Context: an optimization exercise on an open-source flow, tuned for small area, a short achievable clock period and few clock cycles per item. The choices shown serve that exercise and are no tape-out recipe. At most, simulation tests tie the RTL to the original design; equivalence was not proved. Not every run is shown, and edits may drop behaviour that the tests do not exercise. No functional check of the RTL was part of runs 3 to 5 and 12 to 15. Power and IR drop assume default switching activity.

File: design/flow/design.v
module fa_padd #(parameter W = 8)
  (input [W-1:0] x, input [W-1:0] y, input ci, output [W-1:0] s, output co);
   wire [W-1:0] p0 = x ^ y;
   reg  [W-1:0] g, p;
   integer      l, i;
   always @* begin
      g = x & y;
      p = p0;
      g[0] = g[0] | (p[0] & ci);
      for (l = 0; (1 << l) < W; l = l + 1)
        for (i = 0; i < W; i = i + 1)
          if (i[l]) begin
             g[i] = g[i] | (p[i] & g[((i >> l) << l) - 1]);
             p[i] = p[i] & p[((i >> l) << l) - 1];
          end
   end
   assign s  = p0 ^ {g[W-2:0], ci};
   assign co = g[W-1];
endmodule
module float_add_module
  (
   input         clk,
   input         rstn,
   input  [31:0] a,
   input  [31:0] b,
   output [31:0] result,
   input         start_sig,
   output [3:0]  done_sig
   );
   wire        sa = a[31];
   wire        sb = b[31];
   wire [7:0]  ea = a[30:23];
   wire [7:0]  eb = b[30:23];
   wire [22:0] fa = a[22:0];
   wire [22:0] fb = b[22:0];
   wire [7:0]  dab, dba;
   wire        cab, cba;
   fa_padd #(8) u_dab (.x(ea), .y(~eb), .ci(1'b1), .s(dab), .co(cab));
   fa_padd #(8) u_dba (.x(eb), .y(~ea), .ci(1'b1), .s(dba), .co(cba));
   wire        swe  = ~cab;                 
   wire        eeq  = cab & cba;            
   wire [7:0]  d    = swe ? dba : dab;
   wire        swap = swe | (eeq & (fa < fb));
   wire        sx = swap ? sb : sa;
   wire        sy = swap ? sa : sb;
   wire [22:0] fx = swap ? fb : fa;
   wire [22:0] fy = swap ? fa : fb;
   wire [7:0]  ex = swe ? eb : ea;
   wire [23:0] sigy = {1'b1, fy};
   wire        dbig = |d[7:5];
   wire [25:0] s0 = {sigy, 2'b00};
   wire [25:0] s1 = d[0] ? {1'b0,  s0[25:1]}  : s0;
   wire [25:0] s2 = d[1] ? {2'b0,  s1[25:2]}  : s1;
   wire [25:0] s3 = d[2] ? {4'b0,  s2[25:4]}  : s2;
   wire [25:0] s4 = d[3] ? {8'b0,  s3[25:8]}  : s3;
   wire [25:0] s5 = d[4] ? {16'b0, s4[25:16]} : s4;
   wire [25:0] yw = dbig ? 26'd0 : s5;
   wire [4:0]  dm2   = d[4:0] - 5'd2;
   wire [22:0] smask = (d[4:0] < 5'd3) ? 23'd0 : ~(23'h7fffff << dm2);
   wire [22:0] sfy   = fy & smask & {21'h1fffff, ~(d[4:0] == 5'd25), ~(d[4:0] >= 5'd24)};
   wire        dlo   = (d[7:5] == 3'd0) & (d[4:0] <= 5'd25);
   wire        dmid  = ~dlo & (d <= 8'd46);
   wire        sticky = dmid | (dlo & |sfy);
   wire        quirk = sy & (d >= 8'd47);
   wire        op = sx ^ sy;
   wire        opy = op & ~quirk;
   wire [26:0] xw = {2'b01, fx, 2'b00} ^ {27{quirk}};
   wire [26:0] yv = {1'b0, yw} ^ {27{opy}};
   wire [26:0] m;
   wire        mco;
   fa_padd #(27) u_add (.x(xw), .y(yv), .ci((opy & ~sticky) | quirk), .s(m), .co(mco));
   reg  [26:0] rm;
   reg  [7:0]  rex;
   reg         rs;
   reg         busy;
   always @(posedge clk) begin
      rm  <= m;
      rex <= ex;
      rs  <= sx ^ quirk;
   end
   always @(posedge clk)
     if (!rstn)
       busy <= 1'b0;
     else
       busy <= start_sig & ~busy;
   wire [31:0] mz  = {rm, 5'b11111};
   wire        z16 = ~|mz[31:16];
   wire [15:0] q16 = z16 ? mz[15:0] : mz[31:16];
   wire        z8  = ~|q16[15:8];
   wire [7:0]  q8  = z8 ? q16[7:0] : q16[15:8];
   wire        z4  = ~|q8[7:4];
   wire [3:0]  q4  = z4 ? q8[3:0] : q8[7:4];
   wire        z2  = ~|q4[3:2];
   wire [1:0]  q2  = z2 ? q4[1:0] : q4[3:2];
   wire        z1  = ~q2[1];
   wire [4:0]  lz  = {z16, z8, z4, z2, z1};
   wire [26:0] n4 = z16 ? {rm[10:0], 16'd0} : rm;
   wire [26:0] n3 = z8  ? {n4[18:0], 8'd0} : n4;
   wire [26:0] n2 = z4  ? {n3[22:0], 4'd0} : n3;
   wire [26:0] n1 = z2  ? {n2[24:0], 2'd0} : n2;
   wire [26:0] n0 = z1  ? {n1[25:0], 1'b0} : n1;
   wire [8:0]  eq1   = {1'b0, rex} + 9'd1;
   wire        mzero = ~|rm[26:2];          
   wire [9:0]  en;
   wire        enc;
   fa_padd #(10) u_en (.x({1'b0, eq1}), .y(~{5'd0, lz}), .ci(1'b1), .s(en), .co(enc));  
   wire [22:0] frac;
   wire        fco;
   fa_padd #(23) u_rnd (.x(n0[25:3]), .y(23'd0), .ci(n0[2]), .s(frac), .co(fco));
   wire over  = ~mzero & (en[9:8] == 2'b01);
   wire under = ~mzero & (en[9:8] == 2'b11);
   wire zero  = mzero;
   assign result   = (over | under | zero) ? 32'h3F800000 : {rs, en[7:0], frac};
   assign done_sig = {over, under, zero, busy};
endmodule
File: design/flow/flow/run.sh
#!/bin/bash
# The standard layout (standard.sh), with two changes:
#  * ADDER_MAP_FILE is empty, so synthesis does not extract full and half
#    adder cells; ABC maps the adders' prefix networks as ordinary logic
#  * the port buffers are plain buffers (sky130_fd_sc_hd__buf_2) instead of
#    the delay cells buffer_ports picks by default
# All of make's output goes to flow_make.log here; ORFS keeps its own
# per-step logs under orfs/logs.
set -euo pipefail
cd "$(dirname "$0")/.."
bash standard.sh "ADDER_MAP_FILE=" \
  "BUFFER_PORTS_ARGS=-buffer_cell sky130_fd_sc_hd__buf_2" finish > flow_make.log 2>&1
File: design/flow/standard.sh
#!/bin/bash
# synth_recipe.tcl (not shown) runs the flow's synth.tcl, then flattens the netlist and writes it again
# the make line also repeats each setting of config.mk as NAME=value (left out here)
make -C /OpenROAD-flow-scripts/flow DESIGN_CONFIG=/design/flow/config.mk WORK_HOME=/design/flow/orfs CLKGATE_MAP_FILE= SYNTH_SCRIPT=/design/flow/synth_recipe.tcl "${@:-finish}"
File: design/flow/config.mk
export PLATFORM = sky130hd
export DESIGN_NAME = float_add_module
export DESIGN_NICKNAME = float_add_module
export VERILOG_FILES = /design/flow/design.v
export SDC_FILE = /design/flow/constraint.sdc
export NUM_CORES = 4
export LEC_CHECK = 0
export ABC_AREA = 1
export CAP_MARGIN = 20
export CORE_MARGIN = 2
export CORE_UTILIZATION = 40
export SLEW_MARGIN = 20
File: design/flow/constraint.sdc
create_clock -name core_clock -period 10.0 [get_ports {clk}]
set_input_delay 2.0000 -clock core_clock [delete_from_list [all_inputs] [get_ports {clk}]]
set_output_delay 2.0000 -clock core_clock [all_outputs]
set_load 0.01 [all_outputs]
Figure 1. Signal metal coverage by tile (run 1).
Drawn at 2 px/µm. The die is cut into 31 by 31 equal tiles; white is low, dark blue is high, scaled to the fullest tile. Values are wire area over tile area, all layers added.
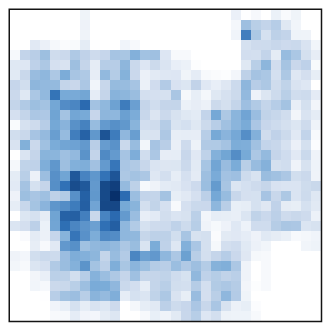
densest ninth of the die: west
mean over tiles: 0.18
emptiest ninth of the die: south-east
nearly empty tiles: 18%
fullest tile: 0.76

Figure 2. Placed cells, one colour a class (run 1).
Drawn at 2 px/µm. Fill, decap, tap and diode cells in grey.
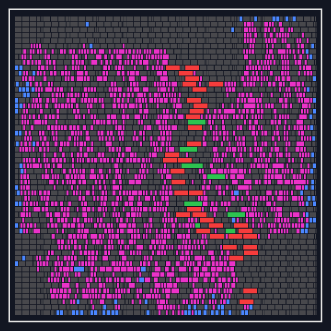
[green] clock drivers and dummy loads | cells: 8
[magenta] remaining logic cells | cells: 1691
[red] sequential cells | cells: 37
[blue] remaining buffers and delay cells | cells: 106

Figure 3. Clock wires, drivers and flops (run 1).
Drawn at 2 px/µm.
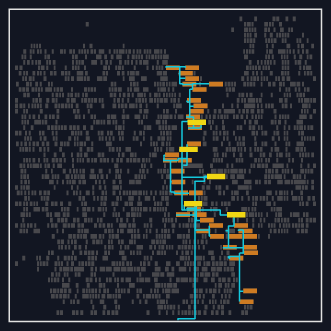
[orange] flip-flops | count: 37
[yellow] clock-net drivers | count: 5
[cyan] clock wires | length: 444 µm
routed clock nets: 6

==> run 1: sequential cells by signal, summed over array words and instances (netlist names) <==
signal	flops
rm	27
rs	1
rex	8
busy	1
==> run 1: cells in the final DEF, fill, tap and decap left out, drive strengths merged, types with 7 or more instances in the layout <==
cell type / count
inv: 234
nand4: 32
xor2: 49
a31oi: 7
o21a: 7
xnor2: 19
nor3: 13
a21oi: 37
o21ai: 116
nand2: 697
nor2: 165
dfxtp: 37
buf: 106
nand3: 270
==> run 1: per-stage QoR <==
stage	cells	hold slack, ns	util [%]
floorplan	1800	0.3907	-
global placement	2118	0.3918	42.36
detailed placement	2118	0.3958	42.36
CTS	2126	0.4036	43.14
global route	2127	0.4313	43.20
finish	2127	0.4005	43.20
==> run 1: worst paths after layout <==
path / startpoint / end / slack (ns) / cells after the start
min: busy / busy / 0.40 / 1
max reg2reg: busy / busy / 9.54 / 1
min reg2reg: busy / busy / 0.40 / 1
max: rm[23] / result[17] / 2.61 / 30
==> run 1: layout make-up <==
class                   count  area (µm²)  share of cell area [%]
multi-input cells        1455        7042                   72.21
inverters                 236       888.4                   9.110
flip-flops and latches     37       740.7                   7.596
repair buffers            106       548.0                   5.620
well taps                 285       356.6                   3.657
clock buffers               6       138.9                   1.424
clock inverters             2       37.54                  0.3849
==> run 1: logic make-up (layout without fill, tap and decap cells) <==
logic type,count (synthesis),count (layout)
compound gates,190,190
xor+xnor,68,68
buf+inv,308,350
flops,37,37
simple gates,1197,1197
==> run 1: synth_stat cells (all sizes together) <==
library cell / number
nand3b: 6
a22o: 1
o21ai: 116
nand3: 270
a21oi: 37
or2: 6
o211ai: 6
o21bai: 5
inv: 234
and2: 3
a41oi: 1
nand4: 32
nor4: 3
and3: 1
nor3: 13
dfxtp: 37
a31oi: 7
clkbuf: 9
clkinv: 2
o22ai: 4
nor2: 165
xor2: 49
nor3b: 1
a21o: 1
nand2: 697
o21a: 7
a21boi: 5
xnor2: 19
buf: 63
==> run 1: per-layer routing <==
metal | vias up | GRT usage, % | share of wire [%]
li1 | 5773 | - | -
met1 | 4730 | 28.02 | 44
met2 | 315 | 41.49 | 48
met3 | 72 | 1.309 | 4.3
met4 | 0 | 8.694 | 3.7
met5 | - | 0 | 0
==> run 1: report_power, final <==
group	total (mW)	internal (mW)	switching, mW
Combinational	2.20	0.729	1.47
Sequential	0.250	0.215	0.0347
Clock	0.180	0.124	0.0555
Total	2.63	1.07	1.56
==> run 1: worst max-delay path: cells and delay by family (launching register included) <==
family,cells,cell delay [ns]
simple gates,21,2.63
flops,1,0.36
buf+inv,6,1.26
compound gates,3,0.83
==> summary.txt, run 1 <==
=====================================================================================================
Synthesized cell area                                                                        9165 µm²
Routability congestion estimate                                                                0.9615
Top Ports                                                                                         103
RSZ-0062 raised after global routing                                                               no
Floorplan die area                                                                          24140 µm²
Maximum number of buffers from clock root to sink                                                   2
Lkg Pwr                                                                                      5.514 nW
CTS Sinks                                                                                          37
Setup fix buffers added after clock tree synthesis                                                  0
Fill cell count                                                                                  2609
First-pass GRT wire length                                                                   46330 µm
Number of buffers inserted during clock tree synthesis                                              5
Post-detail-place hpwl                                                                       22890 µm
Slew @ Worst Pin                                                                            0.8618 ns
Longest individual stage delay on the worst path                                              0.48 ns
Count of nets after finishing                                                                    1908
Outcome                                                                      timing/DRC/antenna clean
Instance area at placement                                                                   9560 µm²
Final worst-path cycle share                                                                   73.94%
Maximum fanout count along the critical path                                                       38
Total of max-cap violations                                                                         0
Fin crit period                                                                              7.394 ns
Via Count                                                                                       10890
Gate count after technology mapping                                                              1800
Sequential fraction of the synthesis area                                                      8.082%
Share of synthesized area spent on multiplexers                                                    0%
Total negative slack for setup checks                                                            0 ns
Via count of the first global-routing pass                                                       9922
Drc violations                                                                                      0
Normalized max-slew margin                                                                     42.02%
Post-route ant nets                                                                                 0
Clock skew after layout                                                                          0 ns
Mapped Avg Cell Area                                                                        5.092 µm²
Post-synthesis share of cell area spent on full adders, half adders and majority gates             0%
=====================================================================================================
Testbench counts for the RTL of run 1, summed over its fixed seeds: cycles 4,096, items 2,048.
==> run 1 -> run 2 <==
--- a/design/flow/config.mk
+++ b/design/flow/config.mk
@@ -11,2 +11,3 @@
 export CORE_UTILIZATION = 40
+export SETUP_SLACK_MARGIN = 4
 export SLEW_MARGIN = 20
Figure 4. Placed cells, one colour a class (run 2).
Drawn at 2 px/µm. Fill, decap, tap and diode cells in grey.
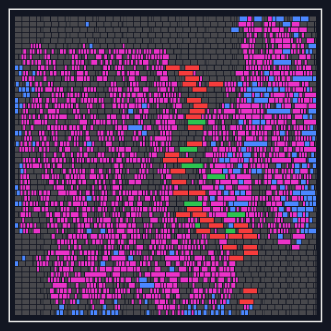
[green] clock drivers and dummy loads | cells: 8
[blue] remaining buffers and delay cells | cells: 193
[magenta] remaining logic cells | cells: 1710
[red] sequential cells | cells: 37

==> summary.txt, run 2 <==
==============================================================================
Maximum fanout count along the critical path                                 6   -84%
Dominant synthesized flop cell                                    sky130_fd_sc_hd__dfxtp_1
Gate count after technology mapping                                       1800   unchanged
Met2 demand-to-capacity share in global routing                         46.40%   +4.9 points
Via count of the first global-routing pass                               10820   +9.1%
Share of synthesized registers carrying an async set or reset               0%   unchanged
Fill cell count                                                           2336   -10%
Fin crit period                                                       6.103 ns   -1.291 ns
Slew @ Worst Pin                                                     0.9544 ns   +0.09260 ns
Routability congestion estimate                                         0.9615   unchanged
Final worst-path cycle share                                            61.03%   -13 points
Top Ports                                                                  103   unchanged
Hold depth                                                                   1   unchanged
Synthesized cell area                                                 9165 µm²   unchanged
Reg-to-reg critical path endpoint                                         busy
Syn Nets                                                                  1867
Post-route ant nets                                                          0   unchanged
Drc violations                                                               0   unchanged
CTS Sinks                                                                   37   unchanged
Mapped Avg Cell Area                                                 5.092 µm²   unchanged
Critical Path Source                                                    rm[23]
Antenna violations before repair                                             0
Largest registers                                                 rm (27), rex (8)
Lkg Pwr                                                               6.319 nW   +15%
Number of cells on the worst reg-to-reg path                                 1   unchanged
R2R setup slack                                                        9.54 ns   about the same
Routing usage on met3                                                   1.253%   -0.056 points
Endpoint of the worst hold path                                           busy
Commonest non-fill, non-tap cell in the layout                    sky130_fd_sc_hd__nand2_1
Outcome                                               timing/DRC/antenna clean
Number of enable-type register cells in the synthesized netlist              0   unchanged
Maximum number of buffers from clock root to sink                            2   unchanged
Most used standard cell by instance count after synthesis         sky130_fd_sc_hd__nand2_1
Synth cell count leaders                                          644 x sky130_fd_sc_hd__nand2_1, 254 x sky130_fd_sc_hd__nand3_1, 197 x sky130_fd_sc_hd__inv_1, 144 x sky130_fd_sc_hd__nor2_1, 95 x sky130_fd_sc_hd__o21ai_0
Worst Min Path Start                                                      busy
Busiest layer in global routing                                           met2
Register with the most flip-flops                                           rm
Routing usage on met1                                                   29.78%   +1.8 points
Total of max-cap violations                                                  0   unchanged
Sequential fraction of the synthesis area                               8.082%   unchanged
Vertical die dimension                                                155.4 µm
Floorplan die area                                                   24140 µm²   unchanged
Critical path required time                                            8.00 ns
Commonest non-fill, non-tap cells in the layout                   611 x sky130_fd_sc_hd__nand2_1, 247 x sky130_fd_sc_hd__nand3_1, 193 x sky130_fd_sc_hd__inv_1, 120 x sky130_fd_sc_hd__nor2_1, 91 x sky130_fd_sc_hd__buf_2
Normalized max-slew margin                                              35.79%   -6.2 points
Post-detail-place hpwl                                                22890 µm   unchanged
RSZ-0062 raised after global routing                                       yes
First-pass GRT wire length                                            51000 µm   +10%
==============================================================================
Figure 5. The whole layout, all layers (run 2).
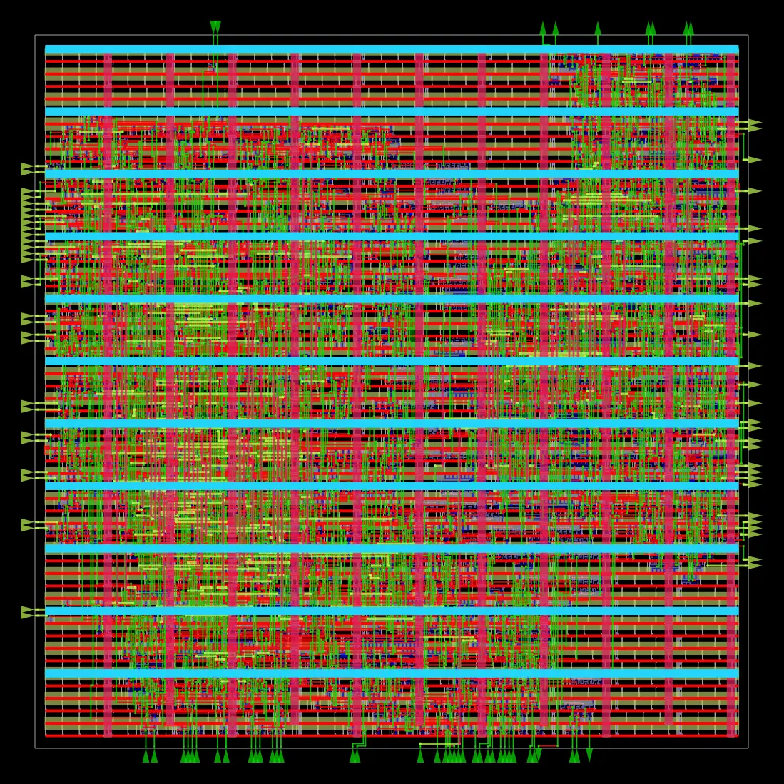
final wirelength: 32680 µm
Final Instance Count excl. Fillers: 2233

-- run 2: cell counts after synthesis --
No cell type changed its count.
-- run 2: critical path, delay by kind of cell (launching register included) --
kind,cells,cell delay (ns)
and+or+nand+nor,19,1.88
xor gates and xnor gates,1,0.16
buffers and inverters,9,1.13
AOI/OAI and AO/OA,3,0.26
DFF,1,0.35
-- run 2: area by class of cell --
type / count / area [µm²] / share of cell area, %
Sequential cell: 37 / 757.0 / 6.496
Tap cell: 285 / 356.6 / 3.060
Timing Repair Buffer: 193 / 1484 / 12.73
Clock inverter: 2 / 37.54 / 0.3221
Clock buffer: 6 / 138.9 / 1.192
Multi-Input combinational cell: 1472 / 7868 / 67.52
Inverter: 236 / 996.0 / 8.547
Timing Repair inverter: 2 / 15.01 / 0.1289
-- run 2: report_power, final --
| part | switching [mW] | total [mW] | internal (mW) | leakage (nW) |
|---|---|---|---|---|
| clock network | 0.0547 | 0.179 | 0.124 | 0.0831 |
| registers | 0.0412 | 0.262 | 0.221 | 0.312 |
| logic | 1.82 | 2.95 | 1.14 | 5.92 |
-- run 2: how the worst max path moves through the flow --
stage	to	slack, ns	cells past startpoint
3_5_place_dp	result[29]	2.91	31
6_report	result[10]	3.90	32
4_1_cts	result[17]	3.93	30
3_3_place_gp	result[29]	3.03	31
2_1_floorplan	result[10]	4.79	27
5_1_grt	result[31]	3.68	31
-- run 2: cell families after synthesis --
| kind of cell | Yosys count | synth area share, % |
|---|---|---|
| AOI/OAI and AO/OA | 190 | 11.88 |
| xor gates and xnor gates | 68 | 6.580 |
| buffers and inverters | 308 | 15.09 |
| DFF | 37 | 8.082 |
| and+or+nand+nor | 1197 | 58.38 |
-- run 2: layer usage --
layer / wire length [µm] / vias up
li1: - / 6026
met1: 12910 / 5251
met2: 16200 / 474
met3: 1668 / 127
met4: 1903 / 0
met5: 0 / -
-- run 2: through the flow --
step / cell area, µm² / std cells / hold slack (ns) / utilization (%)
6_report: 11650 / 2233 / 0.4003 / 51.62
5_1_grt: 11650 / 2233 / 0.4313 / 51.62
4_1_cts: 10900 / 2196 / 0.4036 / 48.27
3_5_place_dp: 9560 / 2118 / 0.3958 / 42.36
3_3_place_gp: 9560 / 2118 / 0.3918 / 42.36
2_1_floorplan: 9165 / 1800 / 0.3907 / -
-- run 2: timing repair --
| item | in CTS | in global routing |
|---|---|---|
| gates resized for setup | 130 | 131 |
| buffers inserted | 55 | 29 |
| endpoints found under the setup margin | 53 | 52 |
| endpoints found under the hold margin | 0 | 0 |
| gates cloned | 15 | 8 |
| pin swaps | 27 | 50 |
| hold buffers | 0 | 0 |
==> run 2 -> run 3 <==
--- a/design/flow/design.v
+++ b/design/flow/design.v
@@ -2,2 +2,3 @@
   (input [W-1:0] x, input [W-1:0] y, input ci, output [W-1:0] s, output co);
+   localparam L = $clog2(W);
    wire [W-1:0] p0 = x ^ y;
@@ -9,3 +10,3 @@
       g[0] = g[0] | (p[0] & ci);
-      for (l = 0; (1 << l) < W; l = l + 1)
+      for (l = 0; l < L; l = l + 1)
         for (i = 0; i < W; i = i + 1)
--- a/design/flow/config.mk
+++ b/design/flow/config.mk
@@ -11,3 +11,2 @@
 export CORE_UTILIZATION = 40
-export SETUP_SLACK_MARGIN = 4
 export SLEW_MARGIN = 20
Figure 6. Signal wires on met4 (run 3).
Drawn at 4 px/µm. Supply wires on this layer in grey.
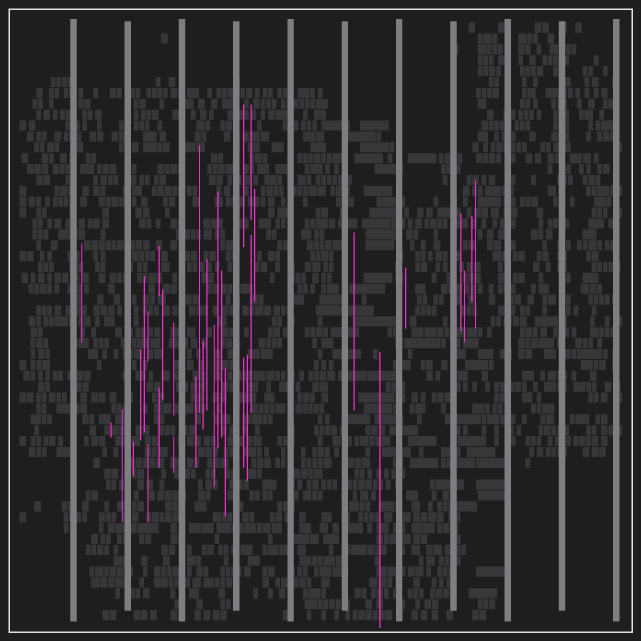
share of all routed wire: 3.7%
longest straight run: 68.7 µm

==> summary.txt, run 3 <==
==============================================================================
Outcome                                               timing/DRC/antenna clean
Dominant synthesized flop cell                                    sky130_fd_sc_hd__dfxtp_1
Routing usage on met3                                                   1.309%   +0.056 points
Synthesized cell area                                                 9165 µm²   unchanged
Routability congestion estimate                                         0.9615   unchanged
CTS Sinks                                                                   37   unchanged
Via count of the first global-routing pass                                9922   -8.3%
First-pass GRT wire length                                            46330 µm   -9.2%
Mapped Avg Cell Area                                                 5.092 µm²   unchanged
Post-route ant nets                                                          0   unchanged
Syn Nets                                                                  1867   unchanged
Final wirelength                                                      27450 µm   -16%
R2R setup slack                                                        9.54 ns   about the same
CP Depth                                                                    30   -6.3%
Final instance area                                                   9752 µm²   -16%
Floorplan die area                                                   24140 µm²   unchanged
Synth cell count leaders                                          644 x sky130_fd_sc_hd__nand2_1, 254 x sky130_fd_sc_hd__nand3_1, 197 x sky130_fd_sc_hd__inv_1, 144 x sky130_fd_sc_hd__nor2_1, 95 x sky130_fd_sc_hd__o21ai_0
Share of synthesized registers carrying an async set or reset               0%   unchanged
Post-CTS sizing                                                              0   -100%
Setup fix buffers added after clock tree synthesis                           0   -100%
Fin crit period                                                       7.394 ns   +1.291 ns
Number of cells on the worst reg-to-reg path                                 1   unchanged
Sequential fraction of the synthesis area                               8.082%   unchanged
Post-detail-place hpwl                                                22890 µm   unchanged
Hold depth                                                                   1   unchanged
RSZ-0062 raised after global routing                                        no
Maximum number of buffers from clock root to sink                            2   unchanged
Worst hold-check slack                                               0.4005 ns   +0.0002200 ns
Busiest layer in global routing                                           met2
Largest registers                                                 rm (27), rex (8)
Commonest non-fill, non-tap cell in the layout                    sky130_fd_sc_hd__nand2_1
Reg-to-reg critical path endpoint                                         busy
Area of combinational cells with multiple inputs                      7042 µm²   -10%
Lkg Pwr                                                               5.514 nW   -13%
Number of enable-type register cells in the synthesized netlist              0   unchanged
Critical path required time                                            8.00 ns   about the same
Worst Min Path Start                                                      busy
Fill cell count                                                           2609   +12%
Instance area at placement                                            9560 µm²   unchanged
Gate count after technology mapping                                       1800   unchanged
Number of buffers inserted by hold repair at cts                             0   unchanged
Final worst-path cycle share                                            73.94%   +13 points
Slew @ Worst Pin                                                     0.8618 ns   -0.09260 ns
Commonest non-fill, non-tap cells in the layout                   644 x sky130_fd_sc_hd__nand2_1, 254 x sky130_fd_sc_hd__nand3_1, 197 x sky130_fd_sc_hd__inv_1, 144 x sky130_fd_sc_hd__nor2_1, 102 x sky130_fd_sc_hd__buf_2
==============================================================================
Figure 7. The whole layout, all layers (run 3).
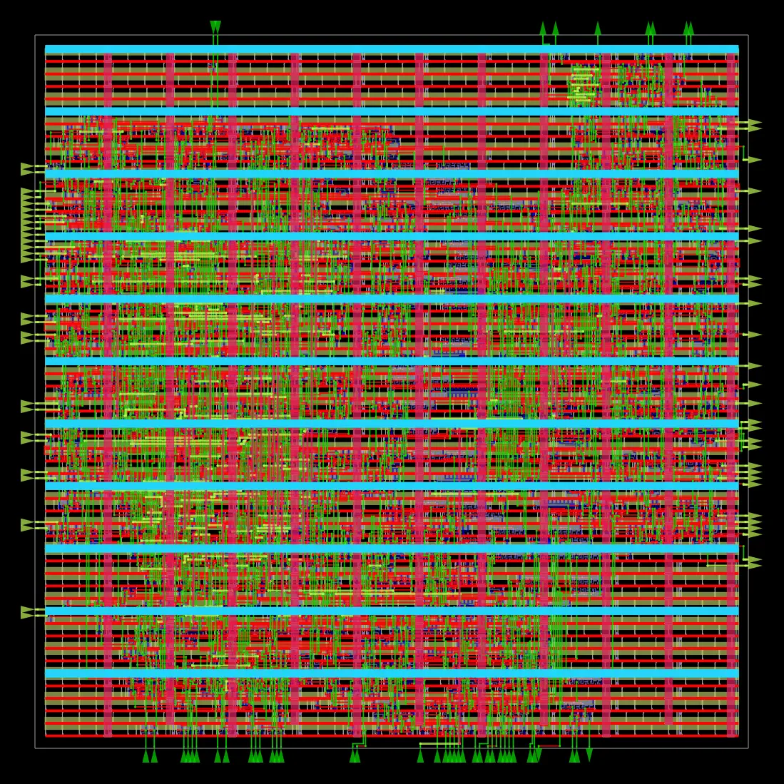
die boundary width: 155.4 µm
vertical die dimension: 155.4 µm
Final Core Density: 43.20%
Std-Cell Rows: 55

[run 3: cells by family (layout without fill, tap and decap cells)]
kind of cell	after synthesis	count (layout)	synth area share [%]
compound gates	190	190	11.88
simple gates	1197	1197	58.38
xor+xnor	68	68	6.580
flops	37	37	8.082
buf+inv	308	350	15.09
[run 3: per-stage QoR]
stage | std cells | power [mW]
2_1_floorplan | 1800 | 1.982
3_3_place_gp | 2118 | 2.426
3_5_place_dp | 2118 | 2.447
4_1_cts | 2126 | 2.633
5_1_grt | 2127 | 2.973
6_report | 2127 | 2.628
[run 3: routing by layer]
metal  wire length [µm]  vias up  share of wire (%)
met2              13120      315                 48
met3               1188       72                4.3
li1                   -     5773                  -
met4               1005        0                3.7
met5                  0        -                  0
met1              12130     4730                 44
[run 3: final cells by class]
type                       instances  share of cell area [%]
timing repair buffer             106                   5.620
inverter                         236                   9.110
sequential                        37                   7.596
multi-input combinational       1455                   72.21
clock buffer                       6                   1.424
clock inverter                     2                  0.3849
tap                              285                   3.657
[run 3: report_power, final]
| part | leakage (nW) | total [mW] | switching [mW] | internal, mW |
|---|---|---|---|---|
| Sequential | 0.311 | 0.250 | 0.0347 | 0.215 |
| Combinational | 5.12 | 2.20 | 1.47 | 0.729 |
| Clock | 0.0831 | 0.180 | 0.0555 | 0.124 |
| Total | 5.51 | 2.63 | 1.56 | 1.07 |
[run 3: worst max-delay path by stage]
| stage | start | to |
|---|---|---|
| 6_report | rm[23] | result[17] |
| 3_3_place_gp | rm[14] | result[29] |
| 2_1_floorplan | rm[14] | result[10] |
| 3_5_place_dp | rm[14] | result[29] |
| 4_1_cts | rm[14] | result[29] |
| 5_1_grt | rm[14] | result[28] |
==> run 3 -> run 4 <==
--- a/design/flow/config.mk
+++ b/design/flow/config.mk
@@ -11,2 +11,3 @@
 export CORE_UTILIZATION = 40
+export SETUP_SLACK_MARGIN = 1.5
 export SLEW_MARGIN = 20
==> summary.txt, run 4 <==
==============================================================================
Slew @ Worst Pin                                                     0.8618 ns   unchanged
Largest registers                                                 rm (27), rex (8)
Commonest non-fill, non-tap cell in the layout                    sky130_fd_sc_hd__nand2_1
Synth cell count leaders                                          644 x sky130_fd_sc_hd__nand2_1, 254 x sky130_fd_sc_hd__nand3_1, 197 x sky130_fd_sc_hd__inv_1, 144 x sky130_fd_sc_hd__nor2_1, 95 x sky130_fd_sc_hd__o21ai_0
Syn Nets                                                                  1867   unchanged
Lkg Pwr                                                               5.514 nW   unchanged
Vertical die dimension                                                155.4 µm   unchanged
Post-detail-place hpwl                                                22890 µm   unchanged
Maximum number of buffers from clock root to sink                            2   unchanged
Sequential fraction of the synthesis area                               8.082%   unchanged
Outcome                                               timing/DRC/antenna clean
Worst hold-check slack                                               0.4005 ns   unchanged
Placed Instances                                                          2118   unchanged
First-pass GRT wire length                                            46330 µm   unchanged
Post-route ant nets                                                          0   unchanged
Commonest non-fill, non-tap cells in the layout                   644 x sky130_fd_sc_hd__nand2_1, 254 x sky130_fd_sc_hd__nand3_1, 197 x sky130_fd_sc_hd__inv_1, 144 x sky130_fd_sc_hd__nor2_1, 102 x sky130_fd_sc_hd__buf_2
Synthesized cell area                                                 9165 µm²   unchanged
Setup fix buffers added after clock tree synthesis                           0   unchanged
Share of synthesized registers carrying an async set or reset               0%   unchanged
Via count of the first global-routing pass                                9922   unchanged
Number of enable-type register cells in the synthesized netlist              0   unchanged
Fill cell count                                                           2609   unchanged
Final Instance Count excl. Fillers                                        2127   unchanged
Die boundary width                                                    155.4 µm   unchanged
Mapped Avg Cell Area                                                 5.092 µm²   unchanged
Final wirelength                                                      27450 µm   unchanged
==============================================================================
## run 4: cell counts in the layout (fill, tap and decap cells not counted)
Identical to the previous run, type by type.
## run 4: final timing paths
check | end | from | depth (start not counted) | slack [ns]
max | result[17] | rm[23] | 30 | 2.61
min | busy | busy | 1 | 0.40
max reg2reg | busy | busy | 1 | 9.54
min reg2reg | busy | busy | 1 | 0.40
## run 4: routing by layer
layer / track usage [%] / vias to the layer above / share of wire, %
met1: 28.02 / 4730 / 44
met3: 1.309 / 72 / 4.3
met4: 8.694 / 0 / 3.7
li1: - / 5773 / -
met2: 41.49 / 315 / 48
met5: 0 / - / 0
## run 4: where the power goes
part	internal, mW	switching [mW]	total, mW
Combinational	0.729	1.47	2.20
Clock	0.124	0.0555	0.180
Sequential	0.215	0.0347	0.250
## run 4: cells by family (layout without fill, tap and decap cells)
logic type      count (synthesis)  in the layout  share of synthesized area [%]
simple gates                 1197           1197                          58.38
buf+inv                       308            350                          15.09
xor+xnor                       68             68                          6.580
flops                          37             37                          8.082
compound gates                190            190                          11.88
## run 4: layout make-up
type	instances	area, µm²	share of cell area [%]
flip-flops and latches	37	740.7	7.596
clock buffers	6	138.9	1.424
multi-input cells	1455	7042	72.21
well taps	285	356.6	3.657
repair buffers	106	548.0	5.620
clock inverters	2	37.54	0.3849
inverters	236	888.4	9.110
## run 4: through the flow
step,power [mW],util (%),area (µm²)
floorplan,1.982,-,9165
global placement,2.426,42.36,9560
detailed placement,2.447,42.36,9560
CTS,2.633,43.14,9737
global route,2.973,43.20,9752
finish,2.628,43.20,9752
==> run 4 -> run 5 <==
--- a/design/flow/config.mk
+++ b/design/flow/config.mk
@@ -10,4 +10,3 @@
 export CORE_MARGIN = 2
-export CORE_UTILIZATION = 40
-export SETUP_SLACK_MARGIN = 1.5
+export CORE_UTILIZATION = 55
 export SLEW_MARGIN = 20
Figure 8. Signal wires on met4 (run 5).
Drawn at 6 px/µm. Supply wires on this layer in grey.
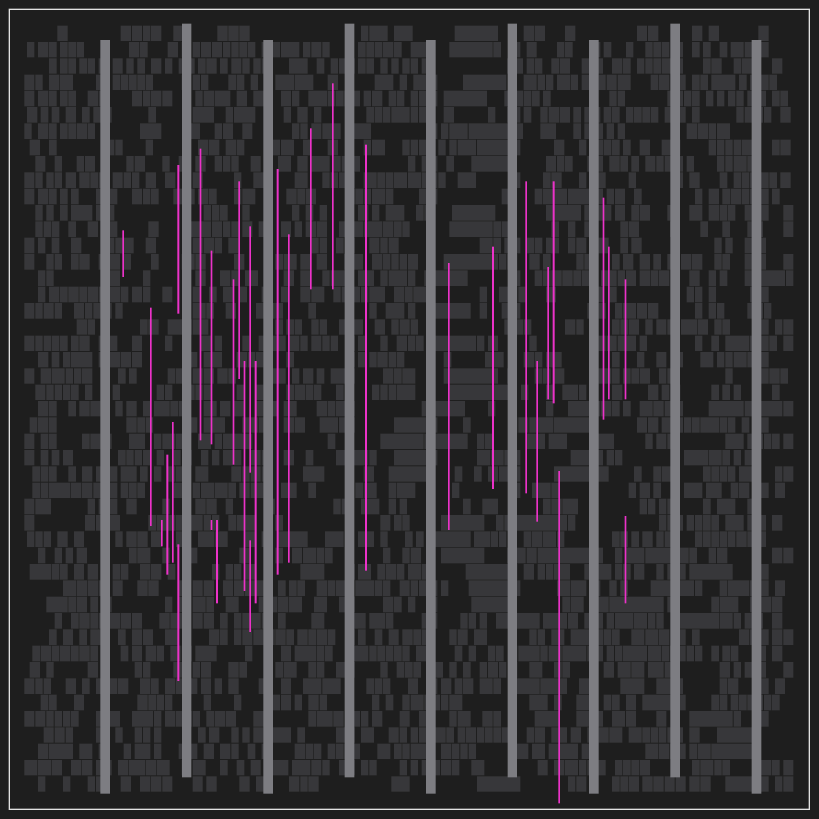
main direction: vertical
wire length on this layer: 1050 µm

==> summary.txt, run 5 <==
=====================================================================================================
Hold depth                                                                                          1   unchanged
M1 WL                                                                                        11420 µm   -5.9%
Post-detail-place hpwl                                                                       21830 µm   -4.7%
Area of combinational cells with multiple inputs                                             7042 µm²   unchanged
Syn Nets                                                                                         1867   unchanged
Synth Area in XOR/XNOR                                                                         6.580%   unchanged
Post-route ant nets                                                                                 0   unchanged
Vertical die dimension                                                                       133.1 µm   -14%
Final wirelength                                                                             26320 µm   -4.1%
Worst Min Path Start                                                                             busy
Synth cell count leaders                                                                 644 x sky130_fd_sc_hd__nand2_1, 254 x sky130_fd_sc_hd__nand3_1, 197 x sky130_fd_sc_hd__inv_1, 144 x sky130_fd_sc_hd__nor2_1, 95 x sky130_fd_sc_hd__o21ai_0
Via count of the first global-routing pass                                                       9456   -4.7%
Outcome                                                                      timing/DRC/antenna clean
Die boundary width                                                                           133.1 µm   -14%
Placed Instances                                                                                 2054   -3.0%
Lkg Pwr                                                                                      5.494 nW   -0.37%
Fill cell count                                                                                  1772   -32%
Synthesized cell area                                                                        9165 µm²   unchanged
Final Core Density                                                                             58.65%   +15 points
Crit Reg-Reg Startpoint                                                                          busy
Synthesized-area fraction occupied by and/or/nand/nor cells                                    58.38%   unchanged
Commonest non-fill, non-tap cell in the layout                                           sky130_fd_sc_hd__nand2_1
Share of synthesized registers carrying an async set or reset                                      0%   unchanged
Routed met3 length                                                                            1202 µm   +1.2%
Worst hold-check slack                                                                      0.3992 ns   -0.001314 ns
Commonest non-fill, non-tap cells in the layout                                          644 x sky130_fd_sc_hd__nand2_1, 254 x sky130_fd_sc_hd__nand3_1, 197 x sky130_fd_sc_hd__inv_1, 144 x sky130_fd_sc_hd__nor2_1, 102 x sky130_fd_sc_hd__buf_2
Register cell area after layout                                                             740.7 µm²   unchanged
Post-synthesis share of cell area spent on full adders, half adders and majority gates             0%   unchanged
Sequential fraction of the synthesis area                                                      8.082%   unchanged
Max layer used                                                                                   met4
DR WL met2                                                                                   12640 µm   -3.6%
Final Instance Count excl. Fillers                                                               2062   -3.1%
Complex-gate fraction of the synthesized area                                                  11.88%   unchanged
Share of synthesized area spent on multiplexers                                                    0%   unchanged
CP Depth                                                                                           31   +3.3%
Overall Power                                                                                2.581 mW   -1.8%
Mapped Avg Cell Area                                                                        5.092 µm²   unchanged
Maximum number of buffers from clock root to sink                                                   2   unchanged
Number of enable-type register cells in the synthesized netlist                                     0   unchanged
Final instance area                                                                          9623 µm²   -1.3%
=====================================================================================================
Figure 9. Signal metal coverage by tile (run 5).
Drawn at 3 px/µm. The die is cut into 27 by 27 equal tiles; white is low, dark blue is high, scaled to the fullest tile. Values are wire area over tile area, all layers added.
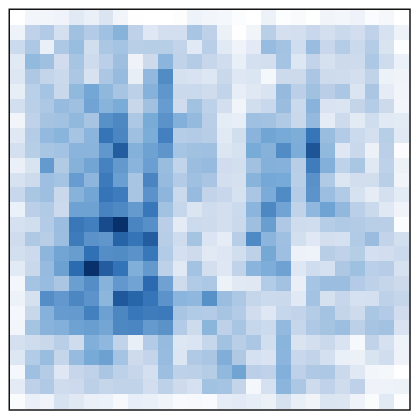
fullest tile: 0.78
densest ninth of the die: west
nearly empty tiles: 1.9%
tiles over half the peak: 15%

==> run 5: changes by cell type in the layout (fill, tap and decap cells not counted) <==
cell / change
sky130_fd_sc_hd__buf_8: -1
sky130_fd_sc_hd__clkbuf_1: +3
sky130_fd_sc_hd__clkbuf_8: -1
sky130_fd_sc_hd__bufinv_16: -1
sky130_fd_sc_hd__clkinvlp_4: -1
sky130_fd_sc_hd__buf_4: +1
==> run 5: cell type report <==
| cell class | count | area share, % |
|---|---|---|
| Clock buffer | 8 | 1.417 |
| Multi-Input combinational cell | 1455 | 73.18 |
| Timing Repair Buffer | 106 | 5.617 |
| Inverter | 236 | 9.232 |
| Tap cell | 220 | 2.860 |
| Sequential cell | 37 | 7.697 |
==> run 5: cell families (layout without fill, tap and decap cells) <==
group,count (synthesis),in the layout
buffers and inverters,308,350
XOR/XNOR,68,68
AND/OR/NAND/NOR,1197,1197
AO/OA/AOI/OAI,190,190
flip-flops,37,37
==> run 5: path summary, 6_finish.rpt <==
kind,endpoint,slack [ns]
min reg2reg,busy,0.40
max,result[29],2.59
min,busy,0.40
max reg2reg,busy,9.54
==> run 5: power breakdown <==
group	internal, mW	total (mW)	switching [mW]
registers	0.215	0.250	0.0349
clock network	0.0925	0.146	0.0538
logic	0.729	2.18	1.46
total	1.04	2.58	1.54
==> run 5: routing by layer <==
layer / GRT usage (%) / vias up
met2: 53.48 / 296
met3: 1.992 / 68
met5: 0 / -
met1: 35.29 / 4672
met4: 12.19 / 0
li1: - / 5794
==> run 5 -> run 6 <==
--- a/design/flow/design.v
+++ b/design/flow/design.v
@@ -2,3 +2,2 @@
   (input [W-1:0] x, input [W-1:0] y, input ci, output [W-1:0] s, output co);
-   localparam L = $clog2(W);
    wire [W-1:0] p0 = x ^ y;
@@ -10,7 +9,12 @@
       g[0] = g[0] | (p[0] & ci);
-      for (l = 0; l < L; l = l + 1)
-        for (i = 0; i < W; i = i + 1)
-          if (i[l]) begin
-             g[i] = g[i] | (p[i] & g[((i >> l) << l) - 1]);
-             p[i] = p[i] & p[((i >> l) << l) - 1];
+      for (l = 1; (1 << (l - 1)) < W; l = l + 1)
+        for (i = (1 << l) - 1; i < W; i = i + (1 << l)) begin
+           g[i] = g[i] | (p[i] & g[i - (1 << (l - 1))]);
+           p[i] = p[i] & p[i - (1 << (l - 1))];
+        end
+      for (l = 8; l > 0; l = l - 1)
+        if ((1 << l) <= 2 * W)
+          for (i = (1 << l) + (1 << (l - 1)) - 1; i < W; i = i + (1 << l)) begin
+             g[i] = g[i] | (p[i] & g[i - (1 << (l - 1))]);
+             p[i] = p[i] & p[i - (1 << (l - 1))];
           end
--- a/design/flow/config.mk
+++ b/design/flow/config.mk
@@ -10,3 +10,3 @@
 export CORE_MARGIN = 2
-export CORE_UTILIZATION = 55
+export CORE_UTILIZATION = 40
 export SLEW_MARGIN = 20
==> summary.txt, run 6 <==
=====================================================================================================
Outcome                                                                      timing/DRC/antenna clean
Final wirelength                                                                             26220 µm   -0.40%
Share of synthesized registers carrying an async set or reset                                      0%   unchanged
Complex-gate fraction of the synthesized area                                                  12.66%   +0.78 points
Post-synthesis share of cell area spent on full adders, half adders and majority gates             0%   unchanged
Die boundary width                                                                           152.0 µm   +14%
Synth Area in XOR/XNOR                                                                         8.271%   +1.7 points
Clock share of power                                                                             7.6%   +1.9 points
R2R setup slack                                                                               9.54 ns   about the same
Endpoints failing hold                                                                              0
Std-Cell Rows                                                                                      54
Sequential group share of total power                                                            9.8%   about the same
Mapped Avg Cell Area                                                                        5.182 µm²   +1.8%
Number of cells on the worst reg-to-reg path                                                        1
Internal Dissipation                                                                         1.110 mW   +7.1%
Final Instance Count excl. Fillers                                                               2019   -2.1%
Final Core Density                                                                             43.39%   -15 points
Syn Nets                                                                                         1757   -5.9%
Normalized max-slew margin                                                                     51.89%
Number of buffers inserted by hold repair at cts                                                    0
Share of power burned in combinational logic                                                    82.6%   -2.0 points
Buffer type at the clock tree root                                                       sky130_fd_sc_hd__clkbuf_16
Number of enable-type register cells in the synthesized netlist                                     0   unchanged
Main combinational cell family by area after synthesis                                   simple AND/OR/NAND/NOR gates
Commonest non-fill, non-tap cell in the layout                                           sky130_fd_sc_hd__nand2_1
Final instance area                                                                          9410 µm²   -2.2%
Fraction of layout instances using a drive strength above 1                                    14.49%
Detail-routed via count per cell                                                                5.025
Hold depth                                                                                          1   unchanged
Reg-to-reg critical path endpoint                                                                busy
Crit Reg-Reg Startpoint                                                                          busy
Net Sw Power                                                                                 1.501 mW   -2.8%
Worst Min Path Start                                                                             busy
Synthesized-area fraction occupied by and/or/nand/nor cells                                    56.64%   -1.7 points
Lkg Pwr                                                                                      5.353 nW   -2.6%
Overall Power                                                                                2.611 mW   +1.2%
Worst hold-check slack                                                                      0.4019 ns   +0.002753 ns
Endpoint of the worst hold path                                                                  busy
Synthesized cell area                                                                        8758 µm²   -4.4%
Synth cell count leaders                                                                 600 x sky130_fd_sc_hd__nand2_1, 214 x sky130_fd_sc_hd__nand3_1, 172 x sky130_fd_sc_hd__inv_1, 149 x sky130_fd_sc_hd__nor2_1, 85 x sky130_fd_sc_hd__o21ai_0
Maximum number of buffers from clock root to sink                                                   2   unchanged
Post-route ant nets                                                                                 0   unchanged
Switching share of total power                                                                 57.50%   -2.3 points
Vertical die dimension                                                                       152.0 µm   +14%
Total of max-cap violations                                                                         0
Share of synthesized area spent on multiplexers                                                    0%   unchanged
Post-detail-place hpwl                                                                       22130 µm   +1.4%
Via count of the first global-routing pass                                                       8980   -5.0%
Sequential fraction of the synthesis area                                                      8.457%   +0.38 points
Commonest non-fill, non-tap cells in the layout                                          600 x sky130_fd_sc_hd__nand2_1, 214 x sky130_fd_sc_hd__nand3_1, 172 x sky130_fd_sc_hd__inv_1, 148 x sky130_fd_sc_hd__nor2_1, 102 x sky130_fd_sc_hd__buf_2
Placed Instances                                                                                 2011   -2.1%
=====================================================================================================
Testbench counts for the RTL of run 6, summed over its fixed seeds: cycles 4,096, items 2,048.
==> run 6: cell families after synthesis <==
group | Yosys count
buffers and inverters | 276
xor gates and xnor gates | 81
and+or+nand+nor | 1097
AOI/OAI and AO/OA | 199
DFF | 37
==> run 6: power by group through the flow <==
stage	registers, mW	clock network, mW	logic [mW]
CTS	0.255	0.204	2.16
global placement	0.257	0	2.15
finish	0.255	0.199	2.16
floorplan	0.246	0	1.71
detailed placement	0.259	0	2.16
global route	0.262	0.212	2.45
==> run 6: critical path, cell delays in order, from the launching register on <==
cell,delay [ns]
sky130_fd_sc_hd__dfxtp_1,0.30
sky130_fd_sc_hd__or2_0,0.23
sky130_fd_sc_hd__nor4_2,0.25
sky130_fd_sc_hd__nand2_2,0.25
sky130_fd_sc_hd__inv_2,0.29
sky130_fd_sc_hd__a21oi_2,0.10
sky130_fd_sc_hd__nand2_1,0.09
sky130_fd_sc_hd__nor3_2,0.05
sky130_fd_sc_hd__nand2_4,0.27
sky130_fd_sc_hd__o21ai_1,0.14
sky130_fd_sc_hd__nor2_2,0.16
sky130_fd_sc_hd__nand2_2,0.32
sky130_fd_sc_hd__inv_4,0.28
sky130_fd_sc_hd__nand2_4,0.09
sky130_fd_sc_hd__nand2_4,0.27
sky130_fd_sc_hd__inv_2,0.19
sky130_fd_sc_hd__o21ai_1,0.28
sky130_fd_sc_hd__o2111ai_2,0.23
sky130_fd_sc_hd__nor2_4,0.19
sky130_fd_sc_hd__nand2_2,0.14
sky130_fd_sc_hd__nor2_4,0.24
sky130_fd_sc_hd__nand3_1,0.13
sky130_fd_sc_hd__nand2_1,0.08
sky130_fd_sc_hd__nand2_1,0.05
sky130_fd_sc_hd__nor2_1,0.09
sky130_fd_sc_hd__buf_2,0.15
==> run 6: how the worst max path moves through the flow <==
stage | start | endpoint | slack [ns]
3_5_place_dp | rm[14] | result[22] | 3.09
6_report | rm[23] | result[21] | 2.84
3_3_place_gp | rm[14] | result[22] | 3.25
5_1_grt | rm[23] | result[22] | 2.23
2_1_floorplan | rm[23] | result[10] | 4.71
4_1_cts | rm[23] | result[21] | 2.78
==> run 6: layout make-up <==
cell class,count,area (µm²)
fill,2450,12280
multi-input combinational,1377,6797
inverter,214,810.8
sequential,37,740.7
timing repair buffer,103,518.0
tap,280,350.3
clock buffer,5,125.1
clock inverter,3,68.82
==> run 6: layer usage <==
| metal | vias up | track usage (%) | part of all wire, % |
|---|---|---|---|
| met4 | 0 | 9.257 | 3.6 |
| met5 | - | 0 | 0 |
| met2 | 257 | 38.25 | 47 |
| met1 | 4383 | 28.64 | 46 |
| met3 | 54 | 0.4564 | 2.9 |
| li1 | 5452 | - | - |
Figure 10. Signal wires on met4 (run 6).
Drawn at 4 px/µm. Supply wires on this layer in grey.
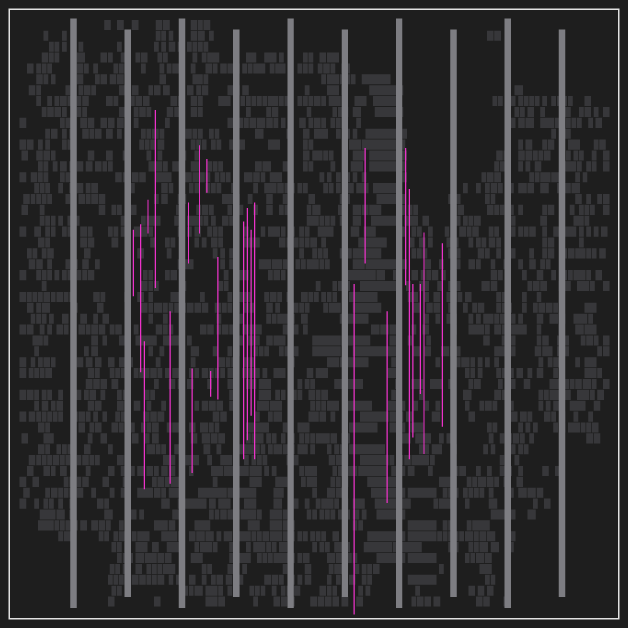
share of all routed wire: 3.6%
longest straight run: 82.3 µm
nets with wire on the layer: 22
main direction: vertical

Figure 11. Clock wires, drivers and flops (run 6).
Drawn at 2 px/µm.
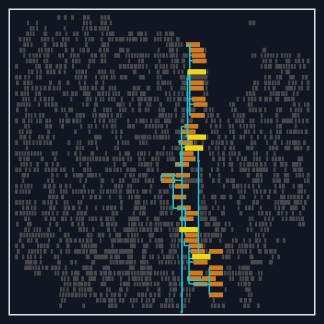
[orange] flip-flops | count: 37
[yellow] clock-net drivers | count: 5
[cyan] clock wires | length: 406 µm
flops lie: a vertical strip down the middle

Figure 12. Placed cells, one colour a class (run 6).
Drawn at 2 px/µm. Fill, decap, tap and diode cells in grey.
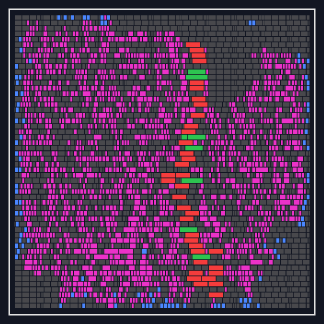

==> run 6 -> run 7 <==
--- a/design/flow/config.mk
+++ b/design/flow/config.mk
@@ -11,2 +11,3 @@
 export CORE_UTILIZATION = 40
+export SETUP_SLACK_MARGIN = 3.0
 export SLEW_MARGIN = 20
Figure 13. Placed cells, one colour a class (run 7).
Drawn at 2 px/µm. Fill, decap, tap and diode cells in grey.
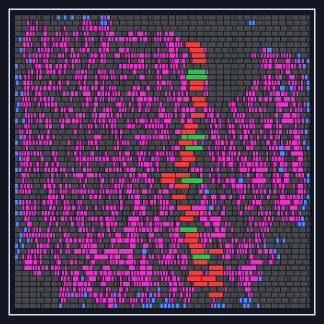
[blue] remaining buffers and delay cells | cells: 112
[green] clock drivers and dummy loads | cells: 8
[magenta] remaining logic cells | cells: 1598
[red] sequential cells | cells: 37

Figure 14. The whole layout, all layers (run 7).
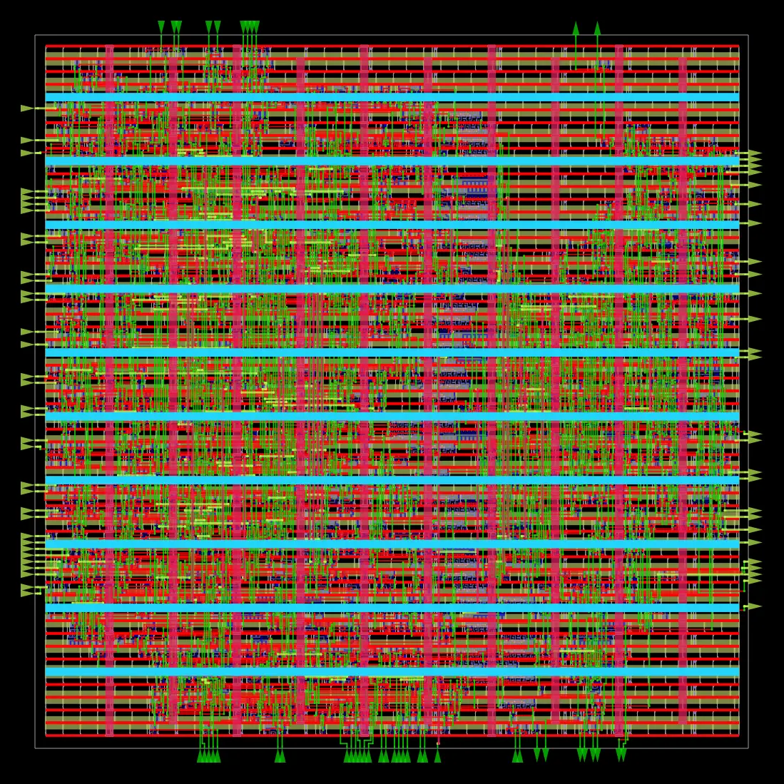
Std-Cell Rows: 54
Final Instance Count excl. Fillers: 2035
Final Core Density: 44.34%

==> summary.txt, run 7 <==
==============================================================================
Number of buffers inserted by hold repair at cts                             0   unchanged
Worst Min Path Start                                                      busy
Vertical die dimension                                                152.0 µm   unchanged
Overall Power                                                         2.695 mW   +3.2%
Endpoints failing hold                                                       0   unchanged
Initial core utilization                                                40.38%
Max layer used                                                            met4
Max-slew violation count                                                     0
Buffer type at the clock tree root                                sky130_fd_sc_hd__clkbuf_16
Normalized max-slew margin                                              49.00%   -2.9 points
Fill cell count                                                           2441   -0.37%
Routed met3 length                                                      863 µm   +13%
Detail-routed via count per cell                                         5.074   +0.96%
Gate count after technology mapping                                       1690
Critical Path Source                                                    rm[21]
Final wirelength                                                      27320 µm   +4.2%
Switching share of total power                                          57.55%   about the same
Synthesized cell area                                                 8758 µm²   unchanged
Commonest non-fill, non-tap cells in the layout                   601 x sky130_fd_sc_hd__nand2_1, 214 x sky130_fd_sc_hd__nand3_1, 172 x sky130_fd_sc_hd__inv_1, 147 x sky130_fd_sc_hd__nor2_1, 102 x sky130_fd_sc_hd__buf_2
Mapped Avg Cell Area                                                 5.182 µm²   unchanged
Final instance area                                                   9617 µm²   +2.2%
Net Sw Power                                                          1.551 mW   +3.3%
Achievable Freq                                                     0.1516 GHz
Share of synthesized registers carrying an async set or reset               0%   unchanged
Commonest non-fill, non-tap cell in the layout                    sky130_fd_sc_hd__nand2_1
Sequential group share of total power                                     9.5%   -0.3 points
Total of max-cap violations                                                  0   unchanged
Via count of the first global-routing pass                                8995   +0.17%
PortBufs                                                                   102
Internal Dissipation                                                  1.144 mW   +3.1%
Crit Reg-Reg Startpoint                                                   busy
TritonRoute pass-1 iters                                                     7
RSZ-0062 raised after global routing                                        no
Outcome                                               timing/DRC/antenna clean
Fraction of layout instances using a drive strength above 1             15.38%   +0.89 points
Register cell area after layout                                      740.7 µm²   unchanged
TritonCTS clock tree                                                       yes
Syn Nets                                                                  1757   unchanged
Cell types occupying the most area after synthesis                sky130_fd_sc_hd__nand2_1 26%, sky130_fd_sc_hd__nand3_1 12%, sky130_fd_sc_hd__dfxtp_1 8.5%
Clock share of power                                                      7.4%   -0.2 points
Routability congestion estimate                                         0.9592
Die boundary width                                                    152.0 µm   unchanged
Largest register FFs                                                        27
M1 WL                                                                 12280 µm   +1.4%
Area of combinational cells with multiple inputs                      6930 µm²   +2.0%
Number of enable-type register cells in the synthesized netlist              0   unchanged
DR WL met2                                                            13230 µm   +6.8%
Post-route ant nets                                                          0   unchanged
Share of power burned in combinational logic                             83.1%   +0.5 points
Post-detail-place hpwl                                                22130 µm   unchanged
Sequential fraction of the synthesis area                               8.457%   unchanged
Synth cell count leaders                                          600 x sky130_fd_sc_hd__nand2_1, 214 x sky130_fd_sc_hd__nand3_1, 172 x sky130_fd_sc_hd__inv_1, 149 x sky130_fd_sc_hd__nor2_1, 85 x sky130_fd_sc_hd__o21ai_0
Maximum number of buffers from clock root to sink                            2   unchanged
Lkg Pwr                                                               5.456 nW   +1.9%
==============================================================================
==> run 7: cell types whose count changed in the layout (fill, tap and decap cells not counted), sizes merged <==
cell	previous run	this run
nand2	645	649
nand3	220	223
clkbuf	5	6
buf	103	111
==> run 7: path summary, 6_finish.rpt <==
kind | endpoint | slack [ns] | cells after the start
min reg2reg | busy | 0.40 | 1
max reg2reg | busy | 9.54 | 1
min | busy | 0.40 | 1
max | result[20] | 3.40 | 26
==> run 7: worst max-delay path, stage by stage, from the launching register on <==
cell	delay (ns)
sky130_fd_sc_hd__dfxtp_1	0.29
sky130_fd_sc_hd__inv_1	0.08
sky130_fd_sc_hd__nand4_1	0.17
sky130_fd_sc_hd__nor4_4	0.28
sky130_fd_sc_hd__nand2_1	0.20
sky130_fd_sc_hd__o21ai_1	0.28
sky130_fd_sc_hd__nor4_4	0.11
sky130_fd_sc_hd__nand2_4	0.20
sky130_fd_sc_hd__o21ai_1	0.12
sky130_fd_sc_hd__nor2_2	0.24
sky130_fd_sc_hd__nand2_4	0.17
sky130_fd_sc_hd__o21bai_1	0.22
sky130_fd_sc_hd__nand2_1	0.21
sky130_fd_sc_hd__nand3_4	0.21
sky130_fd_sc_hd__buf_4	0.18
sky130_fd_sc_hd__o211ai_1	0.10
sky130_fd_sc_hd__o21ai_2	0.12
sky130_fd_sc_hd__nand2_1	0.09
sky130_fd_sc_hd__nor3_2	0.12
sky130_fd_sc_hd__nand2_2	0.13
sky130_fd_sc_hd__nor2_4	0.17
sky130_fd_sc_hd__clkbuf_2	0.19
sky130_fd_sc_hd__nand2_1	0.08
sky130_fd_sc_hd__nand2_1	0.07
sky130_fd_sc_hd__nand2_1	0.05
sky130_fd_sc_hd__nor2_1	0.09
sky130_fd_sc_hd__buf_2	0.14
==> run 7: cells by family (layout without fill, tap and decap cells) <==
group / Yosys count / in the layout / synth area share, %
compound gates: 199 / 199 / 12.66
xor+xnor: 81 / 81 / 8.271
buf+inv: 276 / 334 / 13.97
flops: 37 / 37 / 8.457
simple gates: 1097 / 1104 / 56.64
==> run 7: area by class of cell <==
class,instances,share of cell area (%)
Multi-Input combinational cell,1384,72.07
Inverter,214,8.509
Sequential cell,37,7.702
Timing Repair Buffer,112,6.063
Tap cell,280,3.643
Clock buffer,5,1.301
Clock inverter,3,0.7156
==> run 7: layer usage <==
metal	vias to the layer above	global-route usage (%)
li1	5505	-
met1	4486	28.61
met2	276	38.42
met3	58	0.4564
met4	0	9.034
met5	-	0
==> run 7: power groups by stage <==
stage                     logic (mW)  registers, mW  clock network (mW)
after floorplan                 1.71          0.246                   0
after global placement          2.15          0.257                   0
after detailed placement        2.16          0.259                   0
after CTS                       2.17          0.255               0.204
after global routing            2.53          0.264               0.212
final                           2.24          0.257               0.199
==> run 7: metrics by stage <==
stage	std cells	hold WS, ns
global route	2035	0.4377
floorplan	1690	0.3907
detailed placement	2011	0.4018
global placement	2011	0.3910
finish	2035	0.4019
CTS	2021	0.4096
==> run 7: what timing repair did <==
action                     CTS  global route
pin swaps                    1            10
setup endpoints to repair   25            32
buffers inserted             2             7
gates cloned                 0             7
resized for setup            2            16
Figure 15. Signal metal coverage by tile (run 7).
Drawn at 2 px/µm. The die is cut into 30 by 30 equal tiles; white is low, dark blue is high, scaled to the fullest tile. Values are wire area over tile area, all layers added.
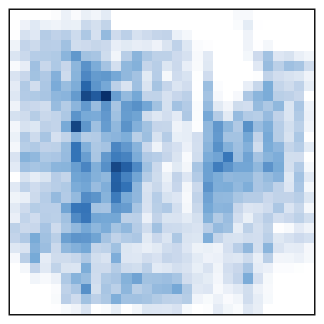

==> run 7 -> run 8 <==
--- a/design/flow/config.mk
+++ b/design/flow/config.mk
@@ -11,3 +11,3 @@
 export CORE_UTILIZATION = 40
-export SETUP_SLACK_MARGIN = 3.0
+export SETUP_SLACK_MARGIN = 3.5
 export SLEW_MARGIN = 20
Figure 16. Signal metal coverage by tile (run 8).
Drawn at 2 px/µm. The die is cut into 30 by 30 equal tiles; white is low, dark blue is high, scaled to the fullest tile. Values are wire area over tile area, all layers added.
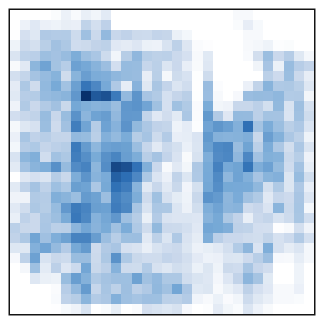
tiles over half the peak: 13%
fullest tile: 0.73
nearly empty tiles: 12%
mean over tiles: 0.20

Figure 17. Placed cells, one colour a class (run 8).
Drawn at 2 px/µm. Fill, decap, tap and diode cells in grey.
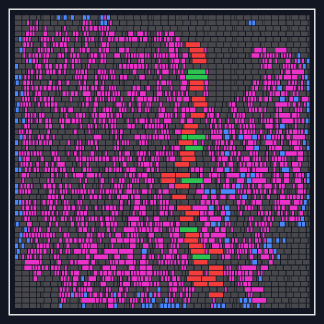
[red] sequential cells | cells: 37
[magenta] remaining logic cells | cells: 1604
[blue] remaining buffers and delay cells | cells: 137
[green] clock drivers and dummy loads | cells: 8

==> summary.txt, run 8 <==
==============================================================================
Count of nets after finishing                                             1852
Synthesized cell area                                                 8758 µm²   unchanged
Largest register FFs                                                        27   unchanged
Number of enable-type register cells in the synthesized netlist              0   unchanged
Longest individual stage delay on the worst path                       0.35 ns   +0.06 ns
Fill cell count                                                           2384   -2.3%
Total of max-cap violations                                                  0   unchanged
Commonest non-fill, non-tap cell in the layout                    sky130_fd_sc_hd__nand2_1
Hold Path Class                                                     reg -> reg
Maximum number of buffers from clock root to sink                            2   unchanged
Buffer type at the clock tree root                                sky130_fd_sc_hd__clkbuf_16
Sequential fraction of the synthesis area                               8.457%   unchanged
Dominant synthesized flop cell                                    sky130_fd_sc_hd__dfxtp_1
Endpoints failing hold                                                       0   unchanged
R2R setup slack                                                        9.54 ns   about the same
Lkg Pwr                                                               5.693 nW   +4.4%
Pin count of the biggest net entering global routing                        78
Detail-routed net length per standard cell                            13.80 µm
Outcome                                               timing/DRC/antenna clean
Share of synthesized registers carrying an async set or reset               0%   unchanged
IR Drop Worst-Case VDD                                               0.1046 mV
Initial core utilization                                                40.38%   unchanged
Final instance area                                                  10100 µm²   +5.1%
Max-slew violation count                                                     0   unchanged
Commonest non-fill, non-tap cells in the layout                   596 x sky130_fd_sc_hd__nand2_1, 213 x sky130_fd_sc_hd__nand3_1, 172 x sky130_fd_sc_hd__inv_1, 143 x sky130_fd_sc_hd__nor2_1, 102 x sky130_fd_sc_hd__buf_2
Fraction of layout instances using a drive strength above 1             18.14%   +2.8 points
Routability congestion estimate                                         0.9592   unchanged
TritonRoute pass-1 iters                                                     5   -2
Post-detail-place hpwl                                                22130 µm   unchanged
Register cell area after layout                                      742.0 µm²   +0.17%
Antenna violations before repair                                             0
Post-route ant nets                                                          0   unchanged
Normalized max-slew margin                                              42.79%   -6.2 points
Detail-routed via count per cell                                         5.092   +0.36%
Cell with the biggest individual delay on the critical path       sky130_fd_sc_hd__dfxtp_1
Cell types occupying the most area after synthesis                sky130_fd_sc_hd__nand2_1 26%, sky130_fd_sc_hd__nand3_1 12%, sky130_fd_sc_hd__dfxtp_1 8.5%
Mapped Avg Cell Area                                                 5.182 µm²   unchanged
Via count of the first global-routing pass                                9179   +2.0%
TritonCTS clock tree                                                       yes
Register with the most flip-flops                                           rm
Data arrival time of the critical path                                 4.20 ns
Total negative slack for setup checks                                     0 ns
Std-Cell Rows                                                               54   unchanged
Synth cell count leaders                                          600 x sky130_fd_sc_hd__nand2_1, 214 x sky130_fd_sc_hd__nand3_1, 172 x sky130_fd_sc_hd__inv_1, 149 x sky130_fd_sc_hd__nor2_1, 85 x sky130_fd_sc_hd__o21ai_0
Final setup slack of the worst path                                   3.804 ns
PortBufs                                                                   102   unchanged
Achievable Freq                                                     0.1614 GHz   +6.5%
Most used cell along the critical path                            sky130_fd_sc_hd__nand2_1
Final wirelength                                                      28510 µm   +4.4%
Floorplan die area                                                   23090 µm²
Vertical die dimension                                                152.0 µm   unchanged
RSZ-0062 raised after global routing                                        no
Kind of start point of the critical path                                  flop
Die boundary width                                                    152.0 µm   unchanged
Gate count after technology mapping                                       1690   unchanged
Syn Nets                                                                  1757   unchanged
Area of combinational cells with multiple inputs                      7182 µm²   +3.6%
==============================================================================
==> run 8: cell counts after synthesis <==
No cell type changed its count.
==> run 8: cell type report <==
cell class                      instances  share of cell area (%)
Clock buffer                            5                   1.238
Clock inverter                          3                  0.6811
Inverter                              214                   8.396
Multi-Input combinational cell       1390                   71.08
Sequential cell                        37                   7.344
Tap cell                              280                   3.468
Timing Repair Buffer                  137                   7.790
==> run 8: cells by family after synthesis <==
logic type	Yosys count	synth area share [%]
xor+xnor	81	8.271
buf+inv	276	13.97
compound gates	199	12.66
simple gates	1097	56.64
flops	37	8.457
==> run 8: worst max-delay path: cells and delay by family, from the launching register on <==
family,cells,cell delay [ns]
flops,1,0.35
buf+inv,8,0.98
simple gates,13,1.68
compound gates,5,0.88
==> run 8: final timing paths <==
kind | endpoint | cells past startpoint | start
worst max-delay path | result[22] | 26 | rm[15]
worst min-delay path | busy | 1 | busy
worst max register to register | busy | 1 | busy
worst min register to register | busy | 1 | busy
==> run 8: power breakdown <==
part	total, mW	switching, mW	internal [mW]
clock	0.199	0.0556	0.143
combinational	2.39	1.54	0.848
sequential	0.257	0.0372	0.220
==> run 8: per-stage QoR <==
step                      utilization [%]  power, mW  hold WS, ns  cells
final                               46.58      2.842       0.4019   2066
after global routing                46.58      3.152       0.4377   2066
after CTS                           44.17      2.682       0.4096   2033
after detailed placement            42.49      2.417       0.4018   2011
after global placement              42.49      2.403       0.3910   2011
after floorplan                         -      1.952       0.3907   1690
==> run 8: timing repair <==
| action | 4_1_cts | 5_1_grt |
|---|---|---|
| pin swaps | 8 | 24 |
| hold buffers | 0 | 0 |
| gates cloned | 7 | 6 |
| resized for setup | 14 | 62 |
| endpoints found under the setup margin | 34 | 49 |
| buffers inserted | 7 | 27 |
==> run 8: layer usage <==
layer / up-vias / global-route usage [%] / share of wire (%)
li1: 5577 / - / -
met1: 4604 / 29.12 / 44
met2: 283 / 40.63 / 49
met3: 56 / 0.4849 / 2.9
met4: 0 / 9.479 / 3.8
met5: - / 0 / 0
Figure 18. Signal wires on met4 (run 8).
Drawn at 4 px/µm. Supply wires on this layer in grey.
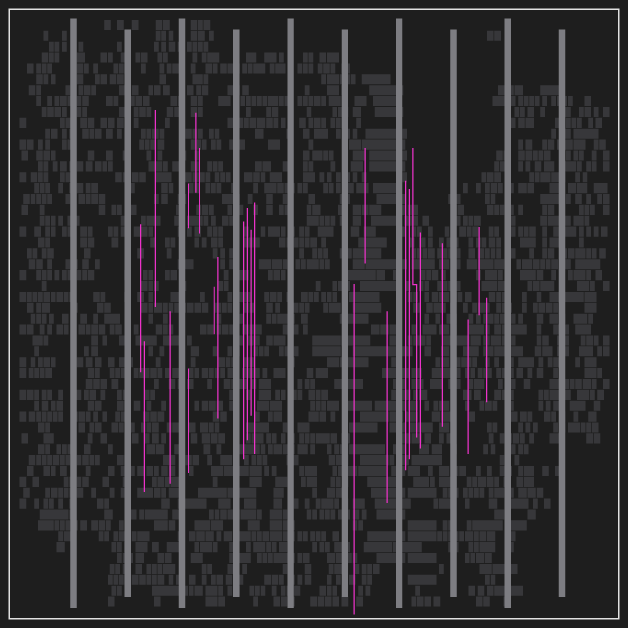

==> run 8 -> run 9 <==
--- a/design/flow/config.mk
+++ b/design/flow/config.mk
@@ -11,2 +11,4 @@
 export CORE_UTILIZATION = 40
+export GPL_ROUTABILITY_DRIVEN = 0
+export GPL_TIMING_DRIVEN = 1
 export SETUP_SLACK_MARGIN = 3.5
Figure 19. Signal wires on met4 (run 9).
Drawn at 4 px/µm. Supply wires on this layer in grey.
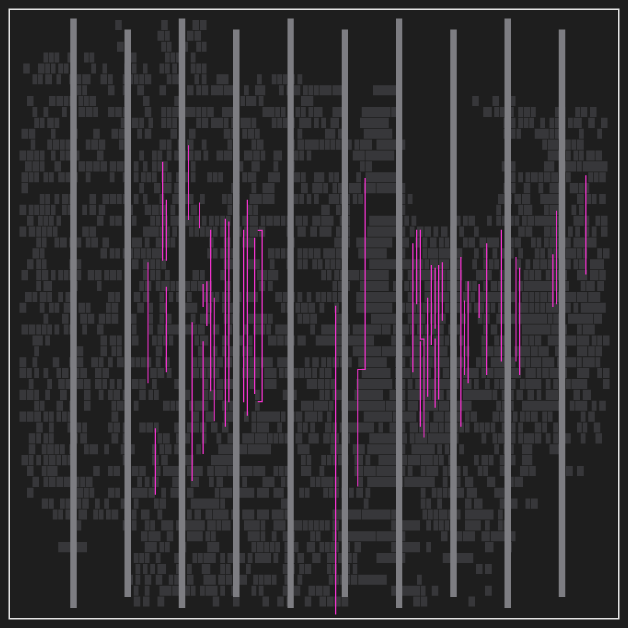
main direction: vertical
longest straight run: 76.8 µm
nets with wire on the layer: 42
wire length on this layer: 1240 µm

==> summary.txt, run 9 <==
==============================================================================
Fill cell count                                                           2398   +0.59%
Std-Cell Rows                                                               54   unchanged
Initial core utilization                                                40.38%   unchanged
Crit Reg-Reg Startpoint                                                   busy
Hold depth                                                                   1   unchanged
Kind of start point of the critical path                                  flop
Number of cells on the worst reg-to-reg path                                 1   unchanged
Vertical die dimension                                                152.0 µm   unchanged
Number of buffers inserted by hold repair at cts                             0   unchanged
Total negative slack for setup checks                                     0 ns   unchanged
Cell types occupying the most area after synthesis                sky130_fd_sc_hd__nand2_1 26%, sky130_fd_sc_hd__nand3_1 12%, sky130_fd_sc_hd__dfxtp_1 8.5%
Longest individual stage delay on the worst path                       0.33 ns   -0.02 ns
Post-detail-place hpwl                                                20970 µm   -5.2%
Share of synthesized registers carrying an async set or reset               0%   unchanged
Count of nets after finishing                                             1861   +0.49%
Post-route ant nets                                                          0   unchanged
CP endpoint                                                         result[22]
Maximum number of buffers from clock root to sink                            2   unchanged
Largest register FFs                                                        27   unchanged
Dominant synthesized flop cell                                    sky130_fd_sc_hd__dfxtp_1
Normalized max-slew margin                                              38.70%   -4.1 points
Syn Nets                                                                  1757   unchanged
Total of max-cap violations                                                  0   unchanged
R2R setup slack                                                        9.54 ns   about the same
Antenna violations before repair                                             0   unchanged
Lkg Pwr                                                               5.698 nW   about the same
PortBufs                                                                   102   unchanged
Outcome                                               timing/DRC/antenna clean
Area of combinational cells with multiple inputs                      7213 µm²   +0.44%
Commonest non-fill, non-tap cells in the layout                   594 x sky130_fd_sc_hd__nand2_1, 213 x sky130_fd_sc_hd__nand3_1, 169 x sky130_fd_sc_hd__inv_1, 139 x sky130_fd_sc_hd__nor2_1, 102 x sky130_fd_sc_hd__buf_2
Fraction of layout instances using a drive strength above 1             18.94%   +0.80 points
Floorplan die area                                                   23090 µm²   unchanged
Register cell area after layout                                      740.7 µm²   -0.17%
Number of enable-type register cells in the synthesized netlist              0   unchanged
Die boundary width                                                    152.0 µm   unchanged
==============================================================================
Figure 20. Clock wires, drivers and flops (run 9).
Drawn at 2 px/µm.
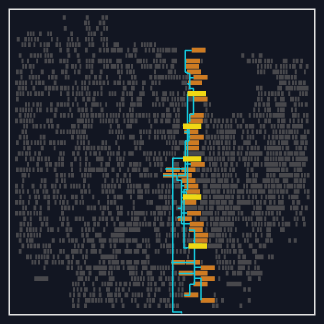
[orange] flip-flops | count: 37
[cyan] clock wires | length: 420 µm
[yellow] clock-net drivers | count: 5
routed clock nets: 6
flops lie: a vertical strip down the middle

run 9: cell counts after synthesis:
Identical to the previous run, type by type.
run 9: kinds of logic (layout without fill, tap and decap cells):
group,Yosys count,count (layout),share of synthesized area (%)
xor+xnor,81,81,8.271
compound gates,199,199,12.66
flops,37,37,8.457
simple gates,1097,1109,56.64
buf+inv,276,369,13.97
run 9: repair_timing:
| action | CTS | global route |
|---|---|---|
| setup buffers | 6 | 37 |
| setup endpoints to repair | 34 | 47 |
| cloned | 5 | 8 |
| pin swaps | 5 | 24 |
| gates resized for setup | 16 | 73 |
run 9: area by class of cell:
| type | count | share of cell area (%) |
|---|---|---|
| sequential | 37 | 7.234 |
| timing repair buffer | 146 | 8.652 |
| inverter | 214 | 8.298 |
| tap | 280 | 3.422 |
| timing repair inverter | 1 | 0.08554 |
| clock inverter | 3 | 0.6355 |
| multi-input combinational | 1389 | 70.45 |
| clock buffer | 5 | 1.222 |
run 9: how the worst min path moves through the flow:
| stage | start | to | slack, ns |
|---|---|---|---|
| detailed placement | busy | busy | 0.40 |
| global placement | busy | busy | 0.39 |
| CTS | busy | busy | 0.40 |
| floorplan | busy | busy | 0.39 |
| finish | busy | busy | 0.40 |
| global route | busy | busy | 0.46 |
run 9: where the power goes:
group / leakage (nW) / switching (mW) / internal (mW)
Combinational: 5.29 / 1.58 / 0.909
Clock: 0.0938 / 0.0538 / 0.142
Sequential: 0.312 / 0.0430 / 0.220
run 9: per-stage QoR:
step                total power [mW]  worst slack [ns]
detailed placement             2.399             3.170
finish                         2.944             3.693
floorplan                      1.952             4.709
global route                   3.241             3.469
global placement               2.380             3.350
CTS                            2.662             3.520
run 9: routing by layer:
metal / global-route usage [%] / vias to the layer above / wire length [µm]
met2: 38.10 / 330 / 13010
met3: 1.112 / 89 / 1043
li1: - / 5588 / -
met4: 9.880 / 0 / 1237
met1: 27.40 / 4590 / 12300
met5: 0 / - / 0
run 9: worst max-delay path: cells and delay by family (launching register included):
family                 cells  cell delay [ns]
buffers and inverters      7             0.89
flip-flops                 1             0.29
AND/OR/NAND/NOR           17             2.13
AO/OA/AOI/OAI              4             0.70
==> run 9 -> run 10 <==
--- a/design/flow/config.mk
+++ b/design/flow/config.mk
@@ -10,5 +10,4 @@
 export CORE_MARGIN = 2
-export CORE_UTILIZATION = 40
-export GPL_ROUTABILITY_DRIVEN = 0
-export GPL_TIMING_DRIVEN = 1
+export CORE_UTILIZATION = 60
+export PLACE_DENSITY = 0.75
 export SETUP_SLACK_MARGIN = 3.5
Figure 21. Clock wires, drivers and flops (run 10).
Drawn at 3 px/µm.
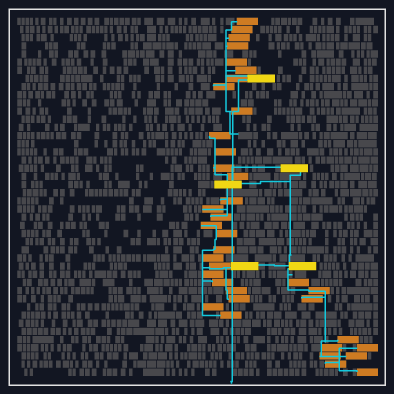
[yellow] clock-net drivers | count: 5
[orange] flip-flops | count: 37
[cyan] clock wires | length: 515 µm
routed clock nets: 6

Figure 22. Signal metal coverage by tile (run 10).
Drawn at 3 px/µm. The die is cut into 25 by 25 equal tiles; white is low, dark blue is high, scaled to the fullest tile. Values are wire area over tile area, all layers added.
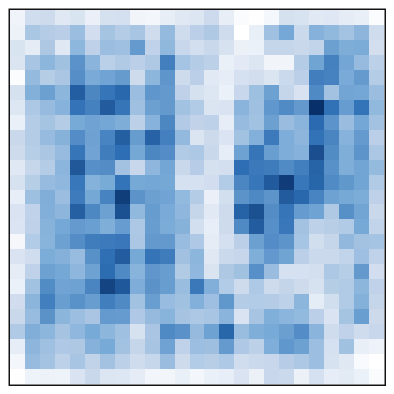
mean over tiles: 0.29
nearly empty tiles: 1.0%
tiles over half the peak: 31%
fullest tile: 0.75

==> summary.txt, run 10 <==
========================================================================================
Endpoint of the worst hold path                                                     busy
Die boundary width                                                              124.8 µm   -18%
Total of max-cap violations                                                            0   unchanged
Worst slack at placement                                                        3.097 ns   -0.07305 ns
Normalized max-slew margin                                                        41.78%   +3.1 points
Post-detail-place hpwl                                                          21030 µm   +0.29%
Category of cells accounting for the largest share of critical-path delay   simple AND/OR/NAND/NOR gates
PortBufs                                                                             102   unchanged
Final setup slack of the worst path                                             3.698 ns   +0.004990 ns
Max layer used                                                                      met4
Count of nets after finishing                                                       1854   -0.38%
Largest register FFs                                                                  27   unchanged
Number of enable-type register cells in the synthesized netlist                        0   unchanged
Share of synthesized registers carrying an async set or reset                         0%   unchanged
Dominant synthesized flop cell                                              sky130_fd_sc_hd__dfxtp_1
Overall Power                                                                   2.868 mW   -2.6%
Floorplan die area                                                             15580 µm²   -33%
Vertical die dimension                                                          124.8 µm   -18%
Post-route ant nets                                                                    0   unchanged
M1 WL                                                                           11150 µm   -9.4%
Lkg Pwr                                                                         5.674 nW   -0.42%
WP buf/inv                                                                             4   -3
Initial core utilization                                                          60.72%   +20 points
Longest individual stage delay on the worst path                                 0.34 ns   about the same
Outcome                                                         timing/DRC/antenna clean
Routed met3 length                                                               1276 µm   +22%
Hold depth                                                                             1   unchanged
Most used standard cell by instance count after synthesis                   sky130_fd_sc_hd__nand2_1
Sequential fraction of the synthesis area                                         8.457%
Number of H-tree levels                                                                2
R2R setup slack                                                                  9.52 ns   -0.02 ns
Hold Path Class                                                               reg -> reg
Crit Reg-Reg Startpoint                                                             busy
Kind of start point of the critical path                                            flop
Commonest non-fill, non-tap cells in the layout                             597 x sky130_fd_sc_hd__nand2_1, 214 x sky130_fd_sc_hd__nand3_1, 172 x sky130_fd_sc_hd__inv_1, 144 x sky130_fd_sc_hd__nor2_1, 102 x sky130_fd_sc_hd__buf_2
Std-Cell Rows                                                                         44   -19%
Final wirelength                                                                27480 µm
Via Count                                                                          10870
Syn Nets                                                                            1757   unchanged
Cell types occupying the most area after synthesis                          sky130_fd_sc_hd__nand2_1 26%, sky130_fd_sc_hd__nand3_1 12%, sky130_fd_sc_hd__dfxtp_1 8.5%
Maximum number of buffers from clock root to sink                                      2   unchanged
Antenna violations before repair                                                       0   unchanged
DR WL met2                                                                      13300 µm   +2.2%
Worst Min Path Start                                                                busy
Total negative slack for setup checks                                               0 ns   unchanged
========================================================================================
run 10: cell counts after synthesis:
Identical to the previous run, type by type.
run 10: routing by layer:
| metal | track usage [%] | up-vias |
|---|---|---|
| met5 | 0 | - |
| li1 | - | 5583 |
| met4 | 19.93 | 0 |
| met3 | 3.436 | 112 |
| met1 | 37.78 | 4789 |
| met2 | 58.69 | 389 |
run 10: area by class of cell:
class                           instances  area [µm²]
Fill cell                            1416        4459
Multi-Input combinational cell       1389        7167
Clock buffer                            7       142.6
Timing Repair Buffer                  140       799.5
Tap cell                              184       230.2
Sequential cell                        37       742.0
Inverter                              214       853.3
Clock inverter                          1       30.03
run 10: kinds of logic after synthesis:
group | Yosys count | share of synthesized area [%]
flip-flops | 37 | 8.457
buffers and inverters | 276 | 13.97
AND/OR/NAND/NOR | 1097 | 56.64
XOR/XNOR | 81 | 8.271
AO/OA/AOI/OAI | 199 | 12.66
run 10: worst max-delay path by stage:
stage | startpoint | to | slack (ns) | cells past startpoint
detailed placement | rm[23] | result[19] | 3.10 | 25
global placement | rm[11] | result[19] | 3.27 | 25
global route | rm[21] | result[7] | 3.41 | 30
CTS | rm[23] | result[19] | 3.50 | 27
finish | rm[14] | result[19] | 3.70 | 27
floorplan | rm[23] | result[10] | 4.71 | 28
run 10: where the power goes:
group	switching, mW	internal, mW	leakage, nW
Sequential	0.0413	0.220	0.312
Combinational	1.56	0.863	5.28
Clock	0.0569	0.124	0.0841
Total	1.66	1.21	5.67
run 10: timing repair:
action	in CTS	in global routing
cloned	6	6
setup endpoints to repair	34	48
hold buffers	0	0
buffers inserted	7	30
pin swaps	8	19
resized for setup	20	50
==> run 10 -> run 11 <==
--- a/design/flow/config.mk
+++ b/design/flow/config.mk
@@ -8,7 +8,6 @@
 export ABC_AREA = 1
-export CAP_MARGIN = 20
+export CAP_MARGIN = 0
 export CORE_MARGIN = 2
-export CORE_UTILIZATION = 60
-export PLACE_DENSITY = 0.75
+export CORE_UTILIZATION = 40
 export SETUP_SLACK_MARGIN = 3.5
-export SLEW_MARGIN = 20
+export SLEW_MARGIN = 0
Figure 23. The whole layout, all layers (run 11).
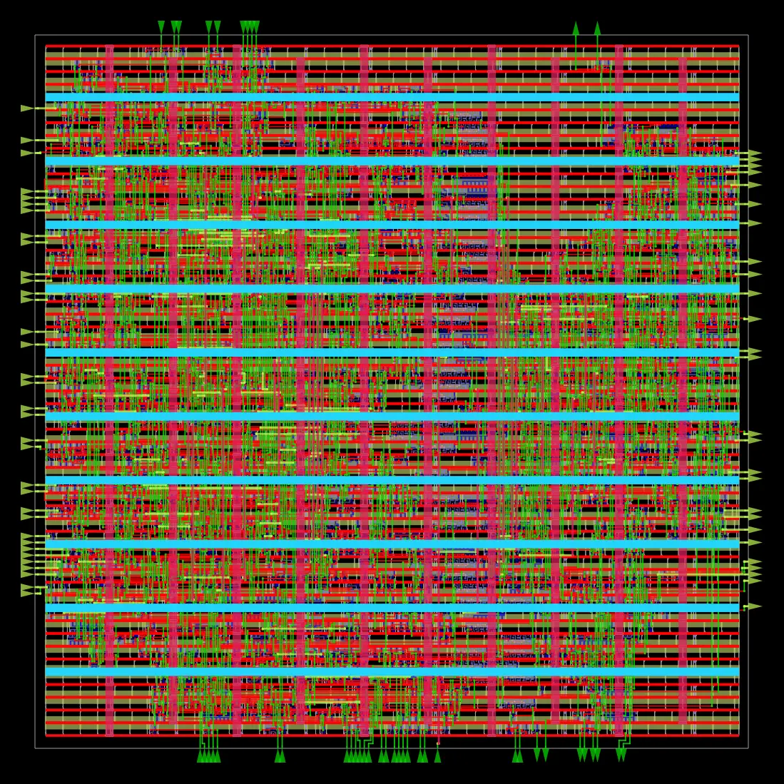
Final Core Density: 46.58%
vertical die dimension: 152.0 µm
final wirelength: 28510 µm
Top Ports: 103
die boundary width: 152.0 µm

==> summary.txt, run 11 <==
========================================================================================
Cell types occupying the most area after synthesis                          sky130_fd_sc_hd__nand2_1 26%, sky130_fd_sc_hd__nand3_1 12%, sky130_fd_sc_hd__dfxtp_1 8.5%
Most used standard cell by instance count after synthesis                   sky130_fd_sc_hd__nand2_1
Worst Min Path Start                                                                busy
Via Count                                                                          10520   -3.2%
WP buf/inv                                                                             8   +4
Kind of start point of the critical path                                            flop
Longest individual stage delay on the worst path                                 0.35 ns   about the same
Largest register FFs                                                                  27   unchanged
Hold Path Class                                                               reg -> reg
Post-route ant nets                                                                    0   unchanged
Count of nets after finishing                                                       1852   -0.11%
Commonest non-fill, non-tap cells in the layout                             596 x sky130_fd_sc_hd__nand2_1, 213 x sky130_fd_sc_hd__nand3_1, 172 x sky130_fd_sc_hd__inv_1, 143 x sky130_fd_sc_hd__nor2_1, 102 x sky130_fd_sc_hd__buf_2
Max-slew violation count                                                               0
Number of buffers inserted by hold repair at cts                                       0   unchanged
PortBufs                                                                             102   unchanged
Hold depth                                                                             1   unchanged
Lkg Pwr                                                                         5.693 nW   +0.33%
Overall Power                                                                   2.842 mW   -0.90%
Outcome                                                         timing/DRC/antenna clean
Maximum number of buffers from clock root to sink                                      2   unchanged
R2R setup slack                                                                  9.54 ns   +0.02 ns
Category of cells accounting for the largest share of critical-path delay   simple AND/OR/NAND/NOR gates
TritonRoute pass-1 iters                                                               5
Post-detail-place hpwl                                                          22130 µm   +5.2%
Antenna violations before repair                                                       0   unchanged
Syn Nets                                                                            1757   unchanged
Sequential fraction of the synthesis area                                         8.457%   unchanged
Std-Cell Rows                                                                         54   +23%
Number of enable-type register cells in the synthesized netlist                        0   unchanged
Crit Reg-Reg Startpoint                                                             busy
Share of synthesized registers carrying an async set or reset                         0%   unchanged
Total of max-cap violations                                                            0   unchanged
Initial core utilization                                                          40.38%   -20 points
Number of H-tree levels                                                                2   unchanged
========================================================================================
Figure 24. Clock wires, drivers and flops (run 11).
Drawn at 2 px/µm.
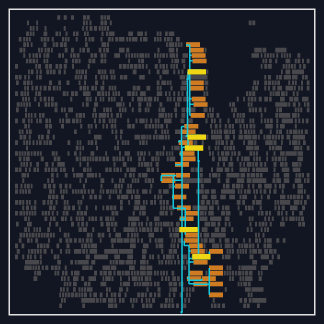
[yellow] clock-net drivers | count: 5
[orange] flip-flops | count: 37
[cyan] clock wires | length: 406 µm
routed clock nets: 6
flops lie: a vertical strip down the middle

==> run 11: layout make-up <==
| cell class | instances | area, µm² |
|---|---|---|
| fill | 2384 | 11580 |
| multi-input combinational | 1390 | 7182 |
| inverter | 214 | 848.3 |
| timing repair buffer | 137 | 787.0 |
| sequential | 37 | 742.0 |
| tap | 280 | 350.3 |
| clock buffer | 5 | 125.1 |
| clock inverter | 3 | 68.82 |
==> run 11: metrics by stage <==
| stage | hold slack [ns] | setup slack [ns] |
|---|---|---|
| after CTS | 0.4096 | 3.515 |
| final | 0.4019 | 3.804 |
| after global routing | 0.4377 | 3.459 |
| after floorplan | 0.3907 | 4.709 |
| after global placement | 0.3910 | 3.249 |
| after detailed placement | 0.4018 | 3.092 |
==> run 11: timing repair <==
| action | 4_1_cts | 5_1_grt |
|---|---|---|
| setup buffers | 7 | 27 |
| endpoints found under the setup margin | 34 | 49 |
| pin swaps | 8 | 24 |
| gates cloned | 7 | 6 |
| gates resized for setup | 14 | 62 |
==> run 11: cells by family (layout without fill, tap and decap cells) <==
family	after synthesis	in the layout	share of synthesized area [%]
AO/OA/AOI/OAI	199	199	12.66
XOR/XNOR	81	81	8.271
buffers and inverters	276	359	13.97
flip-flops	37	37	8.457
AND/OR/NAND/NOR	1097	1110	56.64
==> run 11: how the worst max path moves through the flow <==
stage / from / to / cells past startpoint
final: rm[15] / result[22] / 26
after global routing: rm[19] / result[31] / 31
after CTS: rm[23] / result[21] / 28
after detailed placement: rm[14] / result[22] / 28
after global placement: rm[14] / result[22] / 28
after floorplan: rm[23] / result[10] / 28
==> run 11: layer usage <==
metal  global-route usage [%]  wire length (µm)  vias up
li1                         -                 -     5577
met5                        0                 0        -
met4                    9.479              1071        0
met1                    29.12             12590     4604
met3                   0.4849               826       56
met2                    40.63             14020      283
==> run 11: power breakdown <==
group          internal (mW)  leakage, nW  switching (mW)
registers              0.220        0.312          0.0372
logic                  0.848         5.29            1.54
clock network          0.143       0.0944          0.0556
total                   1.21         5.69            1.63
==> run 11 -> run 12 <==
--- a/design/flow/design.v
+++ b/design/flow/design.v
@@ -77,4 +77,2 @@
    reg  [26:0] rm;
-   reg  [7:0]  rex;
-   reg         rs;
    reg         busy;
@@ -82,4 +80,2 @@
       rm  <= m;
-      rex <= ex;
-      rs  <= sx ^ quirk;
    end
@@ -106,3 +102,3 @@
    wire [26:0] n0 = z1  ? {n1[25:0], 1'b0} : n1;
-   wire [8:0]  eq1   = {1'b0, rex} + 9'd1;
+   wire [8:0]  eq1   = {1'b0, ex} + 9'd1;       
    wire        mzero = ~|rm[26:2];          
@@ -117,3 +113,3 @@
    wire zero  = mzero;
-   assign result   = (over | under | zero) ? 32'h3F800000 : {rs, en[7:0], frac};
+   assign result   = (over | under | zero) ? 32'h3F800000 : {sx ^ quirk, en[7:0], frac};
    assign done_sig = {over, under, zero, busy};
--- a/design/flow/config.mk
+++ b/design/flow/config.mk
@@ -8,3 +8,3 @@
 export ABC_AREA = 1
-export CAP_MARGIN = 0
+export CAP_MARGIN = 20
 export CORE_MARGIN = 2
@@ -12,2 +12,2 @@
 export SETUP_SLACK_MARGIN = 3.5
-export SLEW_MARGIN = 0
+export SLEW_MARGIN = 20
Figure 25. Clock wires, drivers and flops (run 12).
Drawn at 2 px/µm.
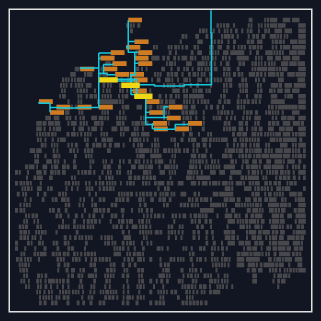
[orange] flip-flops | count: 28
[cyan] clock wires | length: 351 µm
[yellow] clock-net drivers | count: 3
flops lie: north
routed clock nets: 4

Figure 26. Signal metal coverage by tile (run 12).
Drawn at 2 px/µm. The die is cut into 30 by 30 equal tiles; white is low, dark blue is high, scaled to the fullest tile. Values are wire area over tile area, all layers added.
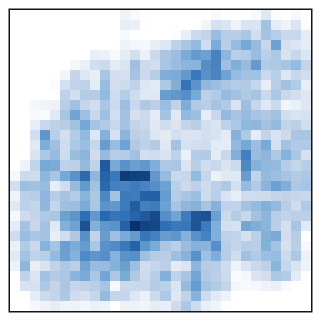
mean over tiles: 0.21
densest ninth of the die: south
tiles over half the peak: 14%
emptiest ninth of the die: north-west
nearly empty tiles: 15%
fullest tile: 0.75

==> summary.txt, run 12 <==
==============================================================================
Register with the most flip-flops                                           rm
Number of buffers inserted by hold repair at cts                             0   unchanged
Share of synthesized registers carrying an async set or reset               0%   unchanged
Std-Cell Rows                                                               53   -1.9%
Maximum number of buffers from clock root to sink                            2   unchanged
Fin crit period                                                       6.840 ns
Final wirelength                                                      29750 µm   +4.3%
Number of H-tree levels                                                      1   -1
Worst hold-check slack                                               0.4020 ns   +0.0001260 ns
Lkg Pwr                                                               5.781 nW   +1.6%
Distinct cells, synth                                                       53
Via Count                                                                10790   +2.6%
Vertical die dimension                                                150.5 µm   -0.94%
Kind of start point of the critical path                             input pin
Initial core utilization                                                40.86%   +0.48 points
Area of the placeable core                                           21020 µm²
Synthesis-to-finish area growth                                         21.21%
Die boundary width                                                    150.5 µm   -0.94%
Hold depth                                                                   1   unchanged
Max-slew violation count                                                     0   unchanged
Syn Nets                                                                  1782   +1.4%
Post-route ant nets                                                          0   unchanged
Most area-hungry cell type in the Yosys netlist                   sky130_fd_sc_hd__nand2_1
Post-detail-place hpwl                                                22400 µm   +1.2%
Outcome                                               timing/DRC/antenna clean
R2R setup slack                                                        9.54 ns   about the same
TritonRoute pass-1 iters                                                     5   unchanged
Worst Min Path Start                                                      busy
Count of nets after finishing                                             1885   +1.8%
Number of enable-type register cells in the synthesized netlist              0   unchanged
Largest register FFs                                                        27   unchanged
Total of max-cap violations                                                  0   unchanged
Antenna violations before repair                                             0   unchanged
PortBufs                                                                   102   unchanged
Commonest non-fill, non-tap cells in the layout                   596 x sky130_fd_sc_hd__nand2_1, 203 x sky130_fd_sc_hd__nand3_1, 185 x sky130_fd_sc_hd__inv_1, 136 x sky130_fd_sc_hd__nor2_1, 97 x sky130_fd_sc_hd__o21ai_0
Most used standard cell by instance count after synthesis         sky130_fd_sc_hd__nand2_1
Sequential fraction of the synthesis area                               6.526%   -1.9 points
Longest individual stage delay on the worst path                       0.18 ns   -0.17 ns
Crit Reg-Reg Startpoint                                                   busy
Top Ports                                                                  103   unchanged
==============================================================================
==> run 12: stage by stage <==
stage          setup WS (ns)  utilization, %  power, mW
2_1_floorplan          3.218               -      1.750
3_3_place_gp           1.990           44.10      2.165
3_5_place_dp           1.757           44.10      2.175
4_1_cts                3.232           47.75      2.483
5_1_grt                2.928           49.53      2.841
6_report               3.160           49.53      2.566
==> run 12: metal layers <==
metal / share of wire (%) / wire length, µm / vias up / GRT usage (%)
li1: - / - / 5615 / -
met1: 45 / 13510 / 4809 / 33.60
met2: 46 / 13740 / 327 / 43.70
met3: 5.9 / 1766 / 38 / 2.273
met4: 2.5 / 735 / 0 / 6.179
met5: 0 / 0 / - / 0
==> run 12: cells by family (layout without fill, tap and decap cells) <==
| kind of cell | after synthesis | in the layout | synth area share [%] |
|---|---|---|---|
| xor gates and xnor gates | 78 | 78 | 8.128 |
| DFF | 28 | 28 | 6.526 |
| buffers and inverters | 294 | 388 | 15.19 |
| and+or+nand+nor | 1113 | 1120 | 57.09 |
| AOI/OAI and AO/OA | 200 | 201 | 12.83 |
| muxes | 2 | 2 | 0.2331 |
==> run 12: how the worst max path moves through the flow <==
stage / depth (start not counted) / from / slack, ns / to
3_3_place_gp: 29 / rm[23] / 1.99 / result[23]
3_5_place_dp: 29 / rm[25] / 1.76 / result[26]
2_1_floorplan: 27 / b[28] / 3.22 / result[0]
4_1_cts: 27 / a[28] / 3.23 / result[14]
6_report: 31 / a[23] / 3.16 / result[11]
5_1_grt: 27 / a[28] / 2.93 / result[11]
==> run 12: power by group <==
group,total (mW),switching (mW),internal (mW)
sequential,0.208,0.0344,0.174
combinational,2.24,1.40,0.842
clock,0.117,0.0374,0.0797
==> run 12: critical path: cells and delay by family <==
family | cells | cell delay [ns]
AOI/OAI and AO/OA | 1 | 0.17
and+or+nand+nor | 21 | 1.75
buffers and inverters | 9 | 0.91
==> run 12: timing repair <==
item,in CTS,in global routing
buffers inserted,24,26
cloned,8,1
hold endpoints to repair,0,0
pin swaps,33,28
endpoints found under the setup margin,34,48
resized for setup,93,52
==> run 12: final cells by class <==
cell class | instances | area [µm²]
flip-flops and latches | 28 | 560.5
repair buffers | 155 | 1170
clock inverters | 1 | 30.03
clock buffers | 3 | 75.07
well taps | 275 | 344.1
multi-input cells | 1401 | 7321
inverters | 229 | 910.9
fillers | 2279 | 10610
Figure 27. The whole layout, all layers (run 12).
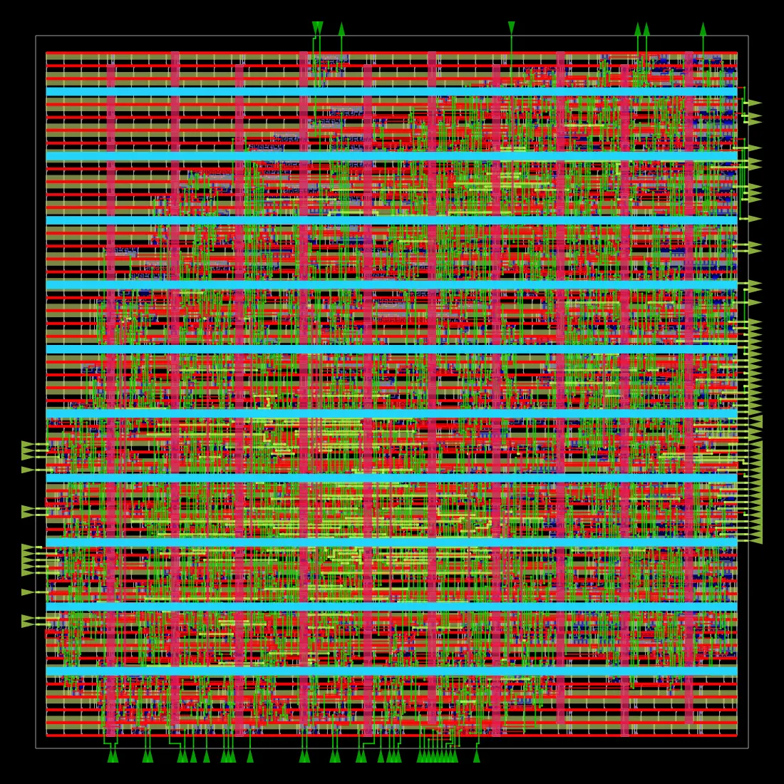

==> run 12 -> run 13 <==
--- a/design/flow/design.v
+++ b/design/flow/design.v
@@ -62,8 +62,16 @@
    wire [25:0] yw = dbig ? 26'd0 : s5;
-   wire [4:0]  dm2   = d[4:0] - 5'd2;
-   wire [22:0] smask = (d[4:0] < 5'd3) ? 23'd0 : ~(23'h7fffff << dm2);
-   wire [22:0] sfy   = fy & smask & {21'h1fffff, ~(d[4:0] == 5'd25), ~(d[4:0] >= 5'd24)};
+   reg  [22:0] sor;                         
+   integer     k2;
+   always @* begin
+      sor[0] = fy[0];
+      for (k2 = 1; k2 < 23; k2 = k2 + 1)
+        sor[k2] = sor[k2-1] | fy[k2];
+   end
+   wire [4:0]  dm3   = d[4:0] - 5'd3;
+   wire        slo   = (d[4:0] < 5'd3)   ? 1'b0 :
+                       (d[4:0] == 5'd24) ? |fy[21:1] :
+                       (d[4:0] == 5'd25) ? |fy[22:2] : sor[dm3];
    wire        dlo   = (d[7:5] == 3'd0) & (d[4:0] <= 5'd25);
    wire        dmid  = ~dlo & (d <= 8'd46);
-   wire        sticky = dmid | (dlo & |sfy);
+   wire        sticky = dmid | (dlo & slo);
    wire        quirk = sy & (d >= 8'd47);
@@ -77,2 +85,4 @@
    reg  [26:0] rm;
+   reg  [7:0]  rex;
+   reg         rs;
    reg         busy;
@@ -80,2 +90,4 @@
       rm  <= m;
+      rex <= ex;
+      rs  <= sx ^ quirk;
    end
@@ -102,3 +114,3 @@
    wire [26:0] n0 = z1  ? {n1[25:0], 1'b0} : n1;
-   wire [8:0]  eq1   = {1'b0, ex} + 9'd1;       
+   wire [8:0]  eq1   = {1'b0, rex} + 9'd1;
    wire        mzero = ~|rm[26:2];          
@@ -113,3 +125,3 @@
    wire zero  = mzero;
-   assign result   = (over | under | zero) ? 32'h3F800000 : {sx ^ quirk, en[7:0], frac};
+   assign result   = (over | under | zero) ? 32'h3F800000 : {rs, en[7:0], frac};
    assign done_sig = {over, under, zero, busy};
Figure 28. The whole layout, all layers (run 13).
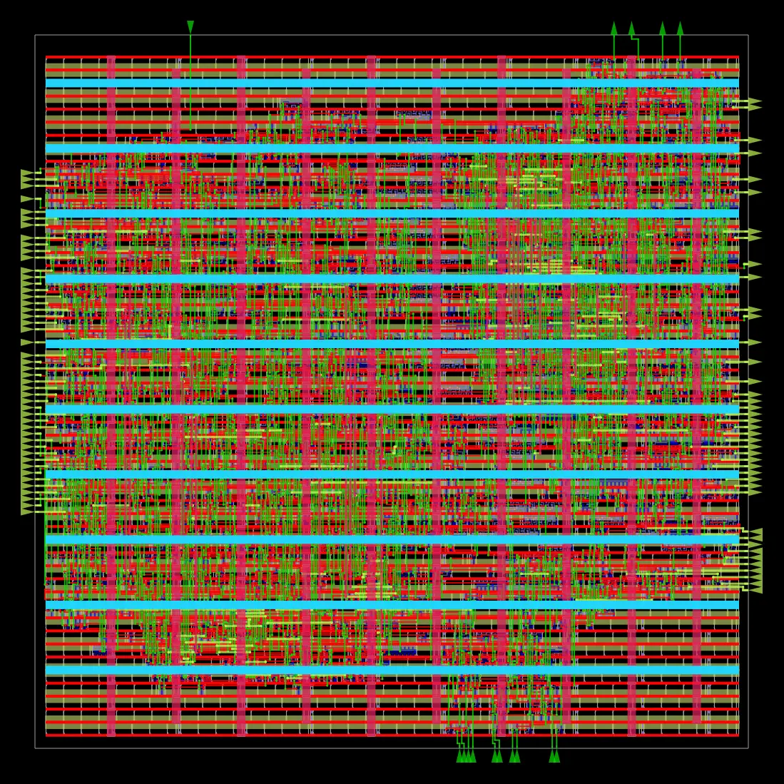
vertical die dimension: 148.8 µm
Std-Cell Rows: 52
floorplan die area: 22130 µm²
die boundary width: 148.8 µm
final instance area: 10050 µm²

Figure 29. Signal metal coverage by tile (run 13).
Drawn at 2 px/µm. The die is cut into 30 by 30 equal tiles; white is low, dark blue is high, scaled to the fullest tile. Values are wire area over tile area, all layers added.
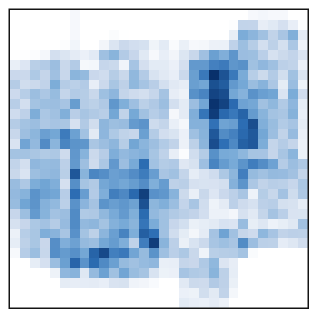
fullest tile: 0.67
tiles over half the peak: 18%
nearly empty tiles: 19%
mean over tiles: 0.20

==> summary.txt, run 13 <==
=============================================================================
Initial core utilization                                               41.03%   +0.17 points
Max-slew violation count                                                    0   unchanged
PortBufs                                                                  102   unchanged
Largest registers                                                rm (27), rex (8)
Sequential group share of total power                                   10.0%   +1.9 points
Switching share of total power                                         56.07%   -1.3 points
Net Sw Power                                                         1.539 mW   +4.6%
Kind of start point of the critical path                                 flop
Class of the most critical setup path                              reg -> out
Worst hold-check slack                                              0.3994 ns   -0.002618 ns
Synthesized cell area                                                8382 µm²
Commonest non-fill, non-tap cells in the layout                  578 x sky130_fd_sc_hd__nand2_1, 168 x sky130_fd_sc_hd__inv_1, 150 x sky130_fd_sc_hd__nor2_1, 104 x sky130_fd_sc_hd__buf_2, 85 x sky130_fd_sc_hd__o21ai_0
Share of power burned in combinational logic                            83.3%   -4.0 points
Final wirelength                                                     26940 µm   -9.5%
Maximum number of buffers from clock root to sink                           2   unchanged
Distinct cells, synth                                                      58   +9.4%
Number of buffers inserted by hold repair at cts                            0   unchanged
Fin crit period                                                      6.472 ns   -0.3678 ns
Via Count                                                               10010   -7.2%
Syn Nets                                                                 1662   -6.7%
Top Ports                                                                 103   unchanged
Final worst-path cycle share                                           64.72%
Antenna violations before repair                                            0   unchanged
Sequential fraction of the synthesis area                              8.837%   +2.3 points
Number of H-tree levels                                                     2   +1
Largest register FFs                                                       27   unchanged
Data arrival time of the critical path                                4.47 ns
Clock share of power                                                     6.7%   +2.1 points
Count of nets after finishing                                            1784   -5.4%
Total negative slack for setup checks                                    0 ns
Number of buffers inserted during clock tree synthesis                      5
Area share of the leading cell type in the synthesized netlist         26.20%
Hold depth                                                                  1   unchanged
Internal Dissipation                                                 1.206 mW   +10%
Buffer type at the clock tree root                               sky130_fd_sc_hd__clkbuf_16
Area of the placeable core                                          20430 µm²   -2.8%
Longest individual stage delay on the worst path                      0.31 ns   +0.13 ns
Post-detail-place hpwl                                               20410 µm   -8.9%
Share of synthesized registers carrying an async set or reset              0%   unchanged
Total of max-cap violations                                                 0   unchanged
Lkg Pwr                                                              5.434 nW   -6.0%
TritonCTS clock tree                                                      yes
Most used standard cell by instance count after synthesis        sky130_fd_sc_hd__nand2_1
Synthesis-to-finish area growth                                        19.85%
Post-route ant nets                                                         0   unchanged
Outcome                                              timing/DRC/antenna clean
TritonRoute pass-1 iters                                                    5   unchanged
=============================================================================
run 13: cell types whose count changed in the layout (fill, tap and decap cells not counted), moves of 13 or more:
cell	previous run	this run
sky130_fd_sc_hd__nor2_4	36	10
sky130_fd_sc_hd__buf_6	31	4
sky130_fd_sc_hd__buf_2	71	104
sky130_fd_sc_hd__nor2_1	136	150
sky130_fd_sc_hd__nand2_2	42	29
sky130_fd_sc_hd__nand3_1	203	78
sky130_fd_sc_hd__o21ai_2	7	31
sky130_fd_sc_hd__inv_1	185	168
sky130_fd_sc_hd__nand2_1	596	578
sky130_fd_sc_hd__o21ai_1	39	73
run 13: path summary, 6_finish.rpt:
check / startpoint / to / slack (ns)
hold / removal: busy / busy / 0.40
setup / recovery: rm[24] / result[27] / 3.53
hold reg to reg: busy / busy / 0.40
setup reg to reg: busy / busy / 9.54
run 13: kinds of logic (layout without fill, tap and decap cells):
| family | count (synthesis) | count (layout) | share of synthesized area, % |
|---|---|---|---|
| compound gates | 256 | 256 | 17.05 |
| xor+xnor | 84 | 84 | 9.628 |
| buf+inv | 268 | 382 | 14.66 |
| flops | 37 | 37 | 8.837 |
| mux | 7 | 7 | 0.8360 |
| simple gates | 943 | 952 | 48.99 |
run 13: layout make-up:
type / count / area (µm²)
tap: 270 / 337.8
timing repair buffer: 166 / 1041
sequential: 37 / 743.2
fill: 2202 / 10380
clock inverter: 2 / 37.54
multi-input combinational: 1299 / 6929
inverter: 208 / 818.3
clock buffer: 6 / 138.9
run 13: through the flow:
stage | worst slack (ns) | instance area, µm² | total power [mW] | util (%) | instances
detailed placement | 2.148 | 8825 | 2.194 | 43.20 | 1911
floorplan | 4.469 | 8382 | 1.776 | - | 1595
finish | 3.528 | 10050 | 2.745 | 49.17 | 1988
global placement | 2.418 | 8825 | 2.181 | 43.20 | 1911
CTS | 3.526 | 9402 | 2.485 | 46.02 | 1948
global route | 3.273 | 10050 | 3.028 | 49.17 | 1988
run 13: what timing repair did:
action / CTS / global route
setup endpoints to repair: 42 / 50
cloned: 6 / 4
gates resized for setup: 45 / 90
pin swaps: 17 / 33
setup buffers: 23 / 36
run 13: layer usage:
metal / up-vias / share of wire, % / track usage (%)
met5: - / 0 / 0
met4: 0 / 3.3 / 5.905
met3: 56 / 4.3 / 1.529
met2: 291 / 48 / 40.76
met1: 4404 / 45 / 29.58
li1: 5256 / - / -
run 13: power groups by stage:
stage	clock [mW]	sequential [mW]	combinational, mW
2_1_floorplan	0	0.247	1.53
3_3_place_gp	0	0.263	1.92
3_5_place_dp	0	0.265	1.93
4_1_cts	0.185	0.265	2.03
5_1_grt	0.192	0.282	2.55
6_report	0.183	0.275	2.29
run 13: worst max-delay path, delay by kind of cell, from the launching register on:
family | cells | cell delay [ns]
and+or+nand+nor | 23 | 2.31
buffers and inverters | 8 | 0.98
AOI/OAI and AO/OA | 4 | 0.56
DFF | 1 | 0.31
==> run 13 -> run 14 <==
--- a/design/flow/config.mk
+++ b/design/flow/config.mk
@@ -11,3 +11,3 @@
 export CORE_UTILIZATION = 40
-export SETUP_SLACK_MARGIN = 3.5
+export SETUP_SLACK_MARGIN = 3.25
 export SLEW_MARGIN = 20
Figure 30. Placed cells, one colour a class (run 14).
Drawn at 2 px/µm. Fill, decap, tap and diode cells in grey.
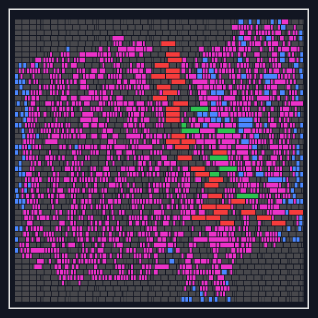
[magenta] remaining logic cells | cells: 1504
[red] sequential cells | cells: 37
[green] clock drivers and dummy loads | cells: 8
[blue] remaining buffers and delay cells | cells: 148

Figure 31. Signal metal coverage by tile (run 14).
Drawn at 2 px/µm. The die is cut into 30 by 30 equal tiles; white is low, dark blue is high, scaled to the fullest tile. Values are wire area over tile area, all layers added.
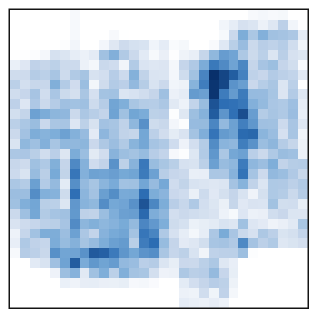
nearly empty tiles: 19%
fullest tile: 0.72
tiles over half the peak: 13%
mean over tiles: 0.19

==> summary.txt, run 14 <==
========================================================================================
Outcome                                                         timing/DRC/antenna clean
Top Ports                                                                            103   unchanged
Register cell area after layout                                                742.0 µm²   -0.17%
Synthesis-to-finish area growth                                                   16.47%
Worst slack at placement                                                        2.148 ns   unchanged
TritonRoute pass-1 iters                                                               5   unchanged
Placed Instances                                                                    1911   unchanged
Synthesized cell area                                                           8382 µm²   unchanged
Antenna violations before repair                                                       0   unchanged
Kind of start point of the critical path                                            flop
Data arrival time of the critical path                                           4.50 ns   +0.03 ns
Crit Reg-Reg Startpoint                                                             busy
Die boundary width                                                              148.8 µm   unchanged
Max layer used                                                                      met4
Most used standard cell by instance count after synthesis                   sky130_fd_sc_hd__nand2_1
Commonest non-fill, non-tap cells in the layout                             580 x sky130_fd_sc_hd__nand2_1, 171 x sky130_fd_sc_hd__inv_1, 150 x sky130_fd_sc_hd__nor2_1, 103 x sky130_fd_sc_hd__buf_2, 92 x sky130_fd_sc_hd__o21ai_0
Largest register FFs                                                                  27   unchanged
Largest registers                                                           rm (27), rex (8)
Final setup slack of the worst path                                             3.496 ns   -0.03206 ns
DR WL met2                                                                      12350 µm   -4.2%
Area of combinational cells with multiple inputs                                6784 µm²   -2.1%
Fin crit period                                                                 6.504 ns   +0.03206 ns
Maximum number of buffers from clock root to sink                                      2   unchanged
WP buf/inv                                                                             5   -3
Buffer type at the clock tree root                                          sky130_fd_sc_hd__clkbuf_16
Vertical die dimension                                                          148.8 µm   unchanged
Overall Power                                                                   2.644 mW   -3.7%
Number of H-tree levels                                                                2   unchanged
Total of max-cap violations                                                            0   unchanged
Fill cell count                                                                     2238   +1.6%
Final Instance Count excl. Fillers                                                  1967   -1.1%
Category of cells accounting for the largest share of critical-path delay   simple AND/OR/NAND/NOR gates
Via Count                                                                           9795   -2.1%
Worst Min Path Start                                                                busy
Share of synthesized registers carrying an async set or reset                         0%   unchanged
Hold depth                                                                             1   unchanged
TritonCTS clock tree                                                                 yes
Std-Cell Rows                                                                         52   unchanged
Distinct cells, synth                                                                 58   unchanged
Final wirelength                                                                26150 µm   -2.9%
Post-route ant nets                                                                    0   unchanged
Initial core utilization                                                          41.03%   unchanged
Floorplan die area                                                             22130 µm²   unchanged
Total negative slack for setup checks                                               0 ns   unchanged
Lkg Pwr                                                                         5.298 nW   -2.5%
========================================================================================
==> run 14: cell counts after synthesis <==
No cell type changed its count.
==> run 14: final cells by class <==
class                      count  area share [%]
clock buffer                   6           1.423
timing repair buffer         148           9.408
clock inverter                 2          0.3845
inverter                     208           8.229
multi-input combinational   1296           69.50
sequential                    37           7.601
tap                          270           3.461
==> run 14: cell families (layout without fill, tap and decap cells) <==
kind of cell,Yosys count,after routing,share of synthesized area [%]
mux,7,7,0.8360
simple gates,943,949,48.99
compound gates,256,256,17.05
flops,37,37,8.837
xor+xnor,84,84,9.628
buf+inv,268,364,14.66
==> run 14: power by group <==
group          switching, mW  leakage (nW)  internal [mW]  total (mW)
Combinational           1.38          4.90          0.810        2.19
Clock                 0.0581        0.0831          0.124       0.182
Sequential            0.0489         0.312          0.221       0.270
==> run 14: worst max-delay path by stage <==
stage                      start    endpoint  cells after the start
final                     rm[14]  result[22]                     27
after CTS                 rm[26]  result[16]                     30
after global routing      rm[14]  result[22]                     27
after floorplan           rm[26]  result[21]                     25
after global placement    rm[15]  result[23]                     31
after detailed placement  rm[15]  result[27]                     31
==> run 14: per-stage QoR <==
step	hold WS [ns]	util [%]	cell area (µm²)
after global routing	0.4183	47.78	9762
after global placement	0.3936	43.20	8825
after CTS	0.4043	45.05	9203
after floorplan	0.3907	-	8382
after detailed placement	0.3961	43.20	8825
final	0.3994	47.78	9762
==> run 14: layer usage <==
layer,track usage (%),up-vias
met2,39.12,302
met1,29.13,4246
li1,-,5197
met5,0,-
met4,5.571,0
met3,1.468,50
==> run 14: timing repair <==
action,in CTS,in global routing
setup buffers,8,33
pin swaps,4,24
setup endpoints to repair,34,50
cloned,3,4
hold buffers,0,0
resized for setup,29,62
==> run 14 -> run 15 <==
--- a/design/flow/design.v
+++ b/design/flow/design.v
@@ -2,2 +2,3 @@
   (input [W-1:0] x, input [W-1:0] y, input ci, output [W-1:0] s, output co);
+   localparam L = $clog2(W);
    wire [W-1:0] p0 = x ^ y;
@@ -9,12 +10,7 @@
       g[0] = g[0] | (p[0] & ci);
-      for (l = 1; (1 << (l - 1)) < W; l = l + 1)
-        for (i = (1 << l) - 1; i < W; i = i + (1 << l)) begin
-           g[i] = g[i] | (p[i] & g[i - (1 << (l - 1))]);
-           p[i] = p[i] & p[i - (1 << (l - 1))];
-        end
-      for (l = 8; l > 0; l = l - 1)
-        if ((1 << l) <= 2 * W)
-          for (i = (1 << l) + (1 << (l - 1)) - 1; i < W; i = i + (1 << l)) begin
-             g[i] = g[i] | (p[i] & g[i - (1 << (l - 1))]);
-             p[i] = p[i] & p[i - (1 << (l - 1))];
+      for (l = 0; l < L; l = l + 1)
+        for (i = 0; i < W; i = i + 1)
+          if (i[l]) begin
+             g[i] = g[i] | (p[i] & g[((i >> l) << l) - 1]);
+             p[i] = p[i] & p[((i >> l) << l) - 1];
           end
@@ -47,3 +43,6 @@
    wire [7:0]  d    = swe ? dba : dab;
-   wire        swap = swe | (eeq & (fa < fb));
+   wire [22:0] fdum;
+   wire        cf;
+   fa_padd #(23) u_fc (.x(fa), .y(~fb), .ci(1'b1), .s(fdum), .co(cf));
+   wire        swap = swe | (eeq & ~cf);
    wire        sx = swap ? sb : sa;
@@ -62,24 +61,18 @@
    wire [25:0] yw = dbig ? 26'd0 : s5;
-   reg  [22:0] sor;                         
-   integer     k2;
+   reg         sticky;
+   integer     j;
    always @* begin
-      sor[0] = fy[0];
-      for (k2 = 1; k2 < 23; k2 = k2 + 1)
-        sor[k2] = sor[k2-1] | fy[k2];
+      sticky = 1'b0;
+      for (j = 0; j < 24; j = j + 1)
+        if (sigy[j] && ({1'b0, d} >= j + 3) && ({1'b0, d} <= j + 23))
+          sticky = 1'b1;
    end
-   wire [4:0]  dm3   = d[4:0] - 5'd3;
-   wire        slo   = (d[4:0] < 5'd3)   ? 1'b0 :
-                       (d[4:0] == 5'd24) ? |fy[21:1] :
-                       (d[4:0] == 5'd25) ? |fy[22:2] : sor[dm3];
-   wire        dlo   = (d[7:5] == 3'd0) & (d[4:0] <= 5'd25);
-   wire        dmid  = ~dlo & (d <= 8'd46);
-   wire        sticky = dmid | (dlo & slo);
    wire        quirk = sy & (d >= 8'd47);
    wire        op = sx ^ sy;
-   wire        opy = op & ~quirk;
-   wire [26:0] xw = {2'b01, fx, 2'b00} ^ {27{quirk}};
-   wire [26:0] yv = {1'b0, yw} ^ {27{opy}};
+   wire [26:0] xw = {2'b01, fx, 2'b00};
+   wire [26:0] xa = quirk ? 27'd0 : xw;
+   wire [26:0] yv = ({1'b0, yw} ^ {27{op & ~quirk}}) | ({27{quirk}} & ~xw);
    wire [26:0] m;
    wire        mco;
-   fa_padd #(27) u_add (.x(xw), .y(yv), .ci((opy & ~sticky) | quirk), .s(m), .co(mco));
+   fa_padd #(27) u_add (.x(xa), .y(yv), .ci((op & ~sticky) | quirk), .s(m), .co(mco));
    reg  [26:0] rm;
==> design/flow/run.sh (new file) <==
#!/bin/bash
# synth_recipe.tcl (not shown) runs the flow's synth.tcl, then flattens the netlist and writes it again
# the make line also repeats each setting of config.mk as NAME=value (left out here)
make -C /OpenROAD-flow-scripts/flow DESIGN_CONFIG=/design/flow/config.mk WORK_HOME=/design/flow/orfs CLKGATE_MAP_FILE= SYNTH_SCRIPT=/design/flow/synth_recipe.tcl finish
--- a/design/flow/config.mk
+++ b/design/flow/config.mk
@@ -11,3 +11,2 @@
 export CORE_UTILIZATION = 40
-export SETUP_SLACK_MARGIN = 3.25
 export SLEW_MARGIN = 20
removed: design/flow/flow/run.sh
removed: design/flow/standard.sh
==> summary.txt, run 15 <==
=====================================================================================================
Synthesized cell area                                                                        9224 µm²   +10%
Maximum number of buffers from clock root to sink                                                   2   unchanged
Share of synthesized area spent on multiplexers                                               0.1085%   -0.73 points
Setup fix buffers added after clock tree synthesis                                                  0   -8
Kind of start point of the critical path                                                         flop
Antenna diode instance count                                                                        0
Complex-gate fraction of the synthesized area                                                  14.45%   -2.6 points
Routing usage on met3                                                                          2.083%   +0.62 points
Total negative slack for setup checks                                                            0 ns   unchanged
Post-route ant nets                                                                                 0   unchanged
Endpoints failing hold                                                                              0
Post-CTS sizing                                                                                     0   -100%
Met2 demand-to-capacity share in global routing                                                51.45%   +12 points
Clock skew after layout                                                                          0 ns
Buffer type at the clock tree root                                                       sky130_fd_sc_hd__clkbuf_16
Instance area at placement                                                                  10360 µm²   +17%
Synthesized-area fraction occupied by and/or/nand/nor cells                                    46.77%   -2.2 points
Routing usage on met1                                                                          34.61%   +5.5 points
Synthesis-to-finish area growth                                                                14.20%
Final instance area                                                                         10530 µm²   +7.9%
Category of cells accounting for the largest share of critical-path delay                buffers and inverters
Share of synthesized registers carrying an async set or reset                                      0%   unchanged
Largest registers                                                                        rm (27), rex (8)
TritonRoute pass-1 iters                                                                            6   +1
Initial core utilization                                                                       40.74%   -0.29 points
Die boundary width                                                                           155.9 µm   +4.8%
Main combinational cell family by area after synthesis                                   simple AND/OR/NAND/NOR gates
Number of H-tree levels                                                                             2   unchanged
Nature of the critical path endpoint                                                     primary output
Lkg Pwr                                                                                      5.720 nW   +8.0%
Distinct cells, synth                                                                              50   -14%
Commonest non-fill, non-tap cells in the layout                                          523 x sky130_fd_sc_hd__nand2_1, 266 x sky130_fd_sc_hd__nand3_1, 222 x sky130_fd_sc_hd__inv_1, 116 x sky130_fd_sc_hd__o21ai_0, 107 x sky130_fd_sc_hd__nor2_1
Fraction of layout instances using a drive strength above 1                                    5.152%
Final setup violation count                                                                         0
Via Count                                                                                       11010   +12%
Final wirelength                                                                             34450 µm   +32%
Largest register FFs                                                                               27   unchanged
Total of max-cap violations                                                                         0   unchanged
Busiest layer in global routing                                                                  met2
Number of buffers inserted by hold repair at cts                                                    0   unchanged
Vertical die dimension                                                                       155.9 µm   +4.8%
Cell types occupying the most area after synthesis                                       sky130_fd_sc_hd__nand2_1 21%, sky130_fd_sc_hd__nand3_1 14%, sky130_fd_sc_hd__ha_1 10%
Outcome                                                                      timing/DRC/antenna clean
Final worst-path cycle share                                                                   85.96%
Antenna violations before repair                                                                    1   +1
Synth Area in XOR/XNOR                                                                         3.893%   -5.7 points
Top Ports                                                                                         103   unchanged
Std-Cell Rows                                                                                      55   +5.8%
TritonCTS clock tree                                                                              yes
WP buf/inv                                                                                         10   +5
Number of design-rule violations left by the first detailed-router iteration                      971
Overall Power                                                                                2.895 mW   +9.5%
Cell with the biggest individual delay on the critical path                              sky130_fd_sc_hd__clkdlybuf4s50_1
Floorplan die area                                                                          24290 µm²   +9.8%
Data arrival time of the critical path                                                        6.60 ns   +2.10 ns
Fin crit period                                                                              8.596 ns   +2.092 ns
Post-synthesis share of cell area spent on full adders, half adders and majority gates         13.00%   +13 points
Most used standard cell by instance count after synthesis                                sky130_fd_sc_hd__nand2_1
=====================================================================================================
[run 15: cell type report]
class	count	area (µm²)
Timing Repair Buffer	125	1194
Fill cell	2512	12110
Tap cell	285	356.6
Sequential cell	37	740.7
Multi-Input combinational cell	1351	7221
Clock inverter	3	46.29
Clock buffer	5	125.1
Inverter	226	850.8
[run 15: worst paths after layout]
path              startpoint    endpoint  slack [ns]  depth (start not counted)
setup reg to reg        busy        busy        9.53                          1
hold / removal          busy        busy        0.41                          1
hold reg to reg         busy        busy        0.41                          1
setup / recovery      rm[14]  result[28]        1.40                         33
[run 15: metrics by stage]
| step | hold slack (ns) | worst slack, ns | util, % | cells |
|---|---|---|---|---|
| 2_1_floorplan | 0.3907 | 3.068 | - | 1691 |
| 3_3_place_gp | 0.3974 | 1.191 | 45.77 | 2024 |
| 3_5_place_dp | 0.4059 | 1.205 | 45.77 | 2024 |
| 4_1_cts | 0.4178 | 1.384 | 46.53 | 2032 |
| 5_1_grt | 0.4352 | 0.5798 | 46.53 | 2032 |
| 6_report | 0.4144 | 1.404 | 46.53 | 2032 |
[run 15: cell families after synthesis]
logic type | after synthesis
flops | 37
xor+xnor | 41
simple gates | 982
mux | 1
buf+inv | 303
compound gates | 239
fa+ha+maj | 88
[run 15: report_power, final]
group / internal [mW] / leakage, nW / switching, mW
Combinational: 0.907 / 5.33 / 1.54
Clock: 0.118 / 0.0800 / 0.0692
Sequential: 0.218 / 0.312 / 0.0373
[run 15: per-layer routing]
metal | part of all wire (%) | vias to the layer above
li1 | - | 5597
met1 | 42 | 4933
met5 | 0 | -
met4 | 3.8 | 0
met2 | 49 | 404
met3 | 5.3 | 79
Figure 32. Clock wires, drivers and flops (run 15).
Drawn at 2 px/µm.
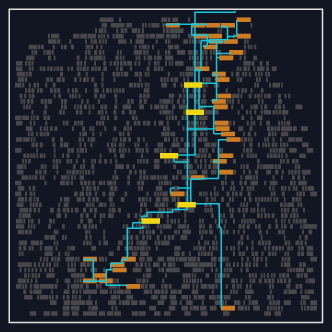
[cyan] clock wires | length: 666 µm
[orange] flip-flops | count: 37
[yellow] clock-net drivers | count: 5
routed clock nets: 6

Figure 33. Signal wires on met4 (run 15).
Drawn at 4 px/µm. Supply wires on this layer in grey.
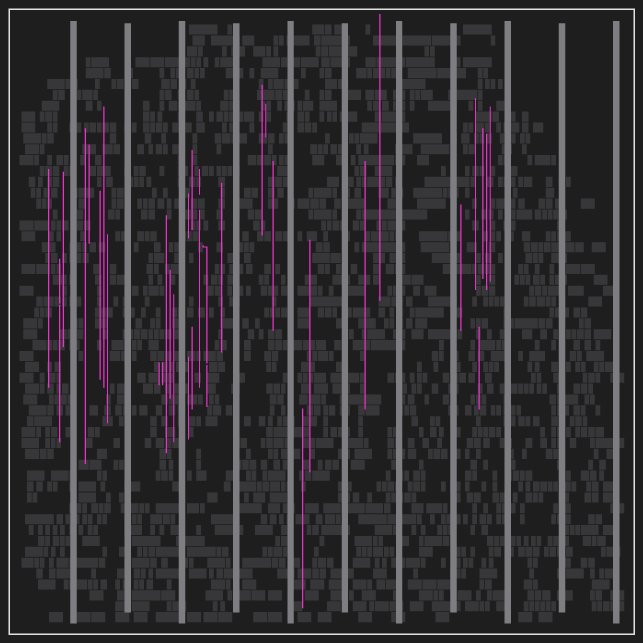
nets with wire on the layer: 35
longest straight run: 83.6 µm
main direction: vertical
wire length on this layer: 1310 µm


==> gallery <==
Clock wires, drivers and flops.
Plate I
Drawn at 2 px/µm.
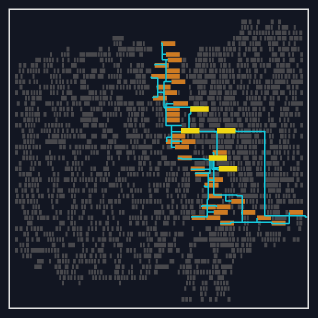
Plate II
Drawn at 3 px/µm.
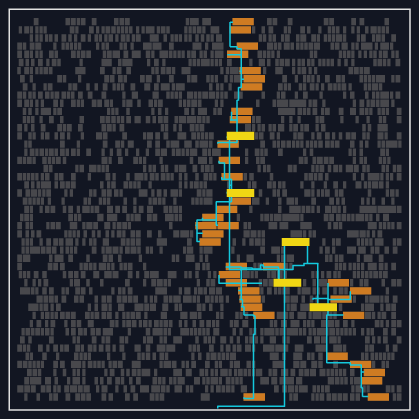
Plate III
Drawn at 2 px/µm.
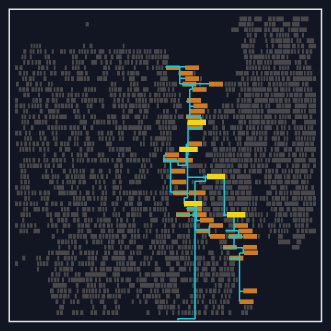
Plate IV
Drawn at 2 px/µm.
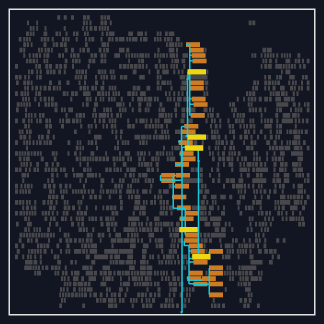
Plate I -> run 13
Plate III -> run 2
Plate II -> run 5
Plate IV -> run 7
The one with the smallest die is Plate II.

Key to Plate IV:
[orange] flip-flops | count: 37
[yellow] clock-net drivers | count: 5
[cyan] clock wires | length: 407 µm
flops lie: a vertical strip down the middle
routed clock nets: 6


==> notes/layouts.md <==
Pictures saved along the way, in no particular order.

Signal wires on met4.
shot_01.png
Drawn at 4 px/µm. Supply wires on this layer in grey.
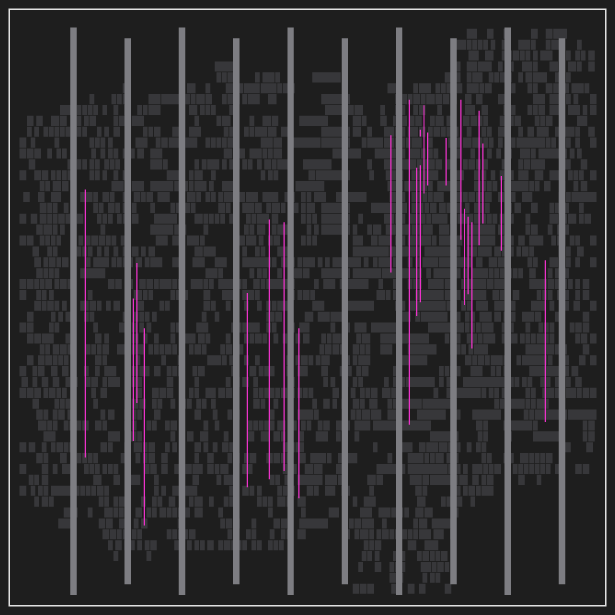
shot_02.png
Drawn at 4 px/µm. Supply wires on this layer in grey.
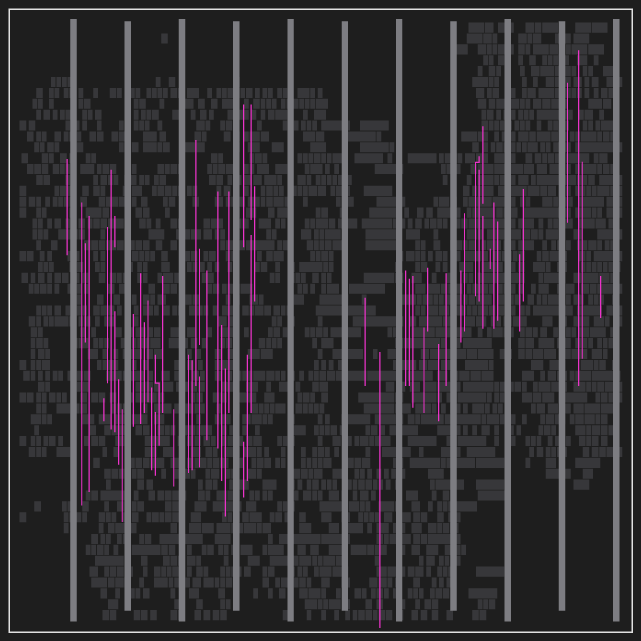
shot_03.png
Drawn at 4 px/µm. Supply wires on this layer in grey.
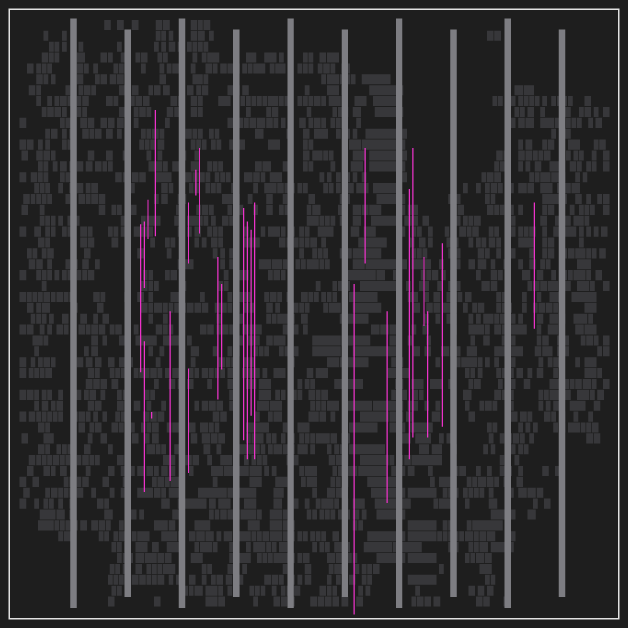
shot_04.png
Drawn at 6 px/µm. Supply wires on this layer in grey.
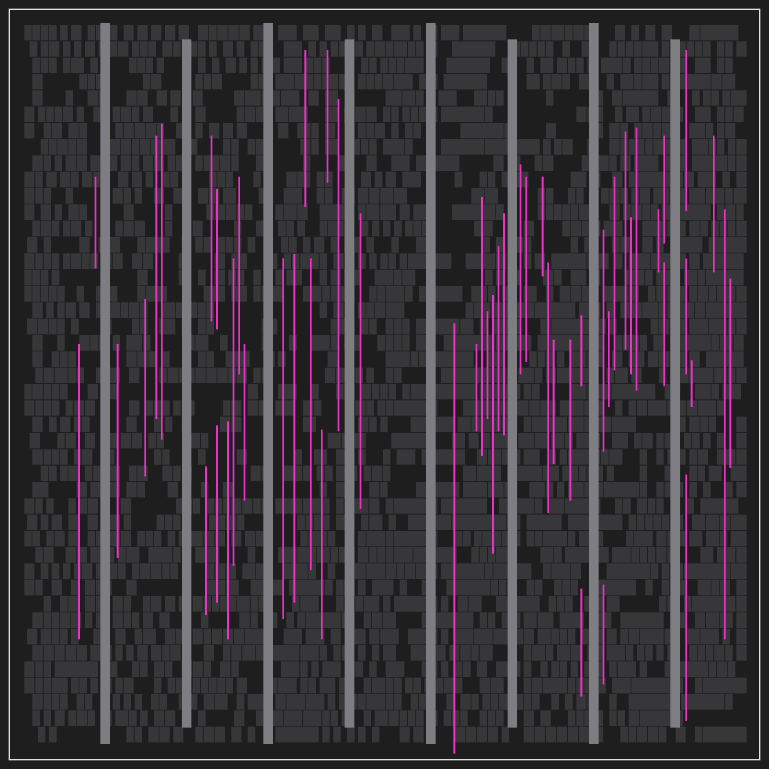
shot_05.png
Drawn at 4 px/µm. Supply wires on this layer in grey.
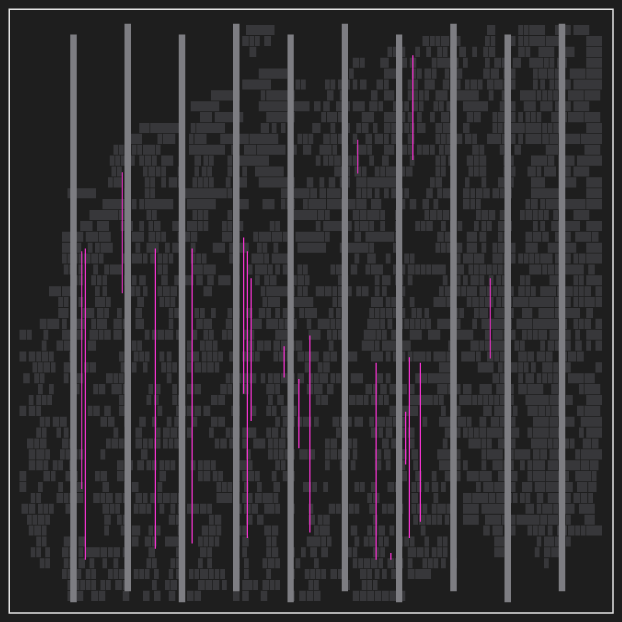
| picture | from |
|---|---|
| shot_01.png | run 14 |
| shot_04.png | run 10 |
| shot_05.png | run 12 |
| shot_02.png | run 2 |
| shot_03.png | run 7 |

Key to shot_03.png:
longest straight run: 82.3 µm
share of all routed wire: 3.5%

==> port drivers added, routing unchanged <==
Ports are ideal in the flow. The routed layouts listed here were re-timed in OpenROAD.
Step 1 assumes that a clkbuf_16 drives the clock port and a buf_2 every other input.
Step 2, shift: input delay + t, output delay - t, t = (earliest + latest rising clock arrival at the registers) / 2. This alone moves slack from input paths to output paths.
Three values: ideal ports, drivers, drivers and shift; two values: the first two.
| run | t (ns) | setup WS [ns] | clock arrival spread, ns | worst data-port slew with drivers (ns) | pins driven straight from the clock port |
|---|---|---|---|---|---|
| run 1 | 0.311 | 2.606 / 2.570 / 2.882 | 0.007 / 0.007 | 0.03 | 1 |
| run 2 | 0.310 | 3.897 / 3.860 / 4.028 | 0.005 / 0.005 | 0.03 | 1 |
| run 3 | 0.311 | 2.606 / 2.570 / 2.882 | 0.007 / 0.007 | 0.03 | 1 |
| run 4 | 0.311 | 2.606 / 2.570 / 2.882 | 0.007 / 0.007 | 0.03 | 1 |
| run 5 | 0.314 | 2.588 / 2.552 / 2.866 | 0.006 / 0.006 | 0.04 | 1 |
| run 6 | 0.314 | 2.835 / 2.798 / 3.112 | 0.004 / 0.003 | 0.03 | 1 |
| run 7 | 0.314 | 3.404 / 3.367 / 3.269 | 0.004 / 0.003 | 0.03 | 1 |
| run 8 | 0.313 | 3.804 / 3.768 / 3.586 | 0.003 / 0.004 | 0.04 | 1 |
| run 9 | 0.310 | 3.693 / 3.657 / 3.705 | 0.004 / 0.003 | 0.04 | 1 |
| run 10 | 0.322 | 3.698 / 3.657 / 3.575 | 0.007 / 0.007 | 0.03 | 1 |
| run 11 | 0.313 | 3.804 / 3.768 / 3.586 | 0.003 / 0.004 | 0.04 | 1 |
| run 12 | 0.295 | 3.160 / 3.104 / 3.104 | 0.002 / 0.002 | 0.06 | 1 |
| run 13 | 0.312 | 3.528 / 3.489 / 3.615 | 0.007 / 0.007 | 0.05 | 1 |
| run 14 | 0.311 | 3.496 / 3.457 / 3.418 | 0.007 / 0.007 | 0.04 | 1 |
| run 15 | 0.325 | 1.404 / 1.364 / 1.152 | 0.002 / 0.002 | 0.07 | 1 |
After both steps every run listed still meets setup and hold. For run 15, which loses most, drivers alone change the setup slack by -0.040 ns; drivers and shift together by -0.252 ns.
